Source: an optimization exercise on an open RTL-to-GDS flow (aim: small area and a short achievable clock period). Production flows keep margins and buffers that such runs may drop. RTL that was checked went through simulation tests only; none was proved equivalent to the original. The series may have gaps, and a smaller design here may also do less where the tests do not look. The RTL of runs 4 and 5 was laid out without a check of its function.

`design/flow/design.v`:
```
module alu_top(CLK, OP1, OP2, OPRN, OUT, ZERO);
	input CLK;
	input [31:0] OP1;
	input [31:0] OP2;
	input [5:0] OPRN;
	output [31:0] OUT;
	output ZERO;
	reg [31:0] op1_q, op2_q;
	reg [5:0] oprn_q;
	reg [31:0] out_q;
	reg zero_q;
	wire [31:0] alu_out;
	wire alu_zero;
	ALU alu_inst(alu_out, alu_zero, op1_q, op2_q, oprn_q);
	always @(posedge CLK) begin
		op1_q <= OP1;
		op2_q <= OP2;
		oprn_q <= OPRN;
		out_q <= alu_out;
		zero_q <= alu_zero;
	end
	assign OUT = out_q;
	assign ZERO = zero_q;
endmodule

`timescale 1ns/10ps
module mux(result, operand1, operand2, control);
	input operand1, operand2, control;
	output result;
	wire notwire, and1wire, and2wire;
	not not1(notwire, control);
	and and1(and1wire, operand1, notwire);
	and and2(and2wire, operand2, control);
	or or1(result, and1wire, and2wire);
endmodule
module mux26_2x1(result, operand1, operand2, control);
	input [25:0] operand1, operand2;
	input control;
	output [25:0] result;
	genvar i; generate
		for (i=0; i<26; i=i+1)begin : mux5_2x1_gen_loop
			mux m(result[i], operand1[i], operand2[i], control);
		end
	endgenerate
endmodule
module mux5_2x1(result, operand1, operand2, control);
	input [4:0] operand1, operand2;
	input control;
	output [4:0] result;
	genvar i; generate
		for (i=0; i<5; i=i+1)begin : mux5_2x1_gen_loop
			mux m(result[i], operand1[i], operand2[i], control);
		end
	endgenerate
endmodule
module mux32_2x1(result, operand1, operand2, control);
	input [31:0] operand1, operand2;
	input control;
	output [31:0] result;
	genvar i; generate
		for (i=0; i<32; i=i+1)begin : mux_gen_loop
			mux m(result[i], operand1[i], operand2[i], control);
		end
	endgenerate
endmodule
module mux64_2x1(result, operand1, operand2, control);
	input [63:0] operand1, operand2;
	input control;
	output [63:0] result;
	genvar i;
	generate
		for (i=0; i<64; i=i+1)
		begin : mux_gen_loop
			mux m(result[i], operand1[i], operand2[i], control);
		end
	endgenerate
endmodule
module mux32_4x1(result, operand1, operand2, operand3, operand4, control);
	input [31:0] operand1, operand2, operand3, operand4;
	input [1:0] control;
	output [31:0] result;
	wire [31:0] mux1Wire, mux2Wire;
	mux32_2x1 m1(.result(mux1Wire), .operand1(operand1), .operand2(operand2), .control(control[0]));
	mux32_2x1 m2(.result(mux2Wire), .operand1(operand3), .operand2(operand4), .control(control[0]));
	mux32_2x1 m3(.result(result), .operand1(mux1Wire), .operand2(mux2Wire), .control(control[1]));
endmodule
module mux32_8x1(result, operand1, operand2, operand3, operand4, 
	operand5, operand6, operand7, operand8, control);
	input [31:0] operand1, operand2, operand3, operand4, operand5, operand6, operand7, operand8;
	input [2:0] control;
	output [31:0] result;
	wire [31:0] mux1Wire, mux2Wire;
	mux32_4x1 m1(mux1Wire, operand1, operand2, operand3, operand4, control[1:0]);
	mux32_4x1 m2(mux2Wire, operand5, operand6, operand7, operand8, control[1:0]);
	mux32_2x1 m3(result, mux1Wire, mux2Wire, control[2]);
endmodule
module mux32_16x1(result, operand1, operand2, operand3, operand4, 
	operand5, operand6, operand7, operand8,
	operand9, operand10, operand11, operand12, 
	operand13, operand14, operand15, operand16, control);
	input [31:0] operand1, operand2, operand3, operand4, 
	operand5, operand6, operand7, operand8, 
	operand9, operand10, operand11, operand12, 
	operand13, operand14, operand15, operand16;
	input [3:0] control;
	output [31:0] result;
	wire [31:0] mux1Wire, mux2Wire;
	mux32_8x1 m1(.result(mux1Wire), .operand1(operand1), .operand2(operand2), .operand3(operand3), 
		.operand4(operand4), .operand5(operand5), .operand6(operand6), .operand7(operand7), 
		.operand8(operand8), .control(control[2:0]));
	mux32_8x1 m2(.result(mux2Wire), .operand1(operand9), .operand2(operand10), .operand3(operand11), 
		.operand4(operand12), .operand5(operand13), .operand6(operand14), .operand7(operand15), 
		.operand8(operand16), .control(control[2:0]));
	mux32_2x1 m3(.result(result), .operand1(mux1Wire), .operand2(mux2Wire), .control(control[3]));
endmodule
module mux32_32x1(result, d0, d1, d2, d3, d4, d5, d6, d7, d8, d9, d10, d11, d12, d13, d14, d15, 
	d16, d17, d18, d19, d20, d21, d22, d23, d24, d25, d26, d27, d28, d29, d30, d31, control);
	input [31:0] d0, d1, d2, d3, d4, d5, d6, d7, d8, d9, d10, d11, d12, d13, d14, d15, 
	d16, d17, d18, d19, d20, d21, d22, d23, d24, d25, d26, d27, d28, d29, d30, d31;
	input [4:0] control;
	output [31:0] result;
	wire [31:0] mux1Wire, mux2Wire;
	mux32_16x1 m1(mux1Wire, d0, d1, d2, d3, d4, d5, d6, d7, 
		d8, d9, d10, d11, d12, d13, d14, d15, control[3:0]);
	mux32_16x1 m2(mux2Wire, d16, d17, d18, d19, d20, d21, d22, d23, 
		d24, d25, d26, d27, d28, d29, d30, d31, control[3:0]);
	mux32_2x1 m3(result, mux1Wire, mux2Wire, control[4]);
endmodule
module twosComplement(result, operand);
	input [31:0] operand;
	output [31:0] result;
	wire [31:0] notwire;
	wire notNeeded;
	wire add = 1'b0;
	wire [31:0] uno = 32'b1;
	genvar i;
	for (i=0; i<32; i=i+1) begin : logic_loop
		not not1(notwire[i], operand[i]);
	end
	rc_add_sub_32 rc(result, notNeeded, notwire, uno, add);
endmodule
module twosComplement64(result, operand);
	input [63:0] operand;
	output [63:0] result;
	wire [63:0] notwire;
	wire notNeeded;
	wire add = 1'b0;
	wire [63:0] uno = 64'b1;
	genvar i;
	for (i=0; i<64; i=i+1) begin : logic_loop
		not not1(notwire[i], operand[i]);
	end
	rc_add_sub_64 rc(result, notNeeded, notwire, uno, add);
endmodule
module buf32(result, operand);
	input [31:0] operand;
	output [31:0] result;
	genvar i;
	for (i=0; i<32; i=i+1) begin : logic_loop
		buf nb(result[i], operand[i]);
	end
endmodule
module lineDecoder2to4(d, b);
	input [1:0] b;
	output [3:0] d;
	wire [1:0] bundle;
	not n0(bundle[0], b[0]);
	not n1(bundle[1], b[1]);
	and a0(d[0], bundle[0], bundle[1]);
	and a1(d[1], bundle[1], b[0]);
	and a2(d[2], b[1], bundle[0]);
	and a3(d[3], b[1], b[0]);
endmodule
module lineDecoder3to8(d, b);
	input [2:0] b;
	output [7:0] d;
	wire [4:0] bundle;
	lineDecoder2to4 l(bundle[3:0], b[1:0]);
	not n0(bundle[4], b[2]);
	genvar i;
	for (i=0; i<4; i=i+1) begin : logic_loop
		and a1(d[i], bundle[i], bundle[4]);
		and a2(d[i+4], bundle[i], b[2]);
	end
endmodule
module lineDecoder4to16(d, b);
	input [3:0] b;
	output [15:0] d;
	wire [8:0] bundle;
	lineDecoder3to8 l(bundle[7:0], b[2:0]);
	not n0(bundle[8], b[3]);
	genvar i;
	for (i=0; i<8; i=i+1) begin : logic_loop
		and a1(d[i], bundle[i], bundle[8]);
		and a2(d[i+8], bundle[i], b[3]);
	end
endmodule
module lineDecoder5to32(d, b);
	input [4:0] b;
	output [31:0] d;
	wire [16:0] bundle;
	lineDecoder4to16 l(bundle[15:0], b[3:0]);
	not n0(bundle[16], b[4]);
	genvar i;
	for (i=0; i<16; i=i+1) begin : logic_loop
		and a1(d[i], bundle[i], bundle[16]);
		and a2(d[i+16], bundle[i], b[4]);
	end
endmodule
module nor32(result, operand1, operand2);
	input [31:0] operand1, operand2;
	output [31:0] result;
	genvar i;
	generate
		for (i=0; i<32; i=i+1)
		begin : nor32_loop
			nor nor1(result[i], operand1[i], operand2[i]);
		end
	endgenerate
endmodule
module and32(result, operand1, operand2);
	input [31:0] operand1, operand2;
	output [31:0] result;
	genvar i;
	generate
		for (i=0; i<32; i=i+1)
		begin : and32_loop
			and a1(result[i], operand1[i], operand2[i]);
		end
	endgenerate
endmodule
module inv32(result, operand);
	input [31:0] operand;
	output [31:0] result;
	genvar i;
	generate
		for (i=0; i<32; i=i+1)
		begin : inv32_loop
			not not1(result[i], operand[i]);
		end
	endgenerate
endmodule
module or31x1(result, operand);
	input [31:0] operand;
	wire [29:0] orWire; 
	output result;
	or o0(orWire[0], operand[0], operand[1]);
	or o1(orWire[1], orWire[0], operand[2]);
	or o2(orWire[2], orWire[1], operand[3]);
	or o3(orWire[3], orWire[2], operand[4]);
	or o4(orWire[4], orWire[3], operand[5]);
	or o5(orWire[5], orWire[4], operand[6]);
	or o6(orWire[6], orWire[5], operand[7]);
	or o7(orWire[7], orWire[6], operand[8]);
	or o8(orWire[8], orWire[7], operand[9]);
	or o9(orWire[9], orWire[8], operand[10]);
	or o10(orWire[10], orWire[9], operand[11]);
	or o11(orWire[11], orWire[10], operand[12]);
	or o12(orWire[12], orWire[11], operand[13]);
	or o13(orWire[13], orWire[12], operand[14]);
	or o14(orWire[14], orWire[13], operand[15]);
	or o15(orWire[15], orWire[14], operand[16]);
	or o16(orWire[16], orWire[15], operand[17]);
	or o17(orWire[17], orWire[16], operand[18]);
	or o18(orWire[18], orWire[17], operand[19]);
	or o19(orWire[19], orWire[18], operand[20]);
	or o20(orWire[20], orWire[19], operand[21]);
	or o21(orWire[21], orWire[20], operand[22]);
	or o22(orWire[22], orWire[21], operand[23]);
	or o23(orWire[23], orWire[22], operand[24]);
	or o24(orWire[24], orWire[23], operand[25]);
	or o25(orWire[25], orWire[24], operand[26]);
	or o26(orWire[26], orWire[25], operand[27]);
	or o27(orWire[27], orWire[26], operand[28]);
	or o28(orWire[28], orWire[27], operand[29]);
	or o29(orWire[29], orWire[28], operand[30]);
	or o30(result, orWire[29], operand[31]);
endmodule
module or32(result, operand1, operand2);
	input [31:0] operand1, operand2;
	output [31:0] result;
	wire [31:0] norWire;
	nor32 n1(norWire, operand1, operand2);
	inv32 i1(result, norWire);
endmodule
module rc_add_sub_32(result, carryOut, operand1, operand2, subtractNotAdd);
	input [31:0] operand1, operand2;
	input subtractNotAdd;
	output [31:0] result;
	output carryOut;
	wire [31:0] xorProduct;
	wire [31:0] wireNext;
	genvar i;
	generate
		for (i=0; i<32; i=i+1) begin : rc_add_sub_32_loop
			xor xor_inst(xorProduct[i], subtractNotAdd, operand2[i]);
			if(i!=0 && i!=31) begin
				full_adder fa(result[i], wireNext[i],
					operand1[i], xorProduct[i], wireNext[i-1]);
			end else if(i==0) begin
				full_adder fa(result[i], wireNext[i],
					operand1[i], xorProduct[i], subtractNotAdd);
			end else if(i==31) begin
				full_adder fa(result[i], carryOut,
					operand1[i], xorProduct[i], wireNext[i-1]);
			end
		end
	endgenerate
endmodule
module rc_add_sub_64(r, c, o, p, sNa);
	input [63:0] o, p;
	input sNa;
	output [63:0] r;
	output c;
	wire [63:0] xorProduct, wireNext;
	genvar i;
	generate
		for (i=0; i<64; i=i+1) begin : rc_add_sub_64_loop
			xor xor_inst(xorProduct[i], sNa, p[i]);
			if(i!=0 && i!=63) begin
				full_adder fa(r[i], wireNext[i], o[i], xorProduct[i], wireNext[i-1]);
			end else if(i==0) begin
				full_adder fa(r[i], wireNext[i], o[i], xorProduct[i], sNa);
			end else if(i==63) begin
				full_adder fa(r[i], c, o[i], xorProduct[i], wireNext[i-1]);
			end
		end
	endgenerate
endmodule
module full_adder(s, co, o, p, ci);
	input o, p, ci;
	output s, co;
	wire HA1sum, HA1carry, HA2carry;
	half_adder h1(HA1sum, HA1carry, o, p);
	half_adder h2(s, HA2carry, HA1sum, ci);
	or orI(co, HA1carry, HA2carry);
endmodule
module half_adder(s, c, o, p);
	input o, p;
	output s, c;
	xor i(s, o, p);
	and j(c, o, p);
endmodule
`timescale 1ns/10ps
module barrel_shifter(result, operand, shift, leftNotRight);
	input [31:0] operand;
	input [31:0] shift;
	input leftNotRight;
	output [31:0] result;
	wire [31:0] shiftOut0, shiftOut1, muxOut;
	wire orResult;
	right_shifter rs(.result(shiftOut0), .operand(operand), .shift(shift[4:0]));
	left_shifter ls(.result(shiftOut1), .operand(operand), .shift(shift[4:0]));
	mux32_2x1 m(.result(muxOut), .operand1(shiftOut0), 
		.operand2(shiftOut1), .control(leftNotRight));
	or31x1 or1(orResult, {5'b0,{shift[31:5]}});
	mux32_2x1 m1(.result(result), .operand1(muxOut), 
		.operand2(0), .control(orResult));
endmodule
module left_shifter(result, operand, shift);
	input [31:0] operand;
	input [4:0] shift;
	output [31:0] result;
	wire mOut [3:0][31:0];
	genvar i, m, j, k;
	generate
		for (i=0; i<=31; i=i+1)
		begin : input_mux_gen_loop_
			if(i>0) begin
				mux m1(.result(mOut[0][i]), .operand1(operand[i]), .operand2(operand[i-1]), .control(shift[0]));
			end else begin
				mux m2(.result(mOut[0][i]), .operand1(operand[i]), .operand2(1'b0), .control(shift[0]));
			end
		end
		for (m=0; m<3; m=m+1)
		begin : inner_col_mux_gen_loop_
			for (k=0; k<=31; k=k+1)
			begin : inner_mux_gen_loop_
				if(k>=2**(m+1)) begin
					mux m3(.result(mOut[m+1][k]), .operand1(mOut[m][k]), .operand2(mOut[m][k-2**(m+1)]), .control(shift[m+1]));
				end else begin
					mux m4(.result(mOut[m+1][k]), .operand1(mOut[m][k]), .operand2(1'b0), .control(shift[m+1]));
				end
			end
		end
		for (j=0; j<=31; j=j+1)
		begin : result_mux_gen_loop_
			if(j>=16) begin
				mux m5(.result(result[j]), .operand1(mOut[3][j]), .operand2(mOut[3][j-16]), .control(shift[4]));
			end else begin
				mux m6(.result(result[j]), .operand1(mOut[3][j]), .operand2(1'b0), .control(shift[4]));
			end
		end
	endgenerate
endmodule
module right_shifter(result, operand, shift);
	input [31:0] operand;
	input [4:0] shift;
	output [31:0] result;
	wire mOut [3:0][31:0];
	genvar i, m, j, k;
	generate
		for (i=0; i<=31; i=i+1)
		begin : input_mux_gen_loop_
			if(i<31) begin
				mux m1(.result(mOut[0][i]), .operand1(operand[i]), .operand2(operand[i+1]), .control(shift[0]));
			end else begin
				mux m2(.result(mOut[0][i]), .operand1(operand[i]), .operand2(1'b0), .control(shift[0]));
			end
		end
		for (m=0; m<3; m=m+1)
		begin : inner_col_mux_gen_loop_
			for (k=0; k<=31; k=k+1)
			begin : inner_mux_gen_loop_
				if(k<32-2**(m+1)) begin
					mux m3(.result(mOut[m+1][k]), .operand1(mOut[m][k]), .operand2(mOut[m][k+2**(m+1)]), .control(shift[m+1]));
				end else begin
					mux m4(.result(mOut[m+1][k]), .operand1(mOut[m][k]), .operand2(1'b0), .control(shift[m+1]));
				end
			end
		end
		for (j=0; j<=31; j=j+1)
		begin : result_mux_gen_loop_
			if(j<16) begin
				mux m5(.result(result[j]), .operand1(mOut[3][j]), .operand2(mOut[3][j+16]), .control(shift[4]));
			end else begin
				mux m6(.result(result[j]), .operand1(mOut[3][j]), .operand2(1'b0), .control(shift[4]));
			end
		end
	endgenerate
endmodule
module mult_32Bit_Unsigned(resultHigh, resultLow, multiplicand, multiplier);
	input [31:0] multiplicand, multiplier;
	output [31:0] resultHigh, resultLow;
	wire cOut [31:0];
	wire [31:0] op2Wire [31:0];
	and32 an(op2Wire[0], multiplicand, {32{multiplier[0]}});
	buf b2(cOut[0], 1'b0);
	buf b(resultLow[0], op2Wire[0][0]);
	genvar j;
	generate
		for (j=1; j<32; j=j+1) begin : loop_
			wire [31:0] op1Wire;
			and32 an(op1Wire, multiplicand, {32{multiplier[j]}});
			rc_add_sub_32 ad(op2Wire[j], cOut[j], op1Wire, {cOut[j-1],{op2Wire[j-1][31:1]}}, 1'b0);
			buf b(resultLow[j], op2Wire[j][0]);
		end
	endgenerate
	buf32 b4(resultHigh, {cOut[31],{op2Wire[31][31:1]}});
endmodule
module mult(resultHigh, resultLow, multiplicand, multiplier);
	input [31:0] multiplicand, multiplier;
	output [31:0] resultHigh, resultLow;
	wire [31:0] bundle [3:0];
	wire [63:0] unsignedWire, twosOutm, muxOut;
	wire xorGate;
	xor o(xorGate, multiplicand[31], multiplier[31]);
	twosComplement t1(bundle[0], multiplicand);
	mux32_2x1 m1(bundle[1], multiplicand, bundle[0], multiplicand[31]);
	twosComplement t2(bundle[2], multiplier);
	mux32_2x1 m2(bundle[3], multiplier, bundle[2], multiplier[31]);
	mult_32Bit_Unsigned mul(unsignedWire[63:32], unsignedWire[31:0], bundle[1], bundle[3]);
	twosComplement64 t3(twosOutm, unsignedWire);
	mux64_2x1 m3(muxOut, unsignedWire, twosOutm, xorGate);
	buf32 b1(resultLow, muxOut[31:0]);
	buf32 b2(resultHigh, muxOut[63:32]);
endmodule
`timescale 1ns/10ps
module ALU(OUT, ZERO, OP1, OP2, OPRN);
	input [(32 -1):0] OP1;  
	input [(32 -1):0] OP2;  
	input [(6 -1):0] OPRN;  
	output [(32 -1):0] OUT;  
	output ZERO;
	wire [31:0] addSubWire;
	wire [31:0] shftWire;
	wire [31:0] mulWire;
	wire [31:0] andWire;
	wire [31:0] orWire;
	wire [31:0] norWire;
	wire [31:0] nullWire;
	wire carryWire;
	wire nonZero;
	wire [31:0] muxWire;
	wire lnr;
	wire andADDWire;
	wire orADDWire;
	and andADD(andADDWire, OPRN[0], OPRN[3]);
	rc_add_sub_32 addSub(.result(addSubWire), .carryOut(carryWire), .operand1(OP1), .operand2(OP2), .subtractNotAdd(OPRN[1])); 
	mult mult_32Bit_Signed(.resultHigh(nullWire), .resultLow(mulWire), .multiplicand(OP1), .multiplier(OP2));
	not lnrNOT(lnr, OPRN[0]);
	barrel_shifter b1(shftWire, OP1, OP2, lnr);
	nor32 n1(.result(norWire), .operand1(OP1), .operand2(OP2));
	or32 o1(.result(orWire), .operand1(OP1), .operand2(OP2));
	and32 a1(.result(andWire), .operand1(OP1), .operand2(OP2));
	mux32_16x1 m1(muxWire, addSubWire, addSubWire, addSubWire, mulWire, 
		shftWire, shftWire, andWire, orWire, 
		norWire, addSubWire, addSubWire, addSubWire, 
		addSubWire, addSubWire, addSubWire, 
		addSubWire, OPRN[3:0]);
	or31x1 or1(nonZero, muxWire);
	not zeroNOT(ZERO, nonZero);
	buf32 bbb(OUT, muxWire);
endmodule
```
`design/flow/run.sh`:
```
#!/bin/bash
# synth_recipe.tcl (not shown) runs the flow's synth.tcl, then flattens the netlist and writes it again
# the make line also repeats each setting of config.mk as NAME=value (left out here)
make -C /OpenROAD-flow-scripts/flow DESIGN_CONFIG=/design/flow/config.mk WORK_HOME=/design/flow/orfs CLKGATE_MAP_FILE= SYNTH_SCRIPT=/design/flow/synth_recipe.tcl finish
```
`design/flow/config.mk`:
```
export PLATFORM = sky130hd
export DESIGN_NAME = alu_top
export DESIGN_NICKNAME = alu_top
export VERILOG_FILES = /design/flow/design.v
export SDC_FILE = /design/flow/constraint.sdc
export NUM_CORES = 4
export LEC_CHECK = 0
export CAP_MARGIN = 20
export CORE_MARGIN = 2
export CORE_UTILIZATION = 40
export SLEW_MARGIN = 20
```
`design/flow/constraint.sdc`:
```
create_clock -name core_clock -period 29.5 [get_ports {CLK}]
set_input_delay 5.9000 -clock core_clock [delete_from_list [all_inputs] [get_ports {CLK}]]
set_output_delay 5.9000 -clock core_clock [all_outputs]
set_load 0.01 [all_outputs]
```
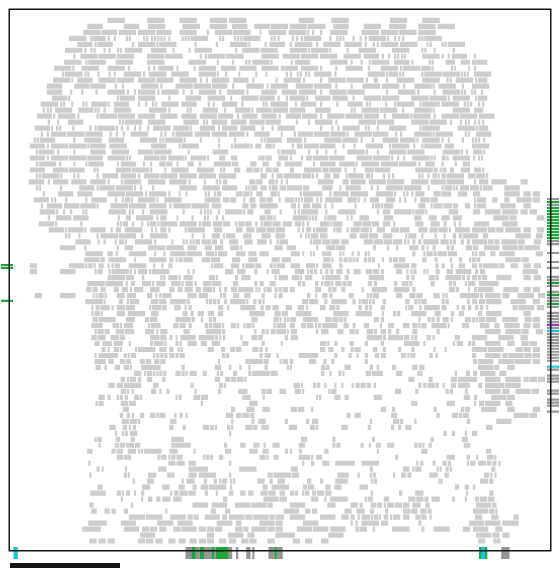
Run 1: pin map
Bar = 50 µm. Pins as bars across the die edge, other pins in gray.
legend:
  cyan:
    port: OPRN
    pins: 6
    direction: input
    edge: 4 bottom, 2 right
  purple:
    port: ZERO
    pins: 1
    direction: output
    edge: right
  green:
    port: OP2
    pins: 32
    direction: input
    edge: 15 right, 14 bottom, 3 left
all pins by edge: 57 right, 44 bottom, 3 left

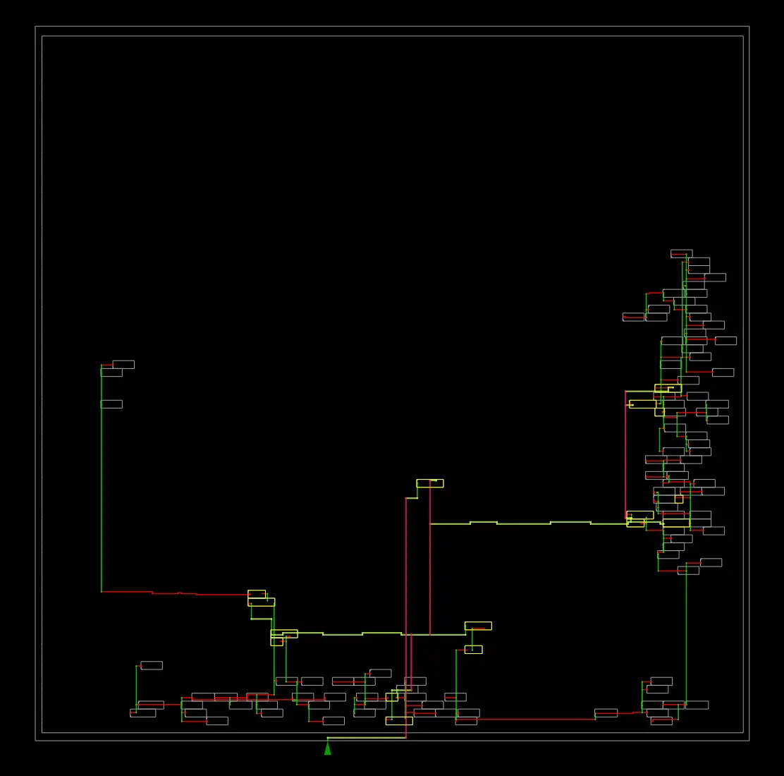
Run 1: the clock network
Setup Skew: 12.50 ps
number of clock-tree buffers in the layout: 9

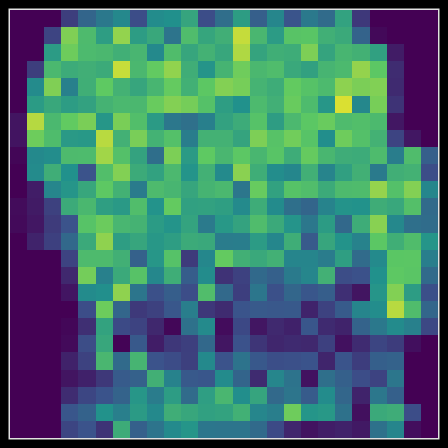
Run 1: placement density heat map
The die is cut into 25 by 25 equal tiles; dark purple is low, yellow is high, 0 to 100% covered.
densest ninth of the die: top middle
tiles over 75% full: 8.8%
mean over tiles: 42%
fullest tile: 95%
emptiest ninth of the die: bottom left

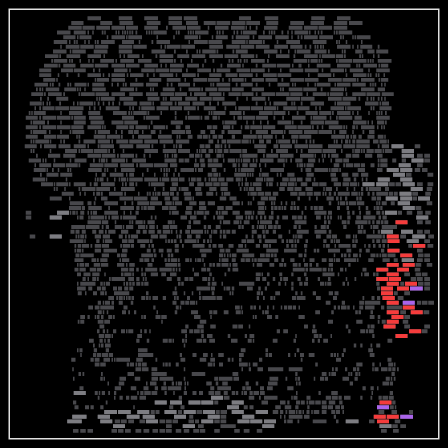
Run 1: where the registers sit
legend:
  red:
    name_in_the_netlist: out_q
    placed_flops: 32
  purple:
    name_in_the_netlist: oprn_q
    placed_flops: 4
    where: bottom right
not colored: 65

==> summary.txt, run 1 <==
The layout multi-input combinational cell count came out at 2109. The initial antenna violation count came to 3. With fillers left out, the area of the finished cells amounts to 26350 µm². The placed cell area is 25190 µm². The final routed DRC violation total is 0.

Summed over all instances, the cell type with the most area after synthesis is fa_1. Subtracting the final worst setup slack from the clock period gives 28860 ps. The relative max-transition margin is 18.58%. The worst setup path is captured at a flip-flop. Measured along the y axis, the die boundary spans 245.4 µm. In this run the worst setup path terminates at zero_q. In this run the most used layer during global routing was met2. Static timing analysis puts the maximum clock frequency at 34.65 MHz. In the final routing, the length of wire on met1 measures 38.27 mm. The number of placed instances, taps included came out at 3343. The fraction of layout instances using a drive strength above 1 came out at 22.07%. The number of max-slew violations in the final report is 0. The worst min-delay path category is flip-flop to flip-flop. The met3 usage came out at 6.199%. The synthesized design devotes to its leading area cell type 39.93% of total area. The final number of hold-violating endpoints is 0.

The number of global-route vias before repair is 20720. The count of buffers not belonging to the clock network in the layout is 196. Summing the areas of all xor and xnor instances in the mapped netlist gives 3.612% of the synthesized area. The met2 layer usage reported by global route came out at 44.55%. The clock buffer and inverter area fraction after layout came out at 1.187%. The clock latency on the worst-skew pair is 390 ps. The CTS buffer count came out at 9. The buffer and inverter count on the worst path came out at 9. The sequential cell area in the final layout is 2038 µm².

The initial utilization of the core area, before any placement, comes to 40.41%. The sum of negative setup slack is 0 ps. Dividing the final minimum period by the clock period gives 97.83%.

The global-route wire length before repair came out at 132.5 mm. The post-synthesis area per instance is 9.009 µm². In this run the cell area of the synthesized design comes to 23310 µm². The number of well taps is 765.

The total overflow left after global routing is 0. Buffers outside the clock tree occupy 6.544% of the routed design's cell area. The number of cells produced by synthesis is 2588. TritonCTS built the clock tree.

Once detailed placement completed, the half-perimeter wirelength came to 69.95 mm. The total of max-cap violations is 0. The detailed-route wire length per cell came out at 26.34 µm.

In the detailed route, the total length drawn on met3 is 8.990 mm. The transition at the pin with the smallest max-transition slack came out at 1211 ps. The run finished with no timing, DRC or antenna violations. The core area came out at 57700 µm².

The data arrival time of the critical path came out at 29160 ps. The number of setup buffers added after CTS is 0. The fraction of the mapped netlist area in simple logic gates is 14.42%. The worst-case register-to-register setup slack is 640 ps.

The endpoint of the worst register-to-register path is zero_q. The fraction of the mapped netlist area in adder cells is 46.68%. The fraction of synthesized area in multiplexers is 8.281%. The multi-input logic area came out at 20660 µm².

CTS placed an instance of clkbuf_16 at the clock tree root. The worst hold slack is 819.9 ps. The final design utilization came out at 45.66%.

The path depth of the worst reg2reg path came out at 78. The repair_antennas step left the layout with diodes totalling 1. The pre-CTS setup slack came out at -743.3 ps. After filler insertion, the fill cell instance count of the layout stands at 5631. The final sequential cell count came out at 101.

The via total after detailed routing came out at 20050. The startpoint identified for the worst register-to-register timing path is op1_q[0]. The overall fraction of global-route tracks in use came out at 29.68%.

The commonest cells after synthesis are nand2_1 (587), fa_1 (465), inv_1 (172), clkbuf_1 (145), o21ai_0 (136). The number of buffers inserted by hold repair at cts is 0. The pin count of the biggest net entering global routing is 63. Data on the critical path is required at its endpoint by 29800 ps. The net count after synthesis is 3249. The largest fanout on the critical path is 17. The smallest setup slack after layout is 638.9 ps. By area, the combinational part of the netlist is dominated by adder cells. The biggest area consumer among cell classes is multi-input gates. The path with the worst hold slack has its endpoint at out_q[22].

The pre-antenna-repair detailed-routing pass consisted of 7 iterations. The die covers 60230 µm². The final weighted congestion in routability-driven placement came out at 1.010.

The number of synthesized flops with an enable pin is 0. The number of setup violations in the final report came out at 0. Row generation in the floorplan step produced 88 rows. The average vias per placed instance came out at 5.964. The startpoint of the tightest hold check path is op2_q[22]. The detailed router's first-iteration violation count came out at 2197. In this run the number of H-tree levels came out at 3.

Summing the areas of all compound-gate instances in the mapped netlist gives 12.02% of the synthesized area. The total number of nets in the final design came out at 3252. The routed wire length came out at 88.57 mm. No sink is reached through more buffers than the 2 on the longest clock path.

The logic depth of the worst setup path including buffers is 78. Detailed routing placed a total of 38.14 mm of wire on met2. The number of buffers inserted by port buffering came out at 101. The number of ports placed on the die boundary is 104. The proportion of cell area occupied by multi-input gates came out at 78.41%. The fraction of synthesis flops using an asynchronous set or reset pin is 0%. The most common cell in the synthesized netlist is nand2_1. The cell family contributing the most delay on the critical path is adder cells.

The post-cts resize count is 60. Among all stages on the critical path, the largest delay is contributed by fa_2. The register fraction of the total cell area came out at 7.736%. The worst setup path is launched from a flip-flop. The final instance count without filler cells is 3362. Among all flip-flop cells after synthesis, the most frequent one is dfxtp_1. By startpoint and endpoint, the worst setup path is classified as flip-flop to flip-flop.

The flip-flop and latch count after synthesis came out at 101. Synthesis instantiated 78 different standard cells from the library. On the worst path, the slowest cell contributes a delay of 600 ps.
-- run 1: placed cells by master, fill, tap and decap left out, types with 9 or more instances in the layout --
cell type / instances
nand3_1: 21
o22a_1: 9
mux4_2: 13
o21ai_0: 134
dfxtp_1: 92
xor2_1: 37
nor2_1: 124
o211ai_1: 24
buf_4: 95
inv_2: 50
a31oi_1: 9
o311ai_0: 14
clkbuf_16: 9
nor3_1: 22
a21oi_1: 67
a221oi_1: 12
nand2_1: 584
clkdlybuf4s50_1: 101
mux2i_1: 73
mux2_2: 76
o221ai_1: 11
fa_2: 283
nor4_1: 10
a22oi_1: 12
o2111ai_1: 9
fa_1: 182
xnor2_1: 53
ha_1: 120
o31ai_1: 9
and2_1: 29
a211oi_1: 18
inv_1: 124
o22ai_1: 39
-- run 1: state kept, by name (all words and copies together), names as in the netlist --
register and flops:
oprn_q 4, op1_q 32, out_q 32, zero_q 1, op2_q 32
Run 1, logic cells by family:
Bar = 50 µm.
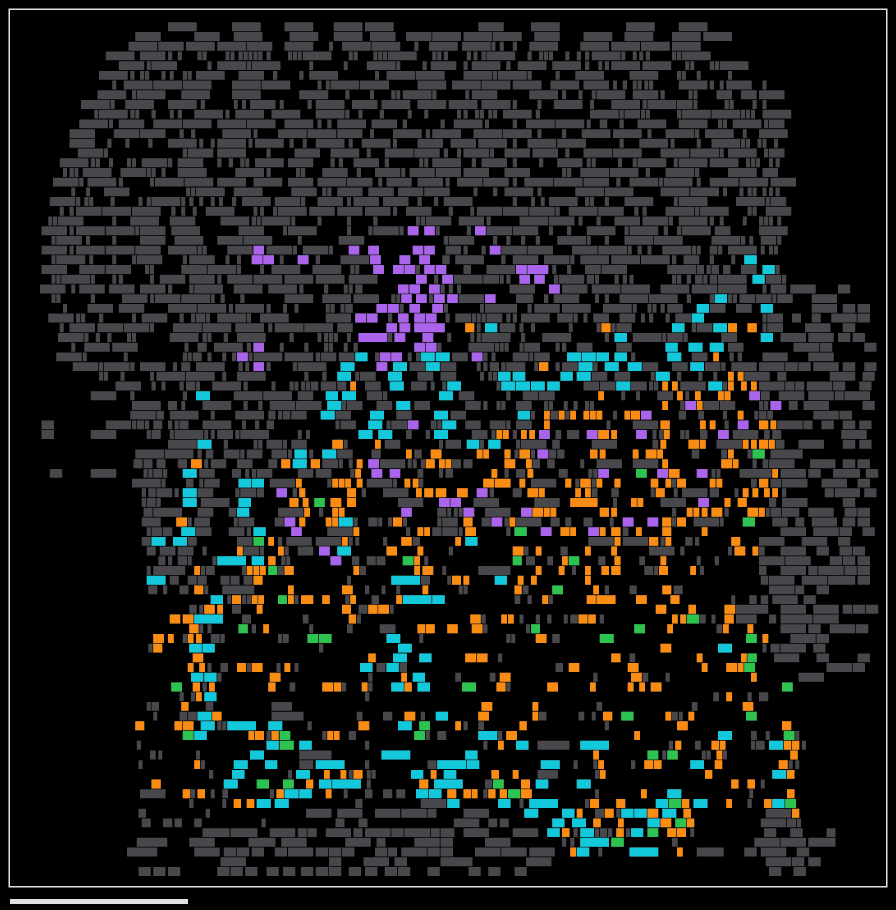

## Run 2: files that changed since run 1, shown whole
==> design/flow/design.v <==
module alu_top(CLK, OP1, OP2, OPRN, OUT, ZERO);
	input CLK;
	input [31:0] OP1;
	input [31:0] OP2;
	input [5:0] OPRN;
	output [31:0] OUT;
	output ZERO;
	reg [31:0] op1_q, op2_q;
	reg [5:0] oprn_q;
	reg [31:0] out_q;
	reg zero_q;
	wire [31:0] alu_out;
	wire alu_zero;
	ALU alu_inst(alu_out, alu_zero, op1_q, op2_q, oprn_q);
	always @(posedge CLK) begin
		op1_q <= OP1;
		op2_q <= OP2;
		oprn_q <= OPRN;
		out_q <= alu_out;
		zero_q <= alu_zero;
	end
	assign OUT = out_q;
	assign ZERO = zero_q;
endmodule

`timescale 1ns/10ps
`timescale 1ns/10ps
module ALU(OUT, ZERO, OP1, OP2, OPRN);
	input [(32 -1):0] OP1;
	input [(32 -1):0] OP2;
	input [(6 -1):0] OPRN;
	output [(32 -1):0] OUT;
	output ZERO;
	wire [3:0] op = OPRN[3:0];
	wire is_mul = (op == 4'h3);
	wire is_shl = (op == 4'h4);
	wire is_shr = (op == 4'h5);
	wire is_and = (op == 4'h6);
	wire is_or  = (op == 4'h7);
	wire is_nor = (op == 4'h8);
	wire is_sh  = is_shl | is_shr;
	wire is_log = is_and | is_or | is_nor;
	wire is_sub = (op == 4'h2) | (op == 4'ha) | (op == 4'hb) | (op == 4'he) | (op == 4'hf);
	wire is_ari = ~(is_mul | is_sh | is_log);
	wire [31:0] arev;
	genvar gi;
	generate for (gi = 0; gi < 32; gi = gi + 1) begin : rev_a
		assign arev[gi] = OP1[31-gi];
	end endgenerate
	wire [31:0] x = is_shr ? arev : OP1;
	wire [32:0] yb = {OP2, 1'b0};
	wire sh_ok = ~|OP2[31:5];
	wire [15:0] one, two, neg;
	generate for (gi = 0; gi < 16; gi = gi + 1) begin : enc
		wire y0 = yb[2*gi], y1 = yb[2*gi+1], y2 = yb[2*gi+2];
		wire hit = sh_ok & (OP2[4:1] == gi);
		assign one[gi] = is_sh ? (hit & ~OP2[0]) : (y0 ^ y1);
		assign two[gi] = is_sh ? (hit & OP2[0]) : ((y2 & ~y1 & ~y0) | (~y2 & y1 & y0));
		assign neg[gi] = ~is_sh & y2;
	end endgenerate
	wire pp0_0 = ((x[0] & one[0]) | (1'b0 & two[0])) ^ neg[0];
	wire pp0_1 = ((x[1] & one[0]) | (x[0] & two[0])) ^ neg[0];
	wire pp0_2 = ((x[2] & one[0]) | (x[1] & two[0])) ^ neg[0];
	wire pp0_3 = ((x[3] & one[0]) | (x[2] & two[0])) ^ neg[0];
	wire pp0_4 = ((x[4] & one[0]) | (x[3] & two[0])) ^ neg[0];
	wire pp0_5 = ((x[5] & one[0]) | (x[4] & two[0])) ^ neg[0];
	wire pp0_6 = ((x[6] & one[0]) | (x[5] & two[0])) ^ neg[0];
	wire pp0_7 = ((x[7] & one[0]) | (x[6] & two[0])) ^ neg[0];
	wire pp0_8 = ((x[8] & one[0]) | (x[7] & two[0])) ^ neg[0];
	wire pp0_9 = ((x[9] & one[0]) | (x[8] & two[0])) ^ neg[0];
	wire pp0_10 = ((x[10] & one[0]) | (x[9] & two[0])) ^ neg[0];
	wire pp0_11 = ((x[11] & one[0]) | (x[10] & two[0])) ^ neg[0];
	wire pp0_12 = ((x[12] & one[0]) | (x[11] & two[0])) ^ neg[0];
	wire pp0_13 = ((x[13] & one[0]) | (x[12] & two[0])) ^ neg[0];
	wire pp0_14 = ((x[14] & one[0]) | (x[13] & two[0])) ^ neg[0];
	wire pp0_15 = ((x[15] & one[0]) | (x[14] & two[0])) ^ neg[0];
	wire pp0_16 = ((x[16] & one[0]) | (x[15] & two[0])) ^ neg[0];
	wire pp0_17 = ((x[17] & one[0]) | (x[16] & two[0])) ^ neg[0];
	wire pp0_18 = ((x[18] & one[0]) | (x[17] & two[0])) ^ neg[0];
	wire pp0_19 = ((x[19] & one[0]) | (x[18] & two[0])) ^ neg[0];
	wire pp0_20 = ((x[20] & one[0]) | (x[19] & two[0])) ^ neg[0];
	wire pp0_21 = ((x[21] & one[0]) | (x[20] & two[0])) ^ neg[0];
	wire pp0_22 = ((x[22] & one[0]) | (x[21] & two[0])) ^ neg[0];
	wire pp0_23 = ((x[23] & one[0]) | (x[22] & two[0])) ^ neg[0];
	wire pp0_24 = ((x[24] & one[0]) | (x[23] & two[0])) ^ neg[0];
	wire pp0_25 = ((x[25] & one[0]) | (x[24] & two[0])) ^ neg[0];
	wire pp0_26 = ((x[26] & one[0]) | (x[25] & two[0])) ^ neg[0];
	wire pp0_27 = ((x[27] & one[0]) | (x[26] & two[0])) ^ neg[0];
	wire pp0_28 = ((x[28] & one[0]) | (x[27] & two[0])) ^ neg[0];
	wire pp0_29 = ((x[29] & one[0]) | (x[28] & two[0])) ^ neg[0];
	wire pp0_30 = ((x[30] & one[0]) | (x[29] & two[0])) ^ neg[0];
	wire pp0_31 = ((x[31] & one[0]) | (x[30] & two[0])) ^ neg[0];
	wire pp1_0 = ((x[0] & one[1]) | (1'b0 & two[1])) ^ neg[1];
	wire pp1_1 = ((x[1] & one[1]) | (x[0] & two[1])) ^ neg[1];
	wire pp1_2 = ((x[2] & one[1]) | (x[1] & two[1])) ^ neg[1];
	wire pp1_3 = ((x[3] & one[1]) | (x[2] & two[1])) ^ neg[1];
	wire pp1_4 = ((x[4] & one[1]) | (x[3] & two[1])) ^ neg[1];
	wire pp1_5 = ((x[5] & one[1]) | (x[4] & two[1])) ^ neg[1];
	wire pp1_6 = ((x[6] & one[1]) | (x[5] & two[1])) ^ neg[1];
	wire pp1_7 = ((x[7] & one[1]) | (x[6] & two[1])) ^ neg[1];
	wire pp1_8 = ((x[8] & one[1]) | (x[7] & two[1])) ^ neg[1];
	wire pp1_9 = ((x[9] & one[1]) | (x[8] & two[1])) ^ neg[1];
	wire pp1_10 = ((x[10] & one[1]) | (x[9] & two[1])) ^ neg[1];
	wire pp1_11 = ((x[11] & one[1]) | (x[10] & two[1])) ^ neg[1];
	wire pp1_12 = ((x[12] & one[1]) | (x[11] & two[1])) ^ neg[1];
	wire pp1_13 = ((x[13] & one[1]) | (x[12] & two[1])) ^ neg[1];
	wire pp1_14 = ((x[14] & one[1]) | (x[13] & two[1])) ^ neg[1];
	wire pp1_15 = ((x[15] & one[1]) | (x[14] & two[1])) ^ neg[1];
	wire pp1_16 = ((x[16] & one[1]) | (x[15] & two[1])) ^ neg[1];
	wire pp1_17 = ((x[17] & one[1]) | (x[16] & two[1])) ^ neg[1];
	wire pp1_18 = ((x[18] & one[1]) | (x[17] & two[1])) ^ neg[1];
	wire pp1_19 = ((x[19] & one[1]) | (x[18] & two[1])) ^ neg[1];
	wire pp1_20 = ((x[20] & one[1]) | (x[19] & two[1])) ^ neg[1];
	wire pp1_21 = ((x[21] & one[1]) | (x[20] & two[1])) ^ neg[1];
	wire pp1_22 = ((x[22] & one[1]) | (x[21] & two[1])) ^ neg[1];
	wire pp1_23 = ((x[23] & one[1]) | (x[22] & two[1])) ^ neg[1];
	wire pp1_24 = ((x[24] & one[1]) | (x[23] & two[1])) ^ neg[1];
	wire pp1_25 = ((x[25] & one[1]) | (x[24] & two[1])) ^ neg[1];
	wire pp1_26 = ((x[26] & one[1]) | (x[25] & two[1])) ^ neg[1];
	wire pp1_27 = ((x[27] & one[1]) | (x[26] & two[1])) ^ neg[1];
	wire pp1_28 = ((x[28] & one[1]) | (x[27] & two[1])) ^ neg[1];
	wire pp1_29 = ((x[29] & one[1]) | (x[28] & two[1])) ^ neg[1];
	wire pp2_0 = ((x[0] & one[2]) | (1'b0 & two[2])) ^ neg[2];
	wire pp2_1 = ((x[1] & one[2]) | (x[0] & two[2])) ^ neg[2];
	wire pp2_2 = ((x[2] & one[2]) | (x[1] & two[2])) ^ neg[2];
	wire pp2_3 = ((x[3] & one[2]) | (x[2] & two[2])) ^ neg[2];
	wire pp2_4 = ((x[4] & one[2]) | (x[3] & two[2])) ^ neg[2];
	wire pp2_5 = ((x[5] & one[2]) | (x[4] & two[2])) ^ neg[2];
	wire pp2_6 = ((x[6] & one[2]) | (x[5] & two[2])) ^ neg[2];
	wire pp2_7 = ((x[7] & one[2]) | (x[6] & two[2])) ^ neg[2];
	wire pp2_8 = ((x[8] & one[2]) | (x[7] & two[2])) ^ neg[2];
	wire pp2_9 = ((x[9] & one[2]) | (x[8] & two[2])) ^ neg[2];
	wire pp2_10 = ((x[10] & one[2]) | (x[9] & two[2])) ^ neg[2];
	wire pp2_11 = ((x[11] & one[2]) | (x[10] & two[2])) ^ neg[2];
	wire pp2_12 = ((x[12] & one[2]) | (x[11] & two[2])) ^ neg[2];
	wire pp2_13 = ((x[13] & one[2]) | (x[12] & two[2])) ^ neg[2];
	wire pp2_14 = ((x[14] & one[2]) | (x[13] & two[2])) ^ neg[2];
	wire pp2_15 = ((x[15] & one[2]) | (x[14] & two[2])) ^ neg[2];
	wire pp2_16 = ((x[16] & one[2]) | (x[15] & two[2])) ^ neg[2];
	wire pp2_17 = ((x[17] & one[2]) | (x[16] & two[2])) ^ neg[2];
	wire pp2_18 = ((x[18] & one[2]) | (x[17] & two[2])) ^ neg[2];
	wire pp2_19 = ((x[19] & one[2]) | (x[18] & two[2])) ^ neg[2];
	wire pp2_20 = ((x[20] & one[2]) | (x[19] & two[2])) ^ neg[2];
	wire pp2_21 = ((x[21] & one[2]) | (x[20] & two[2])) ^ neg[2];
	wire pp2_22 = ((x[22] & one[2]) | (x[21] & two[2])) ^ neg[2];
	wire pp2_23 = ((x[23] & one[2]) | (x[22] & two[2])) ^ neg[2];
	wire pp2_24 = ((x[24] & one[2]) | (x[23] & two[2])) ^ neg[2];
	wire pp2_25 = ((x[25] & one[2]) | (x[24] & two[2])) ^ neg[2];
	wire pp2_26 = ((x[26] & one[2]) | (x[25] & two[2])) ^ neg[2];
	wire pp2_27 = ((x[27] & one[2]) | (x[26] & two[2])) ^ neg[2];
	wire pp3_0 = ((x[0] & one[3]) | (1'b0 & two[3])) ^ neg[3];
	wire pp3_1 = ((x[1] & one[3]) | (x[0] & two[3])) ^ neg[3];
	wire pp3_2 = ((x[2] & one[3]) | (x[1] & two[3])) ^ neg[3];
	wire pp3_3 = ((x[3] & one[3]) | (x[2] & two[3])) ^ neg[3];
	wire pp3_4 = ((x[4] & one[3]) | (x[3] & two[3])) ^ neg[3];
	wire pp3_5 = ((x[5] & one[3]) | (x[4] & two[3])) ^ neg[3];
	wire pp3_6 = ((x[6] & one[3]) | (x[5] & two[3])) ^ neg[3];
	wire pp3_7 = ((x[7] & one[3]) | (x[6] & two[3])) ^ neg[3];
	wire pp3_8 = ((x[8] & one[3]) | (x[7] & two[3])) ^ neg[3];
	wire pp3_9 = ((x[9] & one[3]) | (x[8] & two[3])) ^ neg[3];
	wire pp3_10 = ((x[10] & one[3]) | (x[9] & two[3])) ^ neg[3];
	wire pp3_11 = ((x[11] & one[3]) | (x[10] & two[3])) ^ neg[3];
	wire pp3_12 = ((x[12] & one[3]) | (x[11] & two[3])) ^ neg[3];
	wire pp3_13 = ((x[13] & one[3]) | (x[12] & two[3])) ^ neg[3];
	wire pp3_14 = ((x[14] & one[3]) | (x[13] & two[3])) ^ neg[3];
	wire pp3_15 = ((x[15] & one[3]) | (x[14] & two[3])) ^ neg[3];
	wire pp3_16 = ((x[16] & one[3]) | (x[15] & two[3])) ^ neg[3];
	wire pp3_17 = ((x[17] & one[3]) | (x[16] & two[3])) ^ neg[3];
	wire pp3_18 = ((x[18] & one[3]) | (x[17] & two[3])) ^ neg[3];
	wire pp3_19 = ((x[19] & one[3]) | (x[18] & two[3])) ^ neg[3];
	wire pp3_20 = ((x[20] & one[3]) | (x[19] & two[3])) ^ neg[3];
	wire pp3_21 = ((x[21] & one[3]) | (x[20] & two[3])) ^ neg[3];
	wire pp3_22 = ((x[22] & one[3]) | (x[21] & two[3])) ^ neg[3];
	wire pp3_23 = ((x[23] & one[3]) | (x[22] & two[3])) ^ neg[3];
	wire pp3_24 = ((x[24] & one[3]) | (x[23] & two[3])) ^ neg[3];
	wire pp3_25 = ((x[25] & one[3]) | (x[24] & two[3])) ^ neg[3];
	wire pp4_0 = ((x[0] & one[4]) | (1'b0 & two[4])) ^ neg[4];
	wire pp4_1 = ((x[1] & one[4]) | (x[0] & two[4])) ^ neg[4];
	wire pp4_2 = ((x[2] & one[4]) | (x[1] & two[4])) ^ neg[4];
	wire pp4_3 = ((x[3] & one[4]) | (x[2] & two[4])) ^ neg[4];
	wire pp4_4 = ((x[4] & one[4]) | (x[3] & two[4])) ^ neg[4];
	wire pp4_5 = ((x[5] & one[4]) | (x[4] & two[4])) ^ neg[4];
	wire pp4_6 = ((x[6] & one[4]) | (x[5] & two[4])) ^ neg[4];
	wire pp4_7 = ((x[7] & one[4]) | (x[6] & two[4])) ^ neg[4];
	wire pp4_8 = ((x[8] & one[4]) | (x[7] & two[4])) ^ neg[4];
	wire pp4_9 = ((x[9] & one[4]) | (x[8] & two[4])) ^ neg[4];
	wire pp4_10 = ((x[10] & one[4]) | (x[9] & two[4])) ^ neg[4];
	wire pp4_11 = ((x[11] & one[4]) | (x[10] & two[4])) ^ neg[4];
	wire pp4_12 = ((x[12] & one[4]) | (x[11] & two[4])) ^ neg[4];
	wire pp4_13 = ((x[13] & one[4]) | (x[12] & two[4])) ^ neg[4];
	wire pp4_14 = ((x[14] & one[4]) | (x[13] & two[4])) ^ neg[4];
	wire pp4_15 = ((x[15] & one[4]) | (x[14] & two[4])) ^ neg[4];
	wire pp4_16 = ((x[16] & one[4]) | (x[15] & two[4])) ^ neg[4];
	wire pp4_17 = ((x[17] & one[4]) | (x[16] & two[4])) ^ neg[4];
	wire pp4_18 = ((x[18] & one[4]) | (x[17] & two[4])) ^ neg[4];
	wire pp4_19 = ((x[19] & one[4]) | (x[18] & two[4])) ^ neg[4];
	wire pp4_20 = ((x[20] & one[4]) | (x[19] & two[4])) ^ neg[4];
	wire pp4_21 = ((x[21] & one[4]) | (x[20] & two[4])) ^ neg[4];
	wire pp4_22 = ((x[22] & one[4]) | (x[21] & two[4])) ^ neg[4];
	wire pp4_23 = ((x[23] & one[4]) | (x[22] & two[4])) ^ neg[4];
	wire pp5_0 = ((x[0] & one[5]) | (1'b0 & two[5])) ^ neg[5];
	wire pp5_1 = ((x[1] & one[5]) | (x[0] & two[5])) ^ neg[5];
	wire pp5_2 = ((x[2] & one[5]) | (x[1] & two[5])) ^ neg[5];
	wire pp5_3 = ((x[3] & one[5]) | (x[2] & two[5])) ^ neg[5];
	wire pp5_4 = ((x[4] & one[5]) | (x[3] & two[5])) ^ neg[5];
	wire pp5_5 = ((x[5] & one[5]) | (x[4] & two[5])) ^ neg[5];
	wire pp5_6 = ((x[6] & one[5]) | (x[5] & two[5])) ^ neg[5];
	wire pp5_7 = ((x[7] & one[5]) | (x[6] & two[5])) ^ neg[5];
	wire pp5_8 = ((x[8] & one[5]) | (x[7] & two[5])) ^ neg[5];
	wire pp5_9 = ((x[9] & one[5]) | (x[8] & two[5])) ^ neg[5];
	wire pp5_10 = ((x[10] & one[5]) | (x[9] & two[5])) ^ neg[5];
	wire pp5_11 = ((x[11] & one[5]) | (x[10] & two[5])) ^ neg[5];
	wire pp5_12 = ((x[12] & one[5]) | (x[11] & two[5])) ^ neg[5];
	wire pp5_13 = ((x[13] & one[5]) | (x[12] & two[5])) ^ neg[5];
	wire pp5_14 = ((x[14] & one[5]) | (x[13] & two[5])) ^ neg[5];
	wire pp5_15 = ((x[15] & one[5]) | (x[14] & two[5])) ^ neg[5];
	wire pp5_16 = ((x[16] & one[5]) | (x[15] & two[5])) ^ neg[5];
	wire pp5_17 = ((x[17] & one[5]) | (x[16] & two[5])) ^ neg[5];
	wire pp5_18 = ((x[18] & one[5]) | (x[17] & two[5])) ^ neg[5];
	wire pp5_19 = ((x[19] & one[5]) | (x[18] & two[5])) ^ neg[5];
	wire pp5_20 = ((x[20] & one[5]) | (x[19] & two[5])) ^ neg[5];
	wire pp5_21 = ((x[21] & one[5]) | (x[20] & two[5])) ^ neg[5];
	wire pp6_0 = ((x[0] & one[6]) | (1'b0 & two[6])) ^ neg[6];
	wire pp6_1 = ((x[1] & one[6]) | (x[0] & two[6])) ^ neg[6];
	wire pp6_2 = ((x[2] & one[6]) | (x[1] & two[6])) ^ neg[6];
	wire pp6_3 = ((x[3] & one[6]) | (x[2] & two[6])) ^ neg[6];
	wire pp6_4 = ((x[4] & one[6]) | (x[3] & two[6])) ^ neg[6];
	wire pp6_5 = ((x[5] & one[6]) | (x[4] & two[6])) ^ neg[6];
	wire pp6_6 = ((x[6] & one[6]) | (x[5] & two[6])) ^ neg[6];
	wire pp6_7 = ((x[7] & one[6]) | (x[6] & two[6])) ^ neg[6];
	wire pp6_8 = ((x[8] & one[6]) | (x[7] & two[6])) ^ neg[6];
	wire pp6_9 = ((x[9] & one[6]) | (x[8] & two[6])) ^ neg[6];
	wire pp6_10 = ((x[10] & one[6]) | (x[9] & two[6])) ^ neg[6];
	wire pp6_11 = ((x[11] & one[6]) | (x[10] & two[6])) ^ neg[6];
	wire pp6_12 = ((x[12] & one[6]) | (x[11] & two[6])) ^ neg[6];
	wire pp6_13 = ((x[13] & one[6]) | (x[12] & two[6])) ^ neg[6];
	wire pp6_14 = ((x[14] & one[6]) | (x[13] & two[6])) ^ neg[6];
	wire pp6_15 = ((x[15] & one[6]) | (x[14] & two[6])) ^ neg[6];
	wire pp6_16 = ((x[16] & one[6]) | (x[15] & two[6])) ^ neg[6];
	wire pp6_17 = ((x[17] & one[6]) | (x[16] & two[6])) ^ neg[6];
	wire pp6_18 = ((x[18] & one[6]) | (x[17] & two[6])) ^ neg[6];
	wire pp6_19 = ((x[19] & one[6]) | (x[18] & two[6])) ^ neg[6];
	wire pp7_0 = ((x[0] & one[7]) | (1'b0 & two[7])) ^ neg[7];
	wire pp7_1 = ((x[1] & one[7]) | (x[0] & two[7])) ^ neg[7];
	wire pp7_2 = ((x[2] & one[7]) | (x[1] & two[7])) ^ neg[7];
	wire pp7_3 = ((x[3] & one[7]) | (x[2] & two[7])) ^ neg[7];
	wire pp7_4 = ((x[4] & one[7]) | (x[3] & two[7])) ^ neg[7];
	wire pp7_5 = ((x[5] & one[7]) | (x[4] & two[7])) ^ neg[7];
	wire pp7_6 = ((x[6] & one[7]) | (x[5] & two[7])) ^ neg[7];
	wire pp7_7 = ((x[7] & one[7]) | (x[6] & two[7])) ^ neg[7];
	wire pp7_8 = ((x[8] & one[7]) | (x[7] & two[7])) ^ neg[7];
	wire pp7_9 = ((x[9] & one[7]) | (x[8] & two[7])) ^ neg[7];
	wire pp7_10 = ((x[10] & one[7]) | (x[9] & two[7])) ^ neg[7];
	wire pp7_11 = ((x[11] & one[7]) | (x[10] & two[7])) ^ neg[7];
	wire pp7_12 = ((x[12] & one[7]) | (x[11] & two[7])) ^ neg[7];
	wire pp7_13 = ((x[13] & one[7]) | (x[12] & two[7])) ^ neg[7];
	wire pp7_14 = ((x[14] & one[7]) | (x[13] & two[7])) ^ neg[7];
	wire pp7_15 = ((x[15] & one[7]) | (x[14] & two[7])) ^ neg[7];
	wire pp7_16 = ((x[16] & one[7]) | (x[15] & two[7])) ^ neg[7];
	wire pp7_17 = ((x[17] & one[7]) | (x[16] & two[7])) ^ neg[7];
	wire pp8_0 = ((x[0] & one[8]) | (1'b0 & two[8])) ^ neg[8];
	wire pp8_1 = ((x[1] & one[8]) | (x[0] & two[8])) ^ neg[8];
	wire pp8_2 = ((x[2] & one[8]) | (x[1] & two[8])) ^ neg[8];
	wire pp8_3 = ((x[3] & one[8]) | (x[2] & two[8])) ^ neg[8];
	wire pp8_4 = ((x[4] & one[8]) | (x[3] & two[8])) ^ neg[8];
	wire pp8_5 = ((x[5] & one[8]) | (x[4] & two[8])) ^ neg[8];
	wire pp8_6 = ((x[6] & one[8]) | (x[5] & two[8])) ^ neg[8];
	wire pp8_7 = ((x[7] & one[8]) | (x[6] & two[8])) ^ neg[8];
	wire pp8_8 = ((x[8] & one[8]) | (x[7] & two[8])) ^ neg[8];
	wire pp8_9 = ((x[9] & one[8]) | (x[8] & two[8])) ^ neg[8];
	wire pp8_10 = ((x[10] & one[8]) | (x[9] & two[8])) ^ neg[8];
	wire pp8_11 = ((x[11] & one[8]) | (x[10] & two[8])) ^ neg[8];
	wire pp8_12 = ((x[12] & one[8]) | (x[11] & two[8])) ^ neg[8];
	wire pp8_13 = ((x[13] & one[8]) | (x[12] & two[8])) ^ neg[8];
	wire pp8_14 = ((x[14] & one[8]) | (x[13] & two[8])) ^ neg[8];
	wire pp8_15 = ((x[15] & one[8]) | (x[14] & two[8])) ^ neg[8];
	wire pp9_0 = ((x[0] & one[9]) | (1'b0 & two[9])) ^ neg[9];
	wire pp9_1 = ((x[1] & one[9]) | (x[0] & two[9])) ^ neg[9];
	wire pp9_2 = ((x[2] & one[9]) | (x[1] & two[9])) ^ neg[9];
	wire pp9_3 = ((x[3] & one[9]) | (x[2] & two[9])) ^ neg[9];
	wire pp9_4 = ((x[4] & one[9]) | (x[3] & two[9])) ^ neg[9];
	wire pp9_5 = ((x[5] & one[9]) | (x[4] & two[9])) ^ neg[9];
	wire pp9_6 = ((x[6] & one[9]) | (x[5] & two[9])) ^ neg[9];
	wire pp9_7 = ((x[7] & one[9]) | (x[6] & two[9])) ^ neg[9];
	wire pp9_8 = ((x[8] & one[9]) | (x[7] & two[9])) ^ neg[9];
	wire pp9_9 = ((x[9] & one[9]) | (x[8] & two[9])) ^ neg[9];
	wire pp9_10 = ((x[10] & one[9]) | (x[9] & two[9])) ^ neg[9];
	wire pp9_11 = ((x[11] & one[9]) | (x[10] & two[9])) ^ neg[9];
	wire pp9_12 = ((x[12] & one[9]) | (x[11] & two[9])) ^ neg[9];
	wire pp9_13 = ((x[13] & one[9]) | (x[12] & two[9])) ^ neg[9];
	wire pp10_0 = ((x[0] & one[10]) | (1'b0 & two[10])) ^ neg[10];
	wire pp10_1 = ((x[1] & one[10]) | (x[0] & two[10])) ^ neg[10];
	wire pp10_2 = ((x[2] & one[10]) | (x[1] & two[10])) ^ neg[10];
	wire pp10_3 = ((x[3] & one[10]) | (x[2] & two[10])) ^ neg[10];
	wire pp10_4 = ((x[4] & one[10]) | (x[3] & two[10])) ^ neg[10];
	wire pp10_5 = ((x[5] & one[10]) | (x[4] & two[10])) ^ neg[10];
	wire pp10_6 = ((x[6] & one[10]) | (x[5] & two[10])) ^ neg[10];
	wire pp10_7 = ((x[7] & one[10]) | (x[6] & two[10])) ^ neg[10];
	wire pp10_8 = ((x[8] & one[10]) | (x[7] & two[10])) ^ neg[10];
	wire pp10_9 = ((x[9] & one[10]) | (x[8] & two[10])) ^ neg[10];
	wire pp10_10 = ((x[10] & one[10]) | (x[9] & two[10])) ^ neg[10];
	wire pp10_11 = ((x[11] & one[10]) | (x[10] & two[10])) ^ neg[10];
	wire pp11_0 = ((x[0] & one[11]) | (1'b0 & two[11])) ^ neg[11];
	wire pp11_1 = ((x[1] & one[11]) | (x[0] & two[11])) ^ neg[11];
	wire pp11_2 = ((x[2] & one[11]) | (x[1] & two[11])) ^ neg[11];
	wire pp11_3 = ((x[3] & one[11]) | (x[2] & two[11])) ^ neg[11];
	wire pp11_4 = ((x[4] & one[11]) | (x[3] & two[11])) ^ neg[11];
	wire pp11_5 = ((x[5] & one[11]) | (x[4] & two[11])) ^ neg[11];
	wire pp11_6 = ((x[6] & one[11]) | (x[5] & two[11])) ^ neg[11];
	wire pp11_7 = ((x[7] & one[11]) | (x[6] & two[11])) ^ neg[11];
	wire pp11_8 = ((x[8] & one[11]) | (x[7] & two[11])) ^ neg[11];
	wire pp11_9 = ((x[9] & one[11]) | (x[8] & two[11])) ^ neg[11];
	wire pp12_0 = ((x[0] & one[12]) | (1'b0 & two[12])) ^ neg[12];
	wire pp12_1 = ((x[1] & one[12]) | (x[0] & two[12])) ^ neg[12];
	wire pp12_2 = ((x[2] & one[12]) | (x[1] & two[12])) ^ neg[12];
	wire pp12_3 = ((x[3] & one[12]) | (x[2] & two[12])) ^ neg[12];
	wire pp12_4 = ((x[4] & one[12]) | (x[3] & two[12])) ^ neg[12];
	wire pp12_5 = ((x[5] & one[12]) | (x[4] & two[12])) ^ neg[12];
	wire pp12_6 = ((x[6] & one[12]) | (x[5] & two[12])) ^ neg[12];
	wire pp12_7 = ((x[7] & one[12]) | (x[6] & two[12])) ^ neg[12];
	wire pp13_0 = ((x[0] & one[13]) | (1'b0 & two[13])) ^ neg[13];
	wire pp13_1 = ((x[1] & one[13]) | (x[0] & two[13])) ^ neg[13];
	wire pp13_2 = ((x[2] & one[13]) | (x[1] & two[13])) ^ neg[13];
	wire pp13_3 = ((x[3] & one[13]) | (x[2] & two[13])) ^ neg[13];
	wire pp13_4 = ((x[4] & one[13]) | (x[3] & two[13])) ^ neg[13];
	wire pp13_5 = ((x[5] & one[13]) | (x[4] & two[13])) ^ neg[13];
	wire pp14_0 = ((x[0] & one[14]) | (1'b0 & two[14])) ^ neg[14];
	wire pp14_1 = ((x[1] & one[14]) | (x[0] & two[14])) ^ neg[14];
	wire pp14_2 = ((x[2] & one[14]) | (x[1] & two[14])) ^ neg[14];
	wire pp14_3 = ((x[3] & one[14]) | (x[2] & two[14])) ^ neg[14];
	wire pp15_0 = ((x[0] & one[15]) | (1'b0 & two[15])) ^ neg[15];
	wire pp15_1 = ((x[1] & one[15]) | (x[0] & two[15])) ^ neg[15];
	wire s0, c0;
	fa u_fa0(s0, c0, neg[1], pp0_2, pp1_0);
	wire hs0, hc0;
	ha u_ha0(hs0, hc0, pp0_3, pp1_1);
	wire s1, c1;
	fa u_fa1(s1, c1, neg[2], pp0_4, pp1_2);
	wire s2, c2;
	fa u_fa2(s2, c2, pp2_0, hc0, s1);
	wire s3, c3;
	fa u_fa3(s3, c3, pp0_5, pp1_3, pp2_1);
	wire hs1, hc1;
	ha u_ha1(hs1, hc1, c1, s3);
	wire s4, c4;
	fa u_fa4(s4, c4, neg[3], pp0_6, pp1_4);
	wire s5, c5;
	fa u_fa5(s5, c5, pp2_2, pp3_0, c3);
	wire s6, c6;
	fa u_fa6(s6, c6, s4, hc1, s5);
	wire s7, c7;
	fa u_fa7(s7, c7, pp0_7, pp1_5, pp2_3);
	wire s8, c8;
	fa u_fa8(s8, c8, pp3_1, c4, s7);
	wire hs2, hc2;
	ha u_ha2(hs2, hc2, c5, s8);
	wire s9, c9;
	fa u_fa9(s9, c9, neg[4], pp0_8, pp1_6);
	wire s10, c10;
	fa u_fa10(s10, c10, pp2_4, pp3_2, pp4_0);
	wire s11, c11;
	fa u_fa11(s11, c11, c7, s9, s10);
	wire hs3, hc3;
	ha u_ha3(hs3, hc3, c8, s11);
	wire s12, c12;
	fa u_fa12(s12, c12, pp0_9, pp1_7, pp2_5);
	wire s13, c13;
	fa u_fa13(s13, c13, pp3_3, pp4_1, c9);
	wire s14, c14;
	fa u_fa14(s14, c14, c10, s12, s13);
	wire s15, c15;
	fa u_fa15(s15, c15, c11, hc3, s14);
	wire s16, c16;
	fa u_fa16(s16, c16, neg[5], pp0_10, pp1_8);
	wire s17, c17;
	fa u_fa17(s17, c17, pp2_6, pp3_4, pp4_2);
	wire s18, c18;
	fa u_fa18(s18, c18, pp5_0, c12, s16);
	wire s19, c19;
	fa u_fa19(s19, c19, s17, c13, s18);
	wire hs4, hc4;
	ha u_ha4(hs4, hc4, c14, s19);
	wire s20, c20;
	fa u_fa20(s20, c20, pp0_11, pp1_9, pp2_7);
	wire s21, c21;
	fa u_fa21(s21, c21, pp3_5, pp4_3, pp5_1);
	wire s22, c22;
	fa u_fa22(s22, c22, c16, c17, s20);
	wire s23, c23;
	fa u_fa23(s23, c23, s21, c18, s22);
	wire hs5, hc5;
	ha u_ha5(hs5, hc5, c19, s23);
	wire s24, c24;
	fa u_fa24(s24, c24, neg[6], pp0_12, pp1_10);
	wire s25, c25;
	fa u_fa25(s25, c25, pp2_8, pp3_6, pp4_4);
	wire s26, c26;
	fa u_fa26(s26, c26, pp5_2, pp6_0, c20);
	wire s27, c27;
	fa u_fa27(s27, c27, c21, s24, s25);
	wire s28, c28;
	fa u_fa28(s28, c28, s26, c22, s27);
	wire hs6, hc6;
	ha u_ha6(hs6, hc6, c23, s28);
	wire s29, c29;
	fa u_fa29(s29, c29, pp0_13, pp1_11, pp2_9);
	wire s30, c30;
	fa u_fa30(s30, c30, pp3_7, pp4_5, pp5_3);
	wire s31, c31;
	fa u_fa31(s31, c31, pp6_1, c24, c25);
	wire s32, c32;
	fa u_fa32(s32, c32, s29, s30, c26);
	wire s33, c33;
	fa u_fa33(s33, c33, s31, c27, s32);
	wire s34, c34;
	fa u_fa34(s34, c34, c28, hc6, s33);
	wire s35, c35;
	fa u_fa35(s35, c35, neg[7], pp0_14, pp1_12);
	wire s36, c36;
	fa u_fa36(s36, c36, pp2_10, pp3_8, pp4_6);
	wire s37, c37;
	fa u_fa37(s37, c37, pp5_4, pp6_2, pp7_0);
	wire s38, c38;
	fa u_fa38(s38, c38, c29, c30, s35);
	wire s39, c39;
	fa u_fa39(s39, c39, s36, s37, c31);
	wire s40, c40;
	fa u_fa40(s40, c40, s38, c32, s39);
	wire hs7, hc7;
	ha u_ha7(hs7, hc7, c33, s40);
	wire s41, c41;
	fa u_fa41(s41, c41, pp0_15, pp1_13, pp2_11);
	wire s42, c42;
	fa u_fa42(s42, c42, pp3_9, pp4_7, pp5_5);
	wire s43, c43;
	fa u_fa43(s43, c43, pp6_3, pp7_1, c35);
	wire s44, c44;
	fa u_fa44(s44, c44, c36, c37, s41);
	wire s45, c45;
	fa u_fa45(s45, c45, s42, s43, c38);
	wire s46, c46;
	fa u_fa46(s46, c46, s44, c39, s45);
	wire s47, c47;
	fa u_fa47(s47, c47, c40, s46, hc7);
	wire s48, c48;
	fa u_fa48(s48, c48, neg[8], pp0_16, pp1_14);
	wire s49, c49;
	fa u_fa49(s49, c49, pp2_12, pp3_10, pp4_8);
	wire s50, c50;
	fa u_fa50(s50, c50, pp5_6, pp6_4, pp7_2);
	wire s51, c51;
	fa u_fa51(s51, c51, pp8_0, c41, c42);
	wire s52, c52;
	fa u_fa52(s52, c52, s48, s49, s50);
	wire s53, c53;
	fa u_fa53(s53, c53, c43, s51, c44);
	wire s54, c54;
	fa u_fa54(s54, c54, s52, c45, s53);
	wire hs8, hc8;
	ha u_ha8(hs8, hc8, c46, s54);
	wire s55, c55;
	fa u_fa55(s55, c55, pp0_17, pp1_15, pp2_13);
	wire s56, c56;
	fa u_fa56(s56, c56, pp3_11, pp4_9, pp5_7);
	wire s57, c57;
	fa u_fa57(s57, c57, pp6_5, pp7_3, pp8_1);
	wire s58, c58;
	fa u_fa58(s58, c58, c48, c49, c50);
	wire s59, c59;
	fa u_fa59(s59, c59, s55, s56, s57);
	wire s60, c60;
	fa u_fa60(s60, c60, c51, s58, c52);
	wire s61, c61;
	fa u_fa61(s61, c61, s59, c53, s60);
	wire hs9, hc9;
	ha u_ha9(hs9, hc9, c54, s61);
	wire s62, c62;
	fa u_fa62(s62, c62, neg[9], pp0_18, pp1_16);
	wire s63, c63;
	fa u_fa63(s63, c63, pp2_14, pp3_12, pp4_10);
	wire s64, c64;
	fa u_fa64(s64, c64, pp5_8, pp6_6, pp7_4);
	wire s65, c65;
	fa u_fa65(s65, c65, pp8_2, pp9_0, c55);
	wire s66, c66;
	fa u_fa66(s66, c66, c56, c57, s62);
	wire s67, c67;
	fa u_fa67(s67, c67, s63, s64, c58);
	wire s68, c68;
	fa u_fa68(s68, c68, s65, c59, s66);
	wire s69, c69;
	fa u_fa69(s69, c69, c60, s67, s68);
	wire s70, c70;
	fa u_fa70(s70, c70, c61, s69, hc9);
	wire s71, c71;
	fa u_fa71(s71, c71, pp0_19, pp1_17, pp2_15);
	wire s72, c72;
	fa u_fa72(s72, c72, pp3_13, pp4_11, pp5_9);
	wire s73, c73;
	fa u_fa73(s73, c73, pp6_7, pp7_5, pp8_3);
	wire s74, c74;
	fa u_fa74(s74, c74, pp9_1, c62, c63);
	wire s75, c75;
	fa u_fa75(s75, c75, c64, s71, s72);
	wire s76, c76;
	fa u_fa76(s76, c76, s73, c65, s74);
	wire s77, c77;
	fa u_fa77(s77, c77, c66, s75, c67);
	wire s78, c78;
	fa u_fa78(s78, c78, c68, s76, s77);
	wire hs10, hc10;
	ha u_ha10(hs10, hc10, c69, s78);
	wire s79, c79;
	fa u_fa79(s79, c79, neg[10], pp0_20, pp1_18);
	wire s80, c80;
	fa u_fa80(s80, c80, pp2_16, pp3_14, pp4_12);
	wire s81, c81;
	fa u_fa81(s81, c81, pp5_10, pp6_8, pp7_6);
	wire s82, c82;
	fa u_fa82(s82, c82, pp8_4, pp9_2, pp10_0);
	wire s83, c83;
	fa u_fa83(s83, c83, c71, c72, c73);
	wire s84, c84;
	fa u_fa84(s84, c84, s79, s80, s81);
	wire s85, c85;
	fa u_fa85(s85, c85, s82, c74, s83);
	wire s86, c86;
	fa u_fa86(s86, c86, c75, s84, c76);
	wire s87, c87;
	fa u_fa87(s87, c87, s85, c77, s86);
	wire s88, c88;
	fa u_fa88(s88, c88, c78, s87, hc10);
	wire s89, c89;
	fa u_fa89(s89, c89, pp0_21, pp1_19, pp2_17);
	wire s90, c90;
	fa u_fa90(s90, c90, pp3_15, pp4_13, pp5_11);
	wire s91, c91;
	fa u_fa91(s91, c91, pp6_9, pp7_7, pp8_5);
	wire s92, c92;
	fa u_fa92(s92, c92, pp9_3, pp10_1, c79);
	wire s93, c93;
	fa u_fa93(s93, c93, c80, c81, c82);
	wire s94, c94;
	fa u_fa94(s94, c94, s89, s90, s91);
	wire s95, c95;
	fa u_fa95(s95, c95, c83, s92, s93);
	wire s96, c96;
	fa u_fa96(s96, c96, c84, s94, c85);
	wire s97, c97;
	fa u_fa97(s97, c97, s95, c86, s96);
	wire hs11, hc11;
	ha u_ha11(hs11, hc11, c87, s97);
	wire s98, c98;
	fa u_fa98(s98, c98, neg[11], pp0_22, pp1_20);
	wire s99, c99;
	fa u_fa99(s99, c99, pp2_18, pp3_16, pp4_14);
	wire s100, c100;
	fa u_fa100(s100, c100, pp5_12, pp6_10, pp7_8);
	wire s101, c101;
	fa u_fa101(s101, c101, pp8_6, pp9_4, pp10_2);
	wire s102, c102;
	fa u_fa102(s102, c102, pp11_0, c89, c90);
	wire s103, c103;
	fa u_fa103(s103, c103, c91, s98, s99);
	wire s104, c104;
	fa u_fa104(s104, c104, s100, s101, c92);
	wire s105, c105;
	fa u_fa105(s105, c105, c93, s102, c94);
	wire s106, c106;
	fa u_fa106(s106, c106, s103, c95, s104);
	wire s107, c107;
	fa u_fa107(s107, c107, s105, c96, s106);
	wire hs12, hc12;
	ha u_ha12(hs12, hc12, c97, s107);
	wire s108, c108;
	fa u_fa108(s108, c108, pp0_23, pp1_21, pp2_19);
	wire s109, c109;
	fa u_fa109(s109, c109, pp3_17, pp4_15, pp5_13);
	wire s110, c110;
	fa u_fa110(s110, c110, pp6_11, pp7_9, pp8_7);
	wire s111, c111;
	fa u_fa111(s111, c111, pp9_5, pp10_3, pp11_1);
	wire s112, c112;
	fa u_fa112(s112, c112, c98, c99, c100);
	wire s113, c113;
	fa u_fa113(s113, c113, c101, s108, s109);
	wire s114, c114;
	fa u_fa114(s114, c114, s110, s111, c102);
	wire s115, c115;
	fa u_fa115(s115, c115, s112, c103, s113);
	wire s116, c116;
	fa u_fa116(s116, c116, c104, c105, s114);
	wire s117, c117;
	fa u_fa117(s117, c117, s115, c106, s116);
	wire hs13, hc13;
	ha u_ha13(hs13, hc13, c107, s117);
	wire s118, c118;
	fa u_fa118(s118, c118, neg[12], pp0_24, pp1_22);
	wire s119, c119;
	fa u_fa119(s119, c119, pp2_20, pp3_18, pp4_16);
	wire s120, c120;
	fa u_fa120(s120, c120, pp5_14, pp6_12, pp7_10);
	wire s121, c121;
	fa u_fa121(s121, c121, pp8_8, pp9_6, pp10_4);
	wire s122, c122;
	fa u_fa122(s122, c122, pp11_2, pp12_0, c108);
	wire s123, c123;
	fa u_fa123(s123, c123, c109, c110, c111);
	wire s124, c124;
	fa u_fa124(s124, c124, s118, s119, s120);
	wire s125, c125;
	fa u_fa125(s125, c125, s121, c112, s122);
	wire s126, c126;
	fa u_fa126(s126, c126, s123, c113, s124);
	wire s127, c127;
	fa u_fa127(s127, c127, c114, c115, s125);
	wire s128, c128;
	fa u_fa128(s128, c128, s126, c116, s127);
	wire s129, c129;
	fa u_fa129(s129, c129, c117, s128, hc13);
	wire s130, c130;
	fa u_fa130(s130, c130, pp0_25, pp1_23, pp2_21);
	wire s131, c131;
	fa u_fa131(s131, c131, pp3_19, pp4_17, pp5_15);
	wire s132, c132;
	fa u_fa132(s132, c132, pp6_13, pp7_11, pp8_9);
	wire s133, c133;
	fa u_fa133(s133, c133, pp9_7, pp10_5, pp11_3);
	wire s134, c134;
	fa u_fa134(s134, c134, pp12_1, c118, c119);
	wire s135, c135;
	fa u_fa135(s135, c135, c120, c121, s130);
	wire s136, c136;
	fa u_fa136(s136, c136, s131, s132, s133);
	wire s137, c137;
	fa u_fa137(s137, c137, c122, c123, s134);
	wire s138, c138;
	fa u_fa138(s138, c138, c124, s135, s136);
	wire s139, c139;
	fa u_fa139(s139, c139, c125, c126, s137);
	wire s140, c140;
	fa u_fa140(s140, c140, s138, c127, s139);
	wire hs14, hc14;
	ha u_ha14(hs14, hc14, c128, s140);
	wire s141, c141;
	fa u_fa141(s141, c141, neg[13], pp0_26, pp1_24);
	wire s142, c142;
	fa u_fa142(s142, c142, pp2_22, pp3_20, pp4_18);
	wire s143, c143;
	fa u_fa143(s143, c143, pp5_16, pp6_14, pp7_12);
	wire s144, c144;
	fa u_fa144(s144, c144, pp8_10, pp9_8, pp10_6);
	wire s145, c145;
	fa u_fa145(s145, c145, pp11_4, pp12_2, pp13_0);
	wire s146, c146;
	fa u_fa146(s146, c146, c130, c131, c132);
	wire s147, c147;
	fa u_fa147(s147, c147, c133, s141, s142);
	wire s148, c148;
	fa u_fa148(s148, c148, s143, s144, s145);
	wire s149, c149;
	fa u_fa149(s149, c149, c134, s146, c135);
	wire s150, c150;
	fa u_fa150(s150, c150, c136, s147, s148);
	wire s151, c151;
	fa u_fa151(s151, c151, c137, c138, s149);
	wire s152, c152;
	fa u_fa152(s152, c152, s150, c139, s151);
	wire s153, c153;
	fa u_fa153(s153, c153, c140, s152, hc14);
	wire s154, c154;
	fa u_fa154(s154, c154, pp0_27, pp1_25, pp2_23);
	wire s155, c155;
	fa u_fa155(s155, c155, pp3_21, pp4_19, pp5_17);
	wire s156, c156;
	fa u_fa156(s156, c156, pp6_15, pp7_13, pp8_11);
	wire s157, c157;
	fa u_fa157(s157, c157, pp9_9, pp10_7, pp11_5);
	wire s158, c158;
	fa u_fa158(s158, c158, pp12_3, pp13_1, c141);
	wire s159, c159;
	fa u_fa159(s159, c159, c142, c143, c144);
	wire s160, c160;
	fa u_fa160(s160, c160, c145, s154, s155);
	wire s161, c161;
	fa u_fa161(s161, c161, s156, s157, c146);
	wire s162, c162;
	fa u_fa162(s162, c162, s158, s159, c147);
	wire s163, c163;
	fa u_fa163(s163, c163, c148, s160, c149);
	wire s164, c164;
	fa u_fa164(s164, c164, s161, c150, s162);
	wire s165, c165;
	fa u_fa165(s165, c165, c151, s163, s164);
	wire hs15, hc15;
	ha u_ha15(hs15, hc15, c152, s165);
	wire s166, c166;
	fa u_fa166(s166, c166, neg[14], pp0_28, pp1_26);
	wire s167, c167;
	fa u_fa167(s167, c167, pp2_24, pp3_22, pp4_20);
	wire s168, c168;
	fa u_fa168(s168, c168, pp5_18, pp6_16, pp7_14);
	wire s169, c169;
	fa u_fa169(s169, c169, pp8_12, pp9_10, pp10_8);
	wire s170, c170;
	fa u_fa170(s170, c170, pp11_6, pp12_4, pp13_2);
	wire s171, c171;
	fa u_fa171(s171, c171, pp14_0, c154, c155);
	wire s172, c172;
	fa u_fa172(s172, c172, c156, c157, s166);
	wire s173, c173;
	fa u_fa173(s173, c173, s167, s168, s169);
	wire s174, c174;
	fa u_fa174(s174, c174, s170, c158, c159);
	wire s175, c175;
	fa u_fa175(s175, c175, s171, c160, s172);
	wire s176, c176;
	fa u_fa176(s176, c176, s173, c161, c162);
	wire s177, c177;
	fa u_fa177(s177, c177, s174, s175, c163);
	wire s178, c178;
	fa u_fa178(s178, c178, c164, s176, s177);
	wire s179, c179;
	fa u_fa179(s179, c179, c165, hc15, s178);
	wire s180, c180;
	fa u_fa180(s180, c180, pp0_29, pp1_27, pp2_25);
	wire s181, c181;
	fa u_fa181(s181, c181, pp3_23, pp4_21, pp5_19);
	wire s182, c182;
	fa u_fa182(s182, c182, pp6_17, pp7_15, pp8_13);
	wire s183, c183;
	fa u_fa183(s183, c183, pp9_11, pp10_9, pp11_7);
	wire s184, c184;
	fa u_fa184(s184, c184, pp12_5, pp13_3, pp14_1);
	wire s185, c185;
	fa u_fa185(s185, c185, c166, c167, c168);
	wire s186, c186;
	fa u_fa186(s186, c186, c169, c170, s180);
	wire s187, c187;
	fa u_fa187(s187, c187, s181, s182, s183);
	wire s188, c188;
	fa u_fa188(s188, c188, s184, c171, s185);
	wire s189, c189;
	fa u_fa189(s189, c189, c172, c173, s186);
	wire s190, c190;
	fa u_fa190(s190, c190, s187, c174, c175);
	wire s191, c191;
	fa u_fa191(s191, c191, s188, s189, c176);
	wire s192, c192;
	fa u_fa192(s192, c192, s190, c177, s191);
	wire hs16, hc16;
	ha u_ha16(hs16, hc16, c178, s192);
	wire s193, c193;
	fa u_fa193(s193, c193, neg[15], pp0_30, pp1_28);
	wire s194, c194;
	fa u_fa194(s194, c194, pp2_26, pp3_24, pp4_22);
	wire s195, c195;
	fa u_fa195(s195, c195, pp5_20, pp6_18, pp7_16);
	wire s196, c196;
	fa u_fa196(s196, c196, pp8_14, pp9_12, pp10_10);
	wire s197, c197;
	fa u_fa197(s197, c197, pp11_8, pp12_6, pp13_4);
	wire s198, c198;
	fa u_fa198(s198, c198, pp14_2, pp15_0, c180);
	wire s199, c199;
	fa u_fa199(s199, c199, c181, c182, c183);
	wire s200, c200;
	fa u_fa200(s200, c200, c184, s193, s194);
	wire s201, c201;
	fa u_fa201(s201, c201, s195, s196, s197);
	wire s202, c202;
	fa u_fa202(s202, c202, c185, s198, s199);
	wire s203, c203;
	fa u_fa203(s203, c203, c186, c187, s200);
	wire s204, c204;
	fa u_fa204(s204, c204, s201, c188, c189);
	wire s205, c205;
	fa u_fa205(s205, c205, s202, s203, c190);
	wire s206, c206;
	fa u_fa206(s206, c206, s204, c191, s205);
	wire s207, c207;
	fa u_fa207(s207, c207, c192, s206, hc16);
	wire s208, c208;
	fa u_fa208(s208, c208, pp0_31, pp1_29, pp2_27);
	wire s209, c209;
	fa u_fa209(s209, c209, pp3_25, pp4_23, pp5_21);
	wire s210, c210;
	fa u_fa210(s210, c210, pp6_19, pp7_17, pp8_15);
	wire s211, c211;
	fa u_fa211(s211, c211, pp9_13, pp10_11, pp11_9);
	wire s212, c212;
	fa u_fa212(s212, c212, pp12_7, pp13_5, pp14_3);
	wire s213, c213;
	fa u_fa213(s213, c213, pp15_1, c193, c194);
	wire s214, c214;
	fa u_fa214(s214, c214, c195, c196, c197);
	wire s215, c215;
	fa u_fa215(s215, c215, s208, s209, s210);
	wire s216, c216;
	fa u_fa216(s216, c216, s211, s212, c198);
	wire s217, c217;
	fa u_fa217(s217, c217, c199, s213, s214);
	wire s218, c218;
	fa u_fa218(s218, c218, c200, c201, s215);
	wire s219, c219;
	fa u_fa219(s219, c219, c202, s216, c203);
	wire s220, c220;
	fa u_fa220(s220, c220, s217, s218, c204);
	wire s221, c221;
	fa u_fa221(s221, c221, s219, c205, s220);
	wire hs17, hc17;
	ha u_ha17(hs17, hc17, c206, s221);
	wire [31:0] ms = {c207, s207, c179, s179, c153, s153, c129, s129, hc12, hc11, c88, s88, c70, s70, hc8, c47, s47, c34, s34, hc5, hc4, c15, s15, hc2, c6, s6, c2, s2, c0, s0, pp0_1, pp0_0};
	wire [31:0] mc = {hs17, 1'b0, hs16, 1'b0, hs15, 1'b0, hs14, 1'b0, hs13, hs12, hs11, 1'b0, hs10, 1'b0, hs9, hs8, 1'b0, hs7, 1'b0, hs6, hs5, hs4, 1'b0, hs3, hs2, 1'b0, hs1, 1'b0, hs0, 1'b0, 1'b0, neg[0]};
	wire [31:0] fx = is_ari ? OP1 : ms;
	wire [31:0] fy = is_ari ? (OP2 ^ {32{is_sub}}) : mc;
	wire fci = is_ari & is_sub;
	wire [31:0] sum = fx + fy + fci;
	wire [31:0] srev;
	generate for (gi = 0; gi < 32; gi = gi + 1) begin : rev_s
		assign srev[gi] = sum[31-gi];
	end endgenerate
	wire [31:0] lg = ({32{is_and}} & (OP1 & OP2)) | ({32{is_or}} & (OP1 | OP2)) | ({32{is_nor}} & ~(OP1 | OP2));
	assign OUT = ({32{~is_shr & ~is_log}} & sum) | ({32{is_shr}} & srev) | lg;
	wire [31:0] zq = {fx[30:0] | fy[30:0], 1'b0} | {32{fci}};
	wire zs = &(~(fx ^ fy ^ zq));
	assign ZERO = is_log ? ~|lg : zs;
endmodule
module ha(s, co, a, b);
	input a, b;
	output s, co;
	assign s = a ^ b;
	assign co = a & b;
endmodule
module fa(s, co, a, b, c);
	input a, b, c;
	output s, co;
	assign s = a ^ b ^ c;
	assign co = (a & b) | (a & c) | (b & c);
endmodule
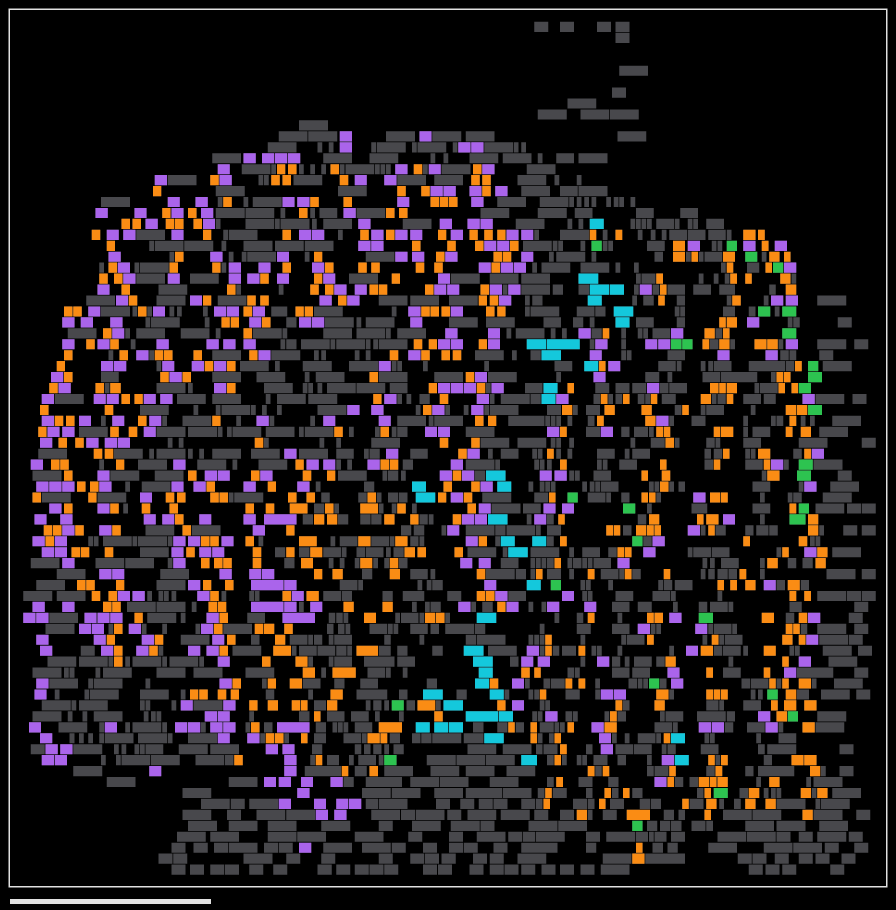
Run 2: logic cells by family
Bar = 50 µm.
legend:
  cyan:
    family: multiplexers
    cells: 39
  purple:
    family: XOR/XNOR gates
    cells: 366
  green:
    family: AND-OR and OR-AND gates
    cells: 29
  orange:
    family: inverting AOI/OAI gates
    cells: 501

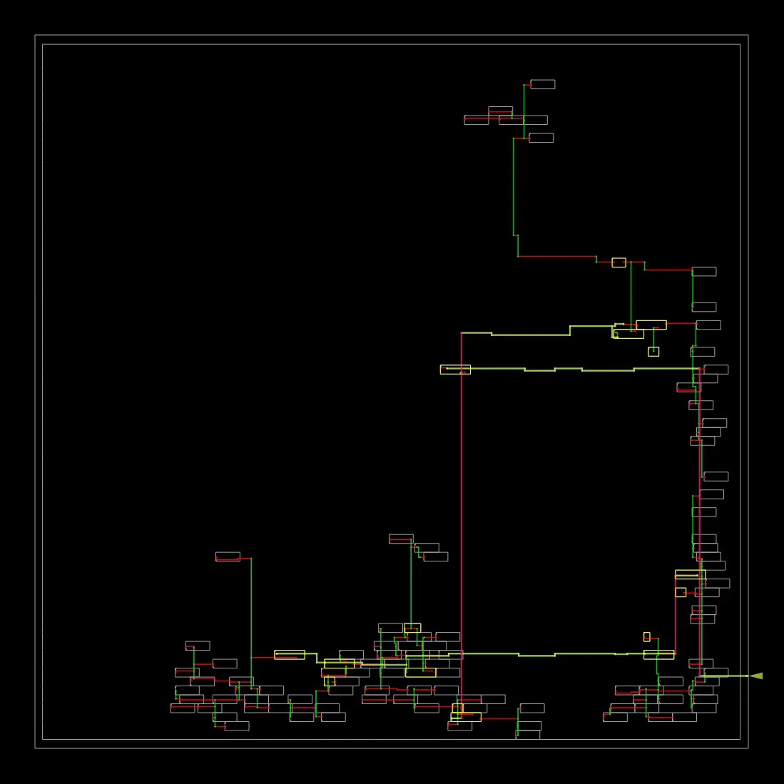
Run 2: the clock network
worst skew pair latency: 390 ps
cts bufs inserted: 9
seq_cells: 101

==> run 2 against run 1 <==
Against the previous run: core utilization decreased by 0.74 points; sequential cell count unchanged; cell area decreased by 23%; highest routed layer unchanged.
==> summary.txt, run 2 <==
The flow ran to the end and the layout has no timing, DRC or antenna violations. Among all flip-flop cells after synthesis, the most frequent one is dfxtp_1. The smallest setup slack after layout came to 20090 ps (+19450 ps). The clock tree skew after final layout came out at 14.31 ps (+1.811 ps). The worst min-delay path category is flip-flop to flip-flop. The net count after synthesis is 2558 (-21%).

The path with the worst hold slack has its endpoint at out_q[17]. Among all stages on the critical path, the largest delay is contributed by a2bb2oi_2. The number of buffers inserted by port buffering is 101 (unchanged). The average vias per placed instance is 6.110 (+2.5%). The number of global-route vias before repair came out at 17150 (-17%). The worst register-to-register path ends at out_q[0]. The sum of negative setup slack is 0 ps (unchanged). The overall fraction of global-route tracks in use is 29.66% (about the same). The detailed router's first-iteration violation count came to 2138 (-2.7%). The post-synthesis cell area is 18270 µm² (-22%).

The total congestion overflow after global routing came out at 0 (unchanged). By startpoint and endpoint, the worst setup path is classified as flip-flop to flip-flop. The die area is 47410 µm² (-21%).

The timing-limited maximum frequency is 106.2 MHz (+210%). The path depth of the worst reg2reg path was 28 (-64%). The layout multi-input combinational cell count is 1629 (-23%).

The maximum count of clock buffers along a single path came out at 2 (unchanged). The number of well taps is 600 (-22%). The total of max-cap violations is 0 (unchanged). The cell family contributing the most delay on the critical path is compound AO/OA/AOI/OAI gates. The post-synthesis area per instance came to 8.390 µm² (-6.9%).

The number of synthesized flops with an enable pin is 0 (unchanged). In this run the critical register-to-register path is launched from oprn_q[2]. The delay of the slowest cell on the worst path is 900 ps (+300 ps).

The standard-cell row count was 78 (-11%). The multi-input logic area is 14710 µm² (-29%). The level count of the clock H-tree came out at 3 (unchanged). The routed wire length came out at 70.25 mm (-21%). Ranked by total area, the top cell class in this layout is multi-input gates.

The number of max-slew violations in the final report came out at 0 (unchanged). STA classifies the critical path startpoint as a flip-flop. The layout clock buffer count came to 10 (+1). The largest fanout on the critical path came out at 54 (+37). The share of final layout cell area taken by non-clock buffers is 7.255% (+0.71 points).

The minimum clock period came out at 9415 ps (-19450 ps). The synthesized design spends more area on one cell type than any other, namely fa_1. The largest registers in the layout are op1_q: 32 flops, op2_q: 32 flops, out_q: 32 flops. The flip-flop and latch count after synthesis is 101 (unchanged). The sequential cell area in the final layout came out at 2022 µm² (-0.80%). The die height came to 217.7 µm (-11%).

The number of setup buffers added after CTS came out at 0 (unchanged). TritonCTS built the clock tree. The pre-CTS setup slack is 20230 ps (+20970 ps). The most common cell in the netlist is inv_1.

The final instance count without filler cells is 2789 (-17%). The post-cts resize count is 0 (-100%). The via total after detailed routing came out at 17040 (-15%).

The global-route wire length before repair is 105.7 mm (-20%). The number of ports placed on the die boundary is 104 (unchanged). The fraction of layout instances using a drive strength above 1 is 6.122% (-16 points). The final cell area excluding filler cells came out at 20300 µm² (-23%).

The transition at the pin with the smallest max-transition slack is 1193 ps (-18.39 ps). Leaving out fill and tap cells, the most frequent cell in the layout is inv_1. The length of routed wiring on met1 came out at 27.75 mm (-27%).

The met2 layer usage reported by global route is 48.81% (+4.3 points). The met3 usage is 4.644% (-1.6 points). The number of buffers inserted by hold repair at cts is 0 (unchanged). The final weighted congestion in routability-driven placement is 0.9456 (-6.4%). In this run the clock root is driven by a clkbuf_16. The worst hold slack came to 818.0 ps (-1.962 ps).

The relative max-transition margin is 19.76% (+1.2 points). The final design utilization came out at 44.92% (-0.74 points). The data arrival time of the critical path was 9680 ps (-19480 ps).

The core area came out at 45190 µm² (-22%). The global routing's busiest layer is met2.
## run 2: changes by cell type in the layout (fill, tap and decap cells not counted), sizes merged, moves of 34 or more
| cell | change |
|---|---|
| nor2 | -75 |
| mux2 | -78 |
| o22ai | +226 |
| fa | -257 |
| xnor2 | +195 |
| mux2i | -36 |
| buf | -34 |
| inv | +106 |
| o21ai | -90 |
| xor2 | +75 |
| nand2 | -429 |
## run 2: cells by family (layout without fill, tap and decap cells)
kind of cell | Yosys count | in the layout | synth area share, %
compound gates | 530 | 530 | 18.60
buf+inv | 448 | 459 | 9.251
xor+xnor | 366 | 366 | 17.92
simple gates | 353 | 353 | 9.566
fa+ha+maj | 341 | 341 | 31.46
flops | 101 | 101 | 11.07
mux | 39 | 39 | 2.143
## run 2: worst max path at each step
stage	slack, ps	endpoint	cells after the start
floorplan	21770	out_q[0]	28
global placement	20240	out_q[0]	28
detailed placement	20230	out_q[0]	28
CTS	20220	out_q[0]	28
global route	19750	out_q[0]	28
finish	20090	out_q[0]	28
Run 2, placement density heat map:
The die is cut into 22 by 22 equal tiles; dark purple is low, yellow is high, 0 to 100% covered.
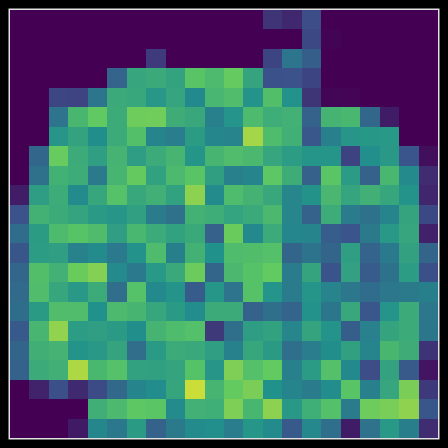

==> inputs of run 3 (changes only) <==
--- a/design/flow/design.v
+++ b/design/flow/design.v
@@ -55,3 +55,3 @@
 		wire y0 = yb[2*gi], y1 = yb[2*gi+1], y2 = yb[2*gi+2];
-		wire hit = sh_ok & (OP2[4:1] == gi);
+		wire hit = (OP2[4:1] == gi);
 		assign one[gi] = is_sh ? (hit & ~OP2[0]) : (y0 ^ y1);
@@ -817,3 +817,136 @@
 	wire fci = is_ari & is_sub;
-	wire [31:0] sum = fx + fy + fci;
+	wire [31:0] pg_p = fx ^ fy;
+	wire [31:0] pg_g = fx & fy;
+	wire G0_0 = pg_g[0] | (pg_p[0] & fci);
+	wire G1_0 = pg_g[1] | (pg_p[1] & G0_0);
+	wire G3_2 = pg_g[3] | (pg_p[3] & pg_g[2]);
+	wire P3_2 = pg_p[3] & pg_p[2];
+	wire G5_4 = pg_g[5] | (pg_p[5] & pg_g[4]);
+	wire P5_4 = pg_p[5] & pg_p[4];
+	wire G7_6 = pg_g[7] | (pg_p[7] & pg_g[6]);
+	wire P7_6 = pg_p[7] & pg_p[6];
+	wire G9_8 = pg_g[9] | (pg_p[9] & pg_g[8]);
+	wire P9_8 = pg_p[9] & pg_p[8];
+	wire G11_10 = pg_g[11] | (pg_p[11] & pg_g[10]);
+	wire P11_10 = pg_p[11] & pg_p[10];
+	wire G13_12 = pg_g[13] | (pg_p[13] & pg_g[12]);
+	wire P13_12 = pg_p[13] & pg_p[12];
+	wire G15_14 = pg_g[15] | (pg_p[15] & pg_g[14]);
+	wire P15_14 = pg_p[15] & pg_p[14];
+	wire G17_16 = pg_g[17] | (pg_p[17] & pg_g[16]);
+	wire P17_16 = pg_p[17] & pg_p[16];
+	wire G19_18 = pg_g[19] | (pg_p[19] & pg_g[18]);
+	wire P19_18 = pg_p[19] & pg_p[18];
+	wire G21_20 = pg_g[21] | (pg_p[21] & pg_g[20]);
+	wire P21_20 = pg_p[21] & pg_p[20];
+	wire G23_22 = pg_g[23] | (pg_p[23] & pg_g[22]);
+	wire P23_22 = pg_p[23] & pg_p[22];
+	wire G25_24 = pg_g[25] | (pg_p[25] & pg_g[24]);
+	wire P25_24 = pg_p[25] & pg_p[24];
+	wire G27_26 = pg_g[27] | (pg_p[27] & pg_g[26]);
+	wire P27_26 = pg_p[27] & pg_p[26];
+	wire G29_28 = pg_g[29] | (pg_p[29] & pg_g[28]);
+	wire P29_28 = pg_p[29] & pg_p[28];
+	wire G31_30 = pg_g[31] | (pg_p[31] & pg_g[30]);
+	wire P31_30 = pg_p[31] & pg_p[30];
+	wire G2_0 = pg_g[2] | (pg_p[2] & G1_0);
+	wire G3_0 = G3_2 | (P3_2 & G1_0);
+	wire G6_4 = pg_g[6] | (pg_p[6] & G5_4);
+	wire P6_4 = pg_p[6] & P5_4;
+	wire G7_4 = G7_6 | (P7_6 & G5_4);
+	wire P7_4 = P7_6 & P5_4;
+	wire G10_8 = pg_g[10] | (pg_p[10] & G9_8);
+	wire P10_8 = pg_p[10] & P9_8;
+	wire G11_8 = G11_10 | (P11_10 & G9_8);
+	wire P11_8 = P11_10 & P9_8;
+	wire G14_12 = pg_g[14] | (pg_p[14] & G13_12);
+	wire P14_12 = pg_p[14] & P13_12;
+	wire G15_12 = G15_14 | (P15_14 & G13_12);
+	wire P15_12 = P15_14 & P13_12;
+	wire G18_16 = pg_g[18] | (pg_p[18] & G17_16);
+	wire P18_16 = pg_p[18] & P17_16;
+	wire G19_16 = G19_18 | (P19_18 & G17_16);
+	wire P19_16 = P19_18 & P17_16;
+	wire G22_20 = pg_g[22] | (pg_p[22] & G21_20);
+	wire P22_20 = pg_p[22] & P21_20;
+	wire G23_20 = G23_22 | (P23_22 & G21_20);
+	wire P23_20 = P23_22 & P21_20;
+	wire G26_24 = pg_g[26] | (pg_p[26] & G25_24);
+	wire P26_24 = pg_p[26] & P25_24;
+	wire G27_24 = G27_26 | (P27_26 & G25_24);
+	wire P27_24 = P27_26 & P25_24;
+	wire G30_28 = pg_g[30] | (pg_p[30] & G29_28);
+	wire P30_28 = pg_p[30] & P29_28;
+	wire G31_28 = G31_30 | (P31_30 & G29_28);
+	wire P31_28 = P31_30 & P29_28;
+	wire G4_0 = pg_g[4] | (pg_p[4] & G3_0);
+	wire G5_0 = G5_4 | (P5_4 & G3_0);
+	wire G6_0 = G6_4 | (P6_4 & G3_0);
+	wire G7_0 = G7_4 | (P7_4 & G3_0);
+	wire G12_8 = pg_g[12] | (pg_p[12] & G11_8);
+	wire P12_8 = pg_p[12] & P11_8;
+	wire G13_8 = G13_12 | (P13_12 & G11_8);
+	wire P13_8 = P13_12 & P11_8;
+	wire G14_8 = G14_12 | (P14_12 & G11_8);
+	wire P14_8 = P14_12 & P11_8;
+	wire G15_8 = G15_12 | (P15_12 & G11_8);
+	wire P15_8 = P15_12 & P11_8;
+	wire G20_16 = pg_g[20] | (pg_p[20] & G19_16);
+	wire P20_16 = pg_p[20] & P19_16;
+	wire G21_16 = G21_20 | (P21_20 & G19_16);
+	wire P21_16 = P21_20 & P19_16;
+	wire G22_16 = G22_20 | (P22_20 & G19_16);
+	wire P22_16 = P22_20 & P19_16;
+	wire G23_16 = G23_20 | (P23_20 & G19_16);
+	wire P23_16 = P23_20 & P19_16;
+	wire G28_24 = pg_g[28] | (pg_p[28] & G27_24);
+	wire P28_24 = pg_p[28] & P27_24;
+	wire G29_24 = G29_28 | (P29_28 & G27_24);
+	wire P29_24 = P29_28 & P27_24;
+	wire G30_24 = G30_28 | (P30_28 & G27_24);
+	wire P30_24 = P30_28 & P27_24;
+	wire G31_24 = G31_28 | (P31_28 & G27_24);
+	wire P31_24 = P31_28 & P27_24;
+	wire G8_0 = pg_g[8] | (pg_p[8] & G7_0);
+	wire G9_0 = G9_8 | (P9_8 & G7_0);
+	wire G10_0 = G10_8 | (P10_8 & G7_0);
+	wire G11_0 = G11_8 | (P11_8 & G7_0);
+	wire G12_0 = G12_8 | (P12_8 & G7_0);
+	wire G13_0 = G13_8 | (P13_8 & G7_0);
+	wire G14_0 = G14_8 | (P14_8 & G7_0);
+	wire G15_0 = G15_8 | (P15_8 & G7_0);
+	wire G24_16 = pg_g[24] | (pg_p[24] & G23_16);
+	wire P24_16 = pg_p[24] & P23_16;
+	wire G25_16 = G25_24 | (P25_24 & G23_16);
+	wire P25_16 = P25_24 & P23_16;
+	wire G26_16 = G26_24 | (P26_24 & G23_16);
+	wire P26_16 = P26_24 & P23_16;
+	wire G27_16 = G27_24 | (P27_24 & G23_16);
+	wire P27_16 = P27_24 & P23_16;
+	wire G28_16 = G28_24 | (P28_24 & G23_16);
+	wire P28_16 = P28_24 & P23_16;
+	wire G29_16 = G29_24 | (P29_24 & G23_16);
+	wire P29_16 = P29_24 & P23_16;
+	wire G30_16 = G30_24 | (P30_24 & G23_16);
+	wire P30_16 = P30_24 & P23_16;
+	wire G31_16 = G31_24 | (P31_24 & G23_16);
+	wire P31_16 = P31_24 & P23_16;
+	wire G16_0 = pg_g[16] | (pg_p[16] & G15_0);
+	wire G17_0 = G17_16 | (P17_16 & G15_0);
+	wire G18_0 = G18_16 | (P18_16 & G15_0);
+	wire G19_0 = G19_16 | (P19_16 & G15_0);
+	wire G20_0 = G20_16 | (P20_16 & G15_0);
+	wire G21_0 = G21_16 | (P21_16 & G15_0);
+	wire G22_0 = G22_16 | (P22_16 & G15_0);
+	wire G23_0 = G23_16 | (P23_16 & G15_0);
+	wire G24_0 = G24_16 | (P24_16 & G15_0);
+	wire G25_0 = G25_16 | (P25_16 & G15_0);
+	wire G26_0 = G26_16 | (P26_16 & G15_0);
+	wire G27_0 = G27_16 | (P27_16 & G15_0);
+	wire G28_0 = G28_16 | (P28_16 & G15_0);
+	wire G29_0 = G29_16 | (P29_16 & G15_0);
+	wire G30_0 = G30_16 | (P30_16 & G15_0);
+	wire G31_0 = G31_16 | (P31_16 & G15_0);
+	wire [31:0] cy = {G30_0, G29_0, G28_0, G27_0, G26_0, G25_0, G24_0, G23_0, G22_0, G21_0, G20_0, G19_0, G18_0, G17_0, G16_0, G15_0, G14_0, G13_0, G12_0, G11_0, G10_0, G9_0, G8_0, G7_0, G6_0, G5_0, G4_0, G3_0, G2_0, G1_0, G0_0, fci};
+	wire [31:0] sum = pg_p ^ cy;
 	wire [31:0] srev;
@@ -823,6 +956,7 @@
 	wire [31:0] lg = ({32{is_and}} & (OP1 & OP2)) | ({32{is_or}} & (OP1 | OP2)) | ({32{is_nor}} & ~(OP1 | OP2));
-	assign OUT = ({32{~is_shr & ~is_log}} & sum) | ({32{is_shr}} & srev) | lg;
+	wire sh_zero = is_sh & ~sh_ok;   
+	assign OUT = ({32{~is_shr & ~is_log & ~sh_zero}} & sum) | ({32{is_shr & sh_ok}} & srev) | lg;
 	wire [31:0] zq = {fx[30:0] | fy[30:0], 1'b0} | {32{fci}};
 	wire zs = &(~(fx ^ fy ^ zq));
-	assign ZERO = is_log ? ~|lg : zs;
+	assign ZERO = is_log ? ~|lg : (sh_zero | zs);
 endmodule
--- a/design/flow/config.mk
+++ b/design/flow/config.mk
@@ -11 +11,3 @@
 export SLEW_MARGIN = 20
+export SYNTH_HIERARCHICAL = 1
+export SYNTH_MINIMUM_KEEP_SIZE = 0
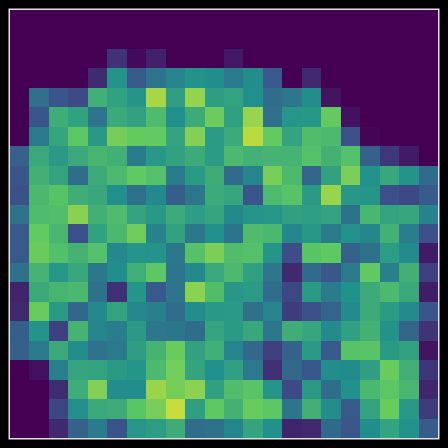
Run 3: placement density heat map
The die is cut into 22 by 22 equal tiles; dark purple is low, yellow is high, 0 to 100% covered.
emptiest ninth of the die: top right
mean over tiles: 40%
tiles over 75% full: 7.4%

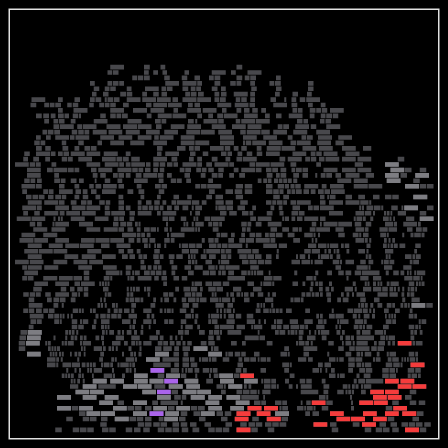
Run 3: where the registers sit
legend:
  purple:
    name_in_the_netlist: oprn_q
    placed_flops: 4
  red:
    name_in_the_netlist: out_q
    placed_flops: 32
    where: bottom right

==> run 3 against run 2 <==
Against the previous run: still clean on timing, DRC and antenna; non-clock buffer count is 42 lower; first-iteration DRC count is 22% lower; global-route usage is 0.66 points lower; highest routed layer unchanged.
==> summary.txt, run 3 <==
The logic depth of the worst setup path including buffers came out at 24 (-14%). The sum of negative setup slack came to 0 ps (unchanged). The worst setup path is launched from a flip-flop. The average vias per placed instance came to 6.162 (+0.85%). The routed wire length came out at 67.50 mm (-3.9%). The core area came out at 44120 µm² (-2.3%). The die height is 215.0 µm (-1.3%).

The number of max-slew violations in the final report is 0 (unchanged). The timing-limited maximum frequency is 114.4 MHz (+7.7%). The number of setup buffers added after CTS is 0 (unchanged). The path depth of the worst reg2reg path is 24 (-14%). TritonCTS built the clock tree. The global-route wire length before repair is 100.3 mm (-5.1%). In this run the worst setup path terminates at zero_q. The worst register-to-register path begins at oprn_q[2]. The length of routed wiring on met1 is 28.16 mm (+1.5%).

The met2 layer usage reported by global route is 45.62% (-3.2 points). The number of buffers inserted by hold repair at cts was 0 (unchanged). The largest fanout on the critical path is 51 (-5.6%). The final number of hold-violating endpoints is 0. The flow ran to the end and the layout has no timing, DRC or antenna violations. The detailed router's first-iteration violation count is 1663 (-22%). The data arrival time of the critical path came to 9020 ps (-660 ps).

The final cell area excluding filler cells came out at 19320 µm² (-4.8%). The signal on the critical path passes through nor3b_2, buf_4, and2_2, buf_4, mux2i_1, o22ai_1, xnor2_1, fa_1, fa_1, fa_1, fa_1, fa_1, ha_1, fa_1, mux2i_1, inv_1, ha_1, a22o_1, a221oi_1, nand4_1, nor4b_1, a21oi_1, or3_1, o31ai_1. The clock latency on the worst-skew pair is 370 ps (-20 ps). The root buffer cell chosen for the clock tree is clkbuf_16. The level count of the clock H-tree was 3 (unchanged). The net count after synthesis is 2319 (-9.3%).

The worst min-delay path category is flip-flop to flip-flop. The number of global-route vias before repair is 15580 (-9.1%).

The maximum count of clock buffers along a single path is 2 (unchanged). The standard-cell row count came to 77 (-1.3%). The total congestion overflow after global routing came out at 0 (unchanged). The die area is 46230 µm² (-2.5%). In this run the most used layer during global routing was met2. The final instance count without filler cells came out at 2496 (-11%). The number of buffers inserted by port buffering came to 101 (unchanged). The number of ports placed on the die boundary came out at 104 (unchanged).

The relative max-transition margin is 24.03% (+4.3 points). The met3 usage is 5.761% (+1.1 points). The post-cts resize count is 0 (unchanged). The minimum clock period was 8740 ps (-674.3 ps). The transition at the pin with the smallest max-transition slack came out at 1129 ps (-63.34 ps). The largest registers in the layout are op1_q: 32 flops, op2_q: 32 flops, out_q: 32 flops.

The smallest setup slack after layout came out at 20760 ps (+674.3 ps). Leaving out fill and tap cells, the most frequent cell in the layout is xnor2_1. The total of max-cap violations came out at 0 (unchanged). The pre-CTS setup slack came out at 21000 ps (+768.9 ps). The category of the critical setup timing path is flip-flop to flip-flop. The post-synthesis area per instance came out at 9.271 µm² (+11%).

The endpoint of the worst register-to-register path is zero_q. The CTS buffer count is 9 (unchanged). The number of cells produced by synthesis came out at 1921. The via total after detailed routing is 15380 (-9.7%).

The final weighted congestion in routability-driven placement came out at 0.9642 (+2.0%).
run 3: cell types whose count changed in the layout (fill, tap and decap cells not counted), moves of 31 or more:
cell | previous run | this run
o22ai_1 | 263 | 69
a22oi_1 | 24 | 207
inv_1 | 274 | 100
xor2_1 | 112 | 17
xnor2_1 | 249 | 314
buf_4 | 60 | 19
mux2i_1 | 21 | 54
nand2_1 | 157 | 126
run 3: cell type report:
type                            instances  area (µm²)
Fill cell                            4386       24800
Multi-Input combinational cell       1555       14670
Sequential cell                       101        2022
Timing Repair Buffer                  120        1154
Tap cell                              592       740.7
Inverter                              112       420.4
Clock buffer                            9       225.2
Clock inverter                          7       91.34
run 3: metrics by stage:
stage          hold WS [ps]  utilization [%]
2_1_floorplan         582.2                -
3_3_place_gp          712.3            43.07
3_5_place_dp          718.3            43.07
4_1_cts               734.1            43.79
5_1_grt               761.5            43.79
6_report              744.0            43.79
run 3: how the worst min path moves through the flow:
stage	from	to	slack [ps]
after floorplan	op1_q[30]	out_q[30]	580
after global placement	op1_q[30]	out_q[30]	710
after detailed placement	op1_q[2]	out_q[2]	720
after CTS	op1_q[2]	out_q[2]	730
after global routing	op1_q[30]	out_q[30]	760
final	op1_q[2]	out_q[2]	740
Run 3, the clock network:
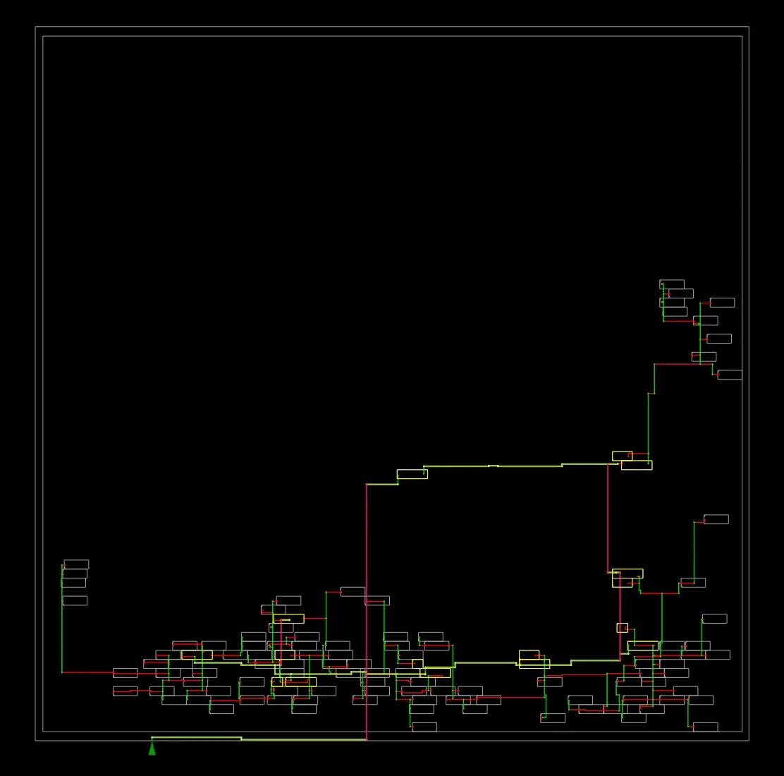

==> inputs of run 4 (changes only) <==
--- a/design/flow/design.v
+++ b/design/flow/design.v
@@ -56,5 +56,5 @@
 		wire hit = (OP2[4:1] == gi);
-		assign one[gi] = is_sh ? (hit & ~OP2[0]) : (y0 ^ y1);
-		assign two[gi] = is_sh ? (hit & OP2[0]) : ((y2 & ~y1 & ~y0) | (~y2 & y1 & y0));
-		assign neg[gi] = ~is_sh & y2;
+		assign one[gi] = (is_sh & hit & ~OP2[0]) | (is_mul & (y0 ^ y1)) | (is_ari & (gi == 0));
+		assign two[gi] = (is_sh & hit & OP2[0]) | (is_mul & ((y2 & ~y1 & ~y0) | (~y2 & y1 & y0)));
+		assign neg[gi] = is_mul & y2;
 	end endgenerate
@@ -812,6 +812,6 @@
 	ha u_ha17(hs17, hc17, c206, s221);
-	wire [31:0] ms = {c207, s207, c179, s179, c153, s153, c129, s129, hc12, hc11, c88, s88, c70, s70, hc8, c47, s47, c34, s34, hc5, hc4, c15, s15, hc2, c6, s6, c2, s2, c0, s0, pp0_1, pp0_0};
-	wire [31:0] mc = {hs17, 1'b0, hs16, 1'b0, hs15, 1'b0, hs14, 1'b0, hs13, hs12, hs11, 1'b0, hs10, 1'b0, hs9, hs8, 1'b0, hs7, 1'b0, hs6, hs5, hs4, 1'b0, hs3, hs2, 1'b0, hs1, 1'b0, hs0, 1'b0, 1'b0, neg[0]};
-	wire [31:0] fx = is_ari ? OP1 : ms;
-	wire [31:0] fy = is_ari ? (OP2 ^ {32{is_sub}}) : mc;
+	wire [31:0] ms = {hs17, s207, hs16, s179, hs15, s153, hs14, s129, hs13, hs12, hs11, s88, hs10, s70, hs9, hs8, s47, hs7, s34, hs6, hs5, hs4, s15, hs3, hs2, s6, hs1, s2, hs0, s0, pp0_1, pp0_0};
+	wire [31:0] mc = {c207, 1'b0, c179, 1'b0, c153, 1'b0, c129, 1'b0, hc12, hc11, c88, 1'b0, c70, 1'b0, hc8, c47, 1'b0, c34, 1'b0, hc5, hc4, c15, 1'b0, hc2, c6, 1'b0, c2, 1'b0, c0, 1'b0, 1'b0, neg[0]};
+	wire [31:0] fx = ms;
+	wire [31:0] fy = mc | ({32{is_ari}} & (OP2 ^ {32{is_sub}}));
 	wire fci = is_ari & is_sub;
--- a/design/flow/config.mk
+++ b/design/flow/config.mk
@@ -7,6 +7,6 @@
 export LEC_CHECK = 0
-export CAP_MARGIN = 20
+export CAP_MARGIN = 50
 export CORE_MARGIN = 2
 export CORE_UTILIZATION = 40
-export SLEW_MARGIN = 20
+export SLEW_MARGIN = 70
 export SYNTH_HIERARCHICAL = 1
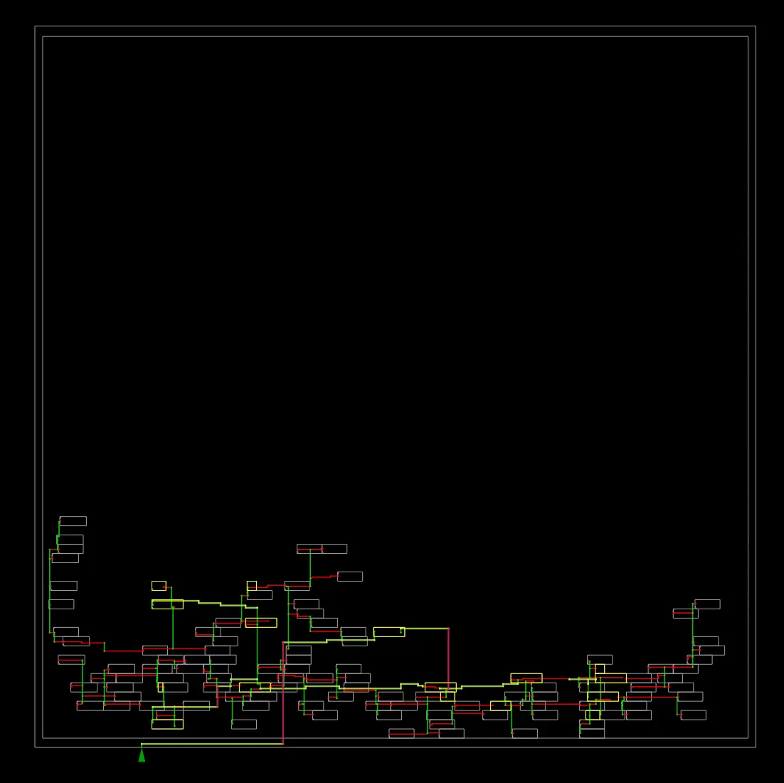
Run 4: the clock network
CTS sink cnt: 101
Setup Skew: 16.24 ps

==> run 4 against run 3 <==
Against the previous run: cell area increased by 3.9%; count of clock-buffer cells in the layout increased by 1; worst setup slack worse by 420 ps; worst hold slack improved by 5.9 ps; non-clock buffer count up 61; clock skew increased by 9.9 ps; fmax decreased by 4.6%; cell count rose by 0.20%; core utilization grew 2.9 points; largest cell class unchanged; highest routed layer is now met5.
==> summary.txt, run 4 <==
The detailed router's first-iteration violation count is 1917 (+15%). The post-cts resize count came out at 0 (unchanged). At the worst endpoint, the required time is 29730 ps. The number of cells produced by synthesis was 1870 (-2.7%). The final sequential cell count came out at 101 (unchanged).

The hold-critical path depth came out at 2. Setup repair after global routing left no endpoint under its margin. The number of global-route vias before repair came out at 15860 (+1.8%).

The delay of the slowest cell on the worst path is 610 ps. The startpoint identified for the worst hold timing path is op2_q[26]. The global-route wire length before repair is 100.5 mm (+0.18%). The number of setup buffers added after CTS came out at 0 (unchanged).

The worst setup path startpoint is oprn_q[2]. The net count after synthesis came out at 2268 (-2.2%). The total number of nets in the final design came out at 2309. The path depth of the worst reg2reg path came out at 27 (+13%). The maximum count of clock buffers along a single path is 2 (unchanged). The clock buffer and inverter area fraction after layout is 1.465% (-0.17 points). The routed wire length is 67.18 mm (-0.48%). The sum of negative setup slack is 0 ps (unchanged). The data arrival time of the critical path came out at 9400 ps (+380 ps).

The register fraction of the total cell area came out at 10.26% (-0.21 points). The largest fanout on the critical path is 37 (-27%). The CTS buffer count came out at 9 (unchanged). The minimum clock period was 9162 ps (+421.5 ps). The share of final layout cell area taken by non-clock buffers is 8.482% (+2.5 points). The clock latency on the worst-skew pair came out at 360 ps (about the same). The sequential cell area in the final layout was 2059 µm² (+1.9%). The total congestion overflow after global routing is 0 (unchanged). The buffer and inverter count on the worst path came out at 4.

The average vias per placed instance came out at 6.282 (+2.0%). For hold timing, the worst endpoint is out_q[26]. The layout clock buffer count was 10 (+1).

The met3 usage was 6.027% (+0.27 points). The highest-delay cell along the critical path is dfxtp_1. The most numerous cell type found on the critical path is fa_1.

The number of iterations in the first detailed-routing pass is 6. The layout filler cell count was 4153 (-5.3%). The initial antenna violation count is 1. The met2 layer usage reported by global route came out at 47.05% (+1.4 points). The post-synthesis area per instance is 9.298 µm² (+0.29%).

The fraction of the cycle the final worst path needs is 31.06%. The largest registers in the layout are op1_q: 32 flops, op2_q: 32 flops, out_q: 32 flops. The timing-limited maximum frequency is 109.1 MHz (-4.6%).

The layout multi-input combinational cell count came out at 1505 (-3.2%). The cell at the root of the clock tree is clkbuf_16. The final design utilization is 46.71% (+2.9 points). The number of buffers inserted by port buffering came out at 101 (unchanged). The number of max-slew violations in the final report came out at 0 (unchanged). The number of well taps is 585 (-1.2%).

The relative max-transition margin is 67.68% (+44 points). The critical path is of the flip-flop to flip-flop type. The met1 track demand over resource came out at 40.97%. The standard-cell row count is 76 (-1.3%). The via total after detailed routing is 15710 (+2.2%). The pin count of the biggest net entering global routing came out at 44.

The total of max-cap violations came to 0 (unchanged). The core area is 42980 µm² (-2.6%). After global routing, the most crowded layer is met2. The count of buffers not belonging to the clock network in the layout is 181 (+51%).

After clock tree synthesis, the clock-pin slew on the worst setup and hold paths is 70 ps. The final number of hold-violating endpoints is 0 (unchanged). STA classifies the critical path startpoint as a flip-flop. TritonCTS built the clock tree.

The number of buffers inserted by hold repair at cts is 0 (unchanged). The endpoint identified for the worst register-to-register timing path is out_q[31]. The leading cell type in the layout, fill and taps excluded is xnor2_1.

The die height is 212.5 µm (-1.2%). The layout inverter count without the clock tree came out at 113 (+0.89%). The proportion of cell area occupied by multi-input gates is 73.98% (-1.9 points). By area, multi-input gates come first. The die area is 45150 µm² (-2.3%). The level count of the clock H-tree is 3 (unchanged).

The transition at the pin with the smallest max-transition slack was 483.9 ps (-645.3 ps). The remaining number of nets flagged by the antenna check after routing is 0. 0 antenna diodes ended up in the layout.

The min-delay analysis places its worst path in the category flip-flop to flip-flop. In this run the critical register-to-register path is launched from oprn_q[2].

The placed wire-length estimate after detailed placement is 51.31 mm. The final weighted congestion in routability-driven placement came out at 0.9483 (-1.6%). The cell family contributing the most delay on the critical path is adder cells.

The run finished with no timing, DRC or antenna violations. The multi-input logic area came to 14850 µm² (+1.2%). The detailed-route wire length per cell came out at 26.86 µm. The number of ports placed on the die boundary is 104 (unchanged).
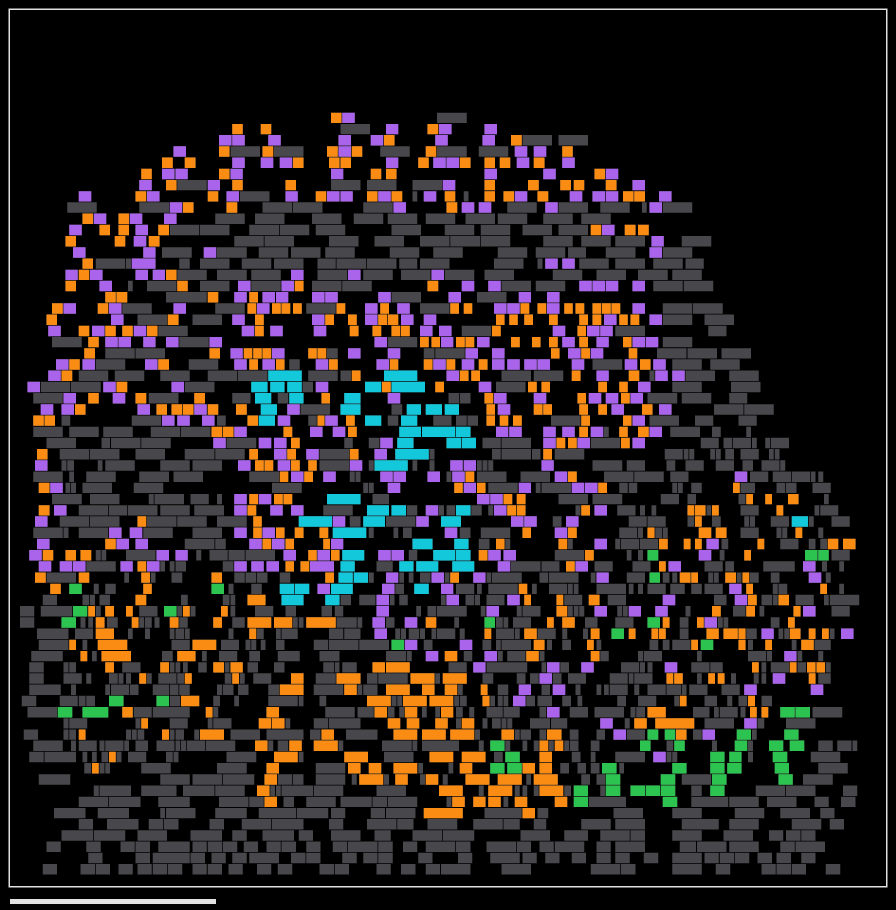
Run 4: logic cells by family
Bar = 50 µm.
legend:
  purple:
    family: XOR/XNOR gates
    cells: 333
  cyan:
    family: multiplexers
    cells: 52
    where: middle
  orange:
    family: inverting AOI/OAI gates
    cells: 444
    where: spread over the die
  green:
    family: AND-OR and OR-AND gates
    cells: 53
    where: a horizontal strip, bottom

## run 4: metal layers
layer | part of all wire, % | wire (µm)
met1 | 41 | 27380
met2 | 45 | 30280
met3 | 9.7 | 6512
met5 | 0.019 | 13
met4 | 4.5 | 2990
## run 4: worst max path at each step
stage | end | slack (ps) | cells past startpoint
after floorplan | out_q[0] | 21850 | 30
after global placement | out_q[31] | 19700 | 26
after detailed placement | out_q[31] | 20320 | 27
after CTS | out_q[31] | 20290 | 27
after global routing | out_q[0] | 20010 | 27
final | out_q[31] | 20340 | 27
## run 4: through the flow
step / area (µm²) / setup WS, ps / instances / hold slack (ps)
6_report: 20080 / 20340 / 2501 / 749.9
3_5_place_dp: 19640 / 20320 / 2481 / 698.7
3_3_place_gp: 18990 / 19700 / 2461 / 694.9
2_1_floorplan: 17390 / 21850 / 1870 / 522.6
4_1_cts: 19930 / 20290 / 2497 / 723.8
5_1_grt: 20080 / 20010 / 2501 / 766.4
Run 4, where the registers sit:
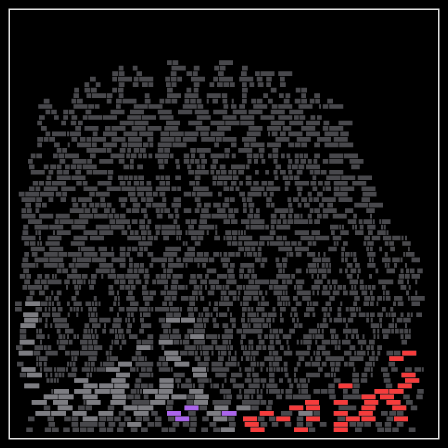

==> inputs of run 5 (changes only) <==
--- a/design/flow/config.mk
+++ b/design/flow/config.mk
@@ -7,6 +7,6 @@
 export LEC_CHECK = 0
-export CAP_MARGIN = 50
+export CAP_MARGIN = 20
 export CORE_MARGIN = 2
 export CORE_UTILIZATION = 40
-export SLEW_MARGIN = 70
+export SLEW_MARGIN = 20
 export SYNTH_HIERARCHICAL = 1
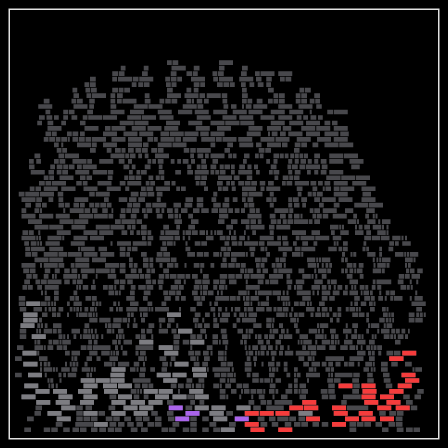
Run 5: where the registers sit
legend:
  purple:
    name_in_the_netlist: oprn_q
    placed_flops: 4
    where: bottom middle
  red:
    name_in_the_netlist: out_q
    placed_flops: 32
    where: bottom right

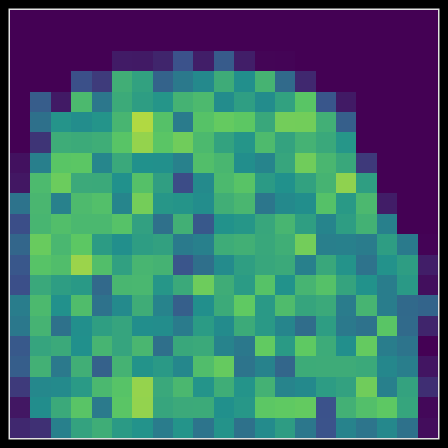
Run 5: placement density heat map
The die is cut into 21 by 21 equal tiles; dark purple is low, yellow is high, 0 to 100% covered.
nearly empty tiles: 21%
fullest tile: 88%
mean over tiles: 41%
emptiest ninth of the die: top right
tiles over 75% full: 5.2%

==> run 5 against run 4 <==
Against the previous run: synthesized area is the same; critical endpoint is now out_q[0]; register-to-register slack lost 930 ps; largest cell class unchanged; worst setup slack lost 930 ps; highest routed layer unchanged; sequential cell count is the same; cell area shrank 3.8%; still clean.
==> summary.txt, run 5 <==
The flow ran to the end and the layout has no timing, DRC or antenna violations. Setup repair after global routing left no endpoint under its margin. Leaving out fill and tap cells, the most frequent cells in the layout are xnor2_1 (318), fa_1 (228), o22ai_1 (150).

The timing-limited maximum frequency came to 99.10 MHz (-9.2%). The worst-case register-to-register setup slack is 19410 ps. The total congestion overflow after global routing is 0 (unchanged). The placed wire-length estimate after detailed placement is 50.77 mm (-1.0%). From left edge to right edge, the die measures 212.5 µm. The relative max-transition margin came out at 19.72% (-48 points). The data arrival time of the critical path came out at 10320 ps (+920 ps). For this design, the slowest cell found on the critical path is mux2i_1. In the final layout, the registers with the most flip-flops are op1_q: 32 flops, op2_q: 32 flops, out_q: 32 flops. The worst setup path is captured at a flip-flop. The final design utilization is 44.94% (-1.8 points). The startpoint identified for the worst hold timing path is op2_q[26]. The standard-cell row count was 76 (unchanged). The hold-critical path depth is 2 (unchanged). The startpoint identified for the worst register-to-register timing path is oprn_q[2]. The initial antenna violation count is 1 (unchanged). The leading cell type in the layout, fill and taps excluded is xnor2_1. The die area came out at 45150 µm² (unchanged). The worst hold path belongs to the class flip-flop to flip-flop. The largest fanout on the critical path came out at 52 (+41%). The final number of hold-violating endpoints was 0 (unchanged). The final weighted congestion in routability-driven placement came to 0.9483 (unchanged).

The number of global-route vias before repair was 15600 (-1.6%). The cell family contributing the most delay on the critical path is adder cells. The number of buffers inserted by hold repair at cts is 0 (unchanged). The die height came out at 212.5 µm (unchanged). The final instance count without filler cells came out at 2477 (-0.96%).

The worst hold slack came out at 741.0 ps (-8.831 ps). The yosys synthesis warning count is 7. The routed wire length is 66.71 mm (-0.71%).

The clock tree skew after final layout came out at 13.97 ps (-2.272 ps). The number of setup buffers added after CTS is 0 (unchanged). STA classifies the critical path startpoint as a flip-flop. The buffer and inverter count on the worst path was 3 (-1). The number of max-slew violations in the final report came out at 0 (unchanged). The transition at the pin with the smallest max-transition slack came to 1189 ps (+705.1 ps).

The final cell area excluding filler cells came out at 19320 µm² (-3.8%). The sum of negative setup slack is 0 ps (unchanged). The critical path required time is 29730 ps (about the same).

The core area came to 42980 µm² (unchanged). The clock sink count is 101 (unchanged). The fraction of the cycle the final worst path needs is 34.21% (+3.2 points). The final routed DRC violation total came out at 0.

The average vias per placed instance is 6.300 (+0.28%). The post-cts resize count came out at 0 (unchanged). The number of iterations in the first detailed-routing pass was 6 (unchanged). The pre-CTS setup slack came out at 19640 ps (-684.3 ps).

The global-route wire length before repair is 99.24 mm (-1.3%). The net count after synthesis is 2268 (unchanged). The number of placed instances, taps included is 2461 (-0.81%). The cell at the root of the clock tree is clkbuf_16.

The minimum clock period was 10090 ps (+929.5 ps). The clock transition at the registers of the reported paths came out at 70 ps (about the same). The path depth of the worst reg2reg path came out at 26 (-3.7%). The post-synthesis area per instance came out at 9.298 µm² (unchanged). The number of cells produced by synthesis came out at 1870 (unchanged). The via total after detailed routing is 15610 (-0.68%).

The maximum count of clock buffers along a single path is 2 (unchanged). The smallest setup slack after layout came out at 19410 ps (-929.5 ps). The delay of the slowest cell on the worst path is 910 ps (+300 ps). Among the stages of the critical path, the cell type that occurs most often is fa_1. The overall fraction of global-route tracks in use is 29.79%.

The category of the critical setup timing path is flip-flop to flip-flop. The level count of the clock H-tree is 3 (unchanged). The number of ports placed on the die boundary came out at 104 (unchanged). The area growth from synthesis to layout is 11.10%. The placed cell area came out at 19000 µm² (-3.2%). The pin count of the biggest net entering global routing is 53 (+20%).

Once the floorplan was initialized, standard cells occupied 40.45% of the core. The clock latency on the worst-skew pair came out at 360 ps (about the same). The path with the worst hold slack has its endpoint at out_q[26]. The CTS buffer count came out at 9 (unchanged). The detailed router's first-iteration violation count came out at 1876 (-2.1%). The fraction of layout instances using a drive strength above 1 is 7.774%. The CTS tree is yes. Setup violations remaining at the end of the flow were counted as 0. The detailed-route wire length per cell came out at 26.93 µm (+0.26%). The remaining number of nets flagged by the antenna check after routing is 0 (unchanged).

The total number of nets in the final design is 2285 (-1.0%). The endpoint of the worst register-to-register path is out_q[0]. The total of max-cap violations was 0 (unchanged). The number of buffers inserted by port buffering is 101 (unchanged). The post-synthesis cell area is 17390 µm².
run 5: layout make-up:
| class | count | area, µm² |
|---|---|---|
| Inverter | 113 | 424.2 |
| Multi-Input combinational cell | 1505 | 14400 |
| Clock buffer | 9 | 225.2 |
| Sequential cell | 101 | 2022 |
| Clock inverter | 6 | 80.08 |
| Antenna cell | 1 | 2.502 |
| Fill cell | 4263 | 23670 |
| Tap cell | 585 | 732.0 |
| Timing Repair Buffer | 157 | 1431 |
run 5: how the worst max path moves through the flow:
stage,start,depth (start not counted),slack [ps],endpoint
after floorplan,oprn_q[3],30,21850,out_q[0]
after detailed placement,oprn_q[2],26,19640,out_q[0]
after global routing,oprn_q[2],26,19110,out_q[0]
after global placement,oprn_q[2],26,19700,out_q[31]
final,oprn_q[2],26,19410,out_q[0]
after CTS,oprn_q[2],26,19580,out_q[0]
run 5: metal layers:
metal	GRT usage (%)	routed length (µm)
met5	0	12
met4	10.18	2602
met3	7.991	7576
met2	46.87	30020
met1	39.52	26490

[port drivers added, routing unchanged]
How much do the figures lean on ideal ports? The routed layouts below were timed once more, with nothing changed but the port constraints.
Step 1 assumes that a clkbuf_16 drives the clock port and a buf_2 every other input.
Step 2 adds t to the input delays and takes it off the output delays; t is the mean of the earliest and latest rising clock arrival at the registers after step 1. Input paths then give back, and output paths get back, about the clock's delay inside the block.
Slacks: ideal / step 1 / step 2; pairs: ideal / step 1.
run | t, ns | slack for setup (ns) | clock arrival spread, ns | worst slew at a driven data input, ns | cell pins on the clock port's net
run 1 | 0.424 | 0.639 / 0.639 / 0.639 | 0.013 / 0.013 | 0.08 | 1
run 2 | 0.435 | 20.085 / 20.085 / 20.085 | 0.015 / 0.015 | 0.08 | 1
run 3 | 0.419 | 20.760 / 20.760 / 20.760 | 0.007 / 0.008 | 0.06 | 1
run 4 | 0.397 | 20.338 / 20.338 / 20.338 | 0.016 / 0.017 | 0.07 | 1
run 5 | 0.391 | 19.409 / 19.409 / 19.409 | 0.014 / 0.014 | 0.07 | 1
After both steps every run listed still meets setup and hold.
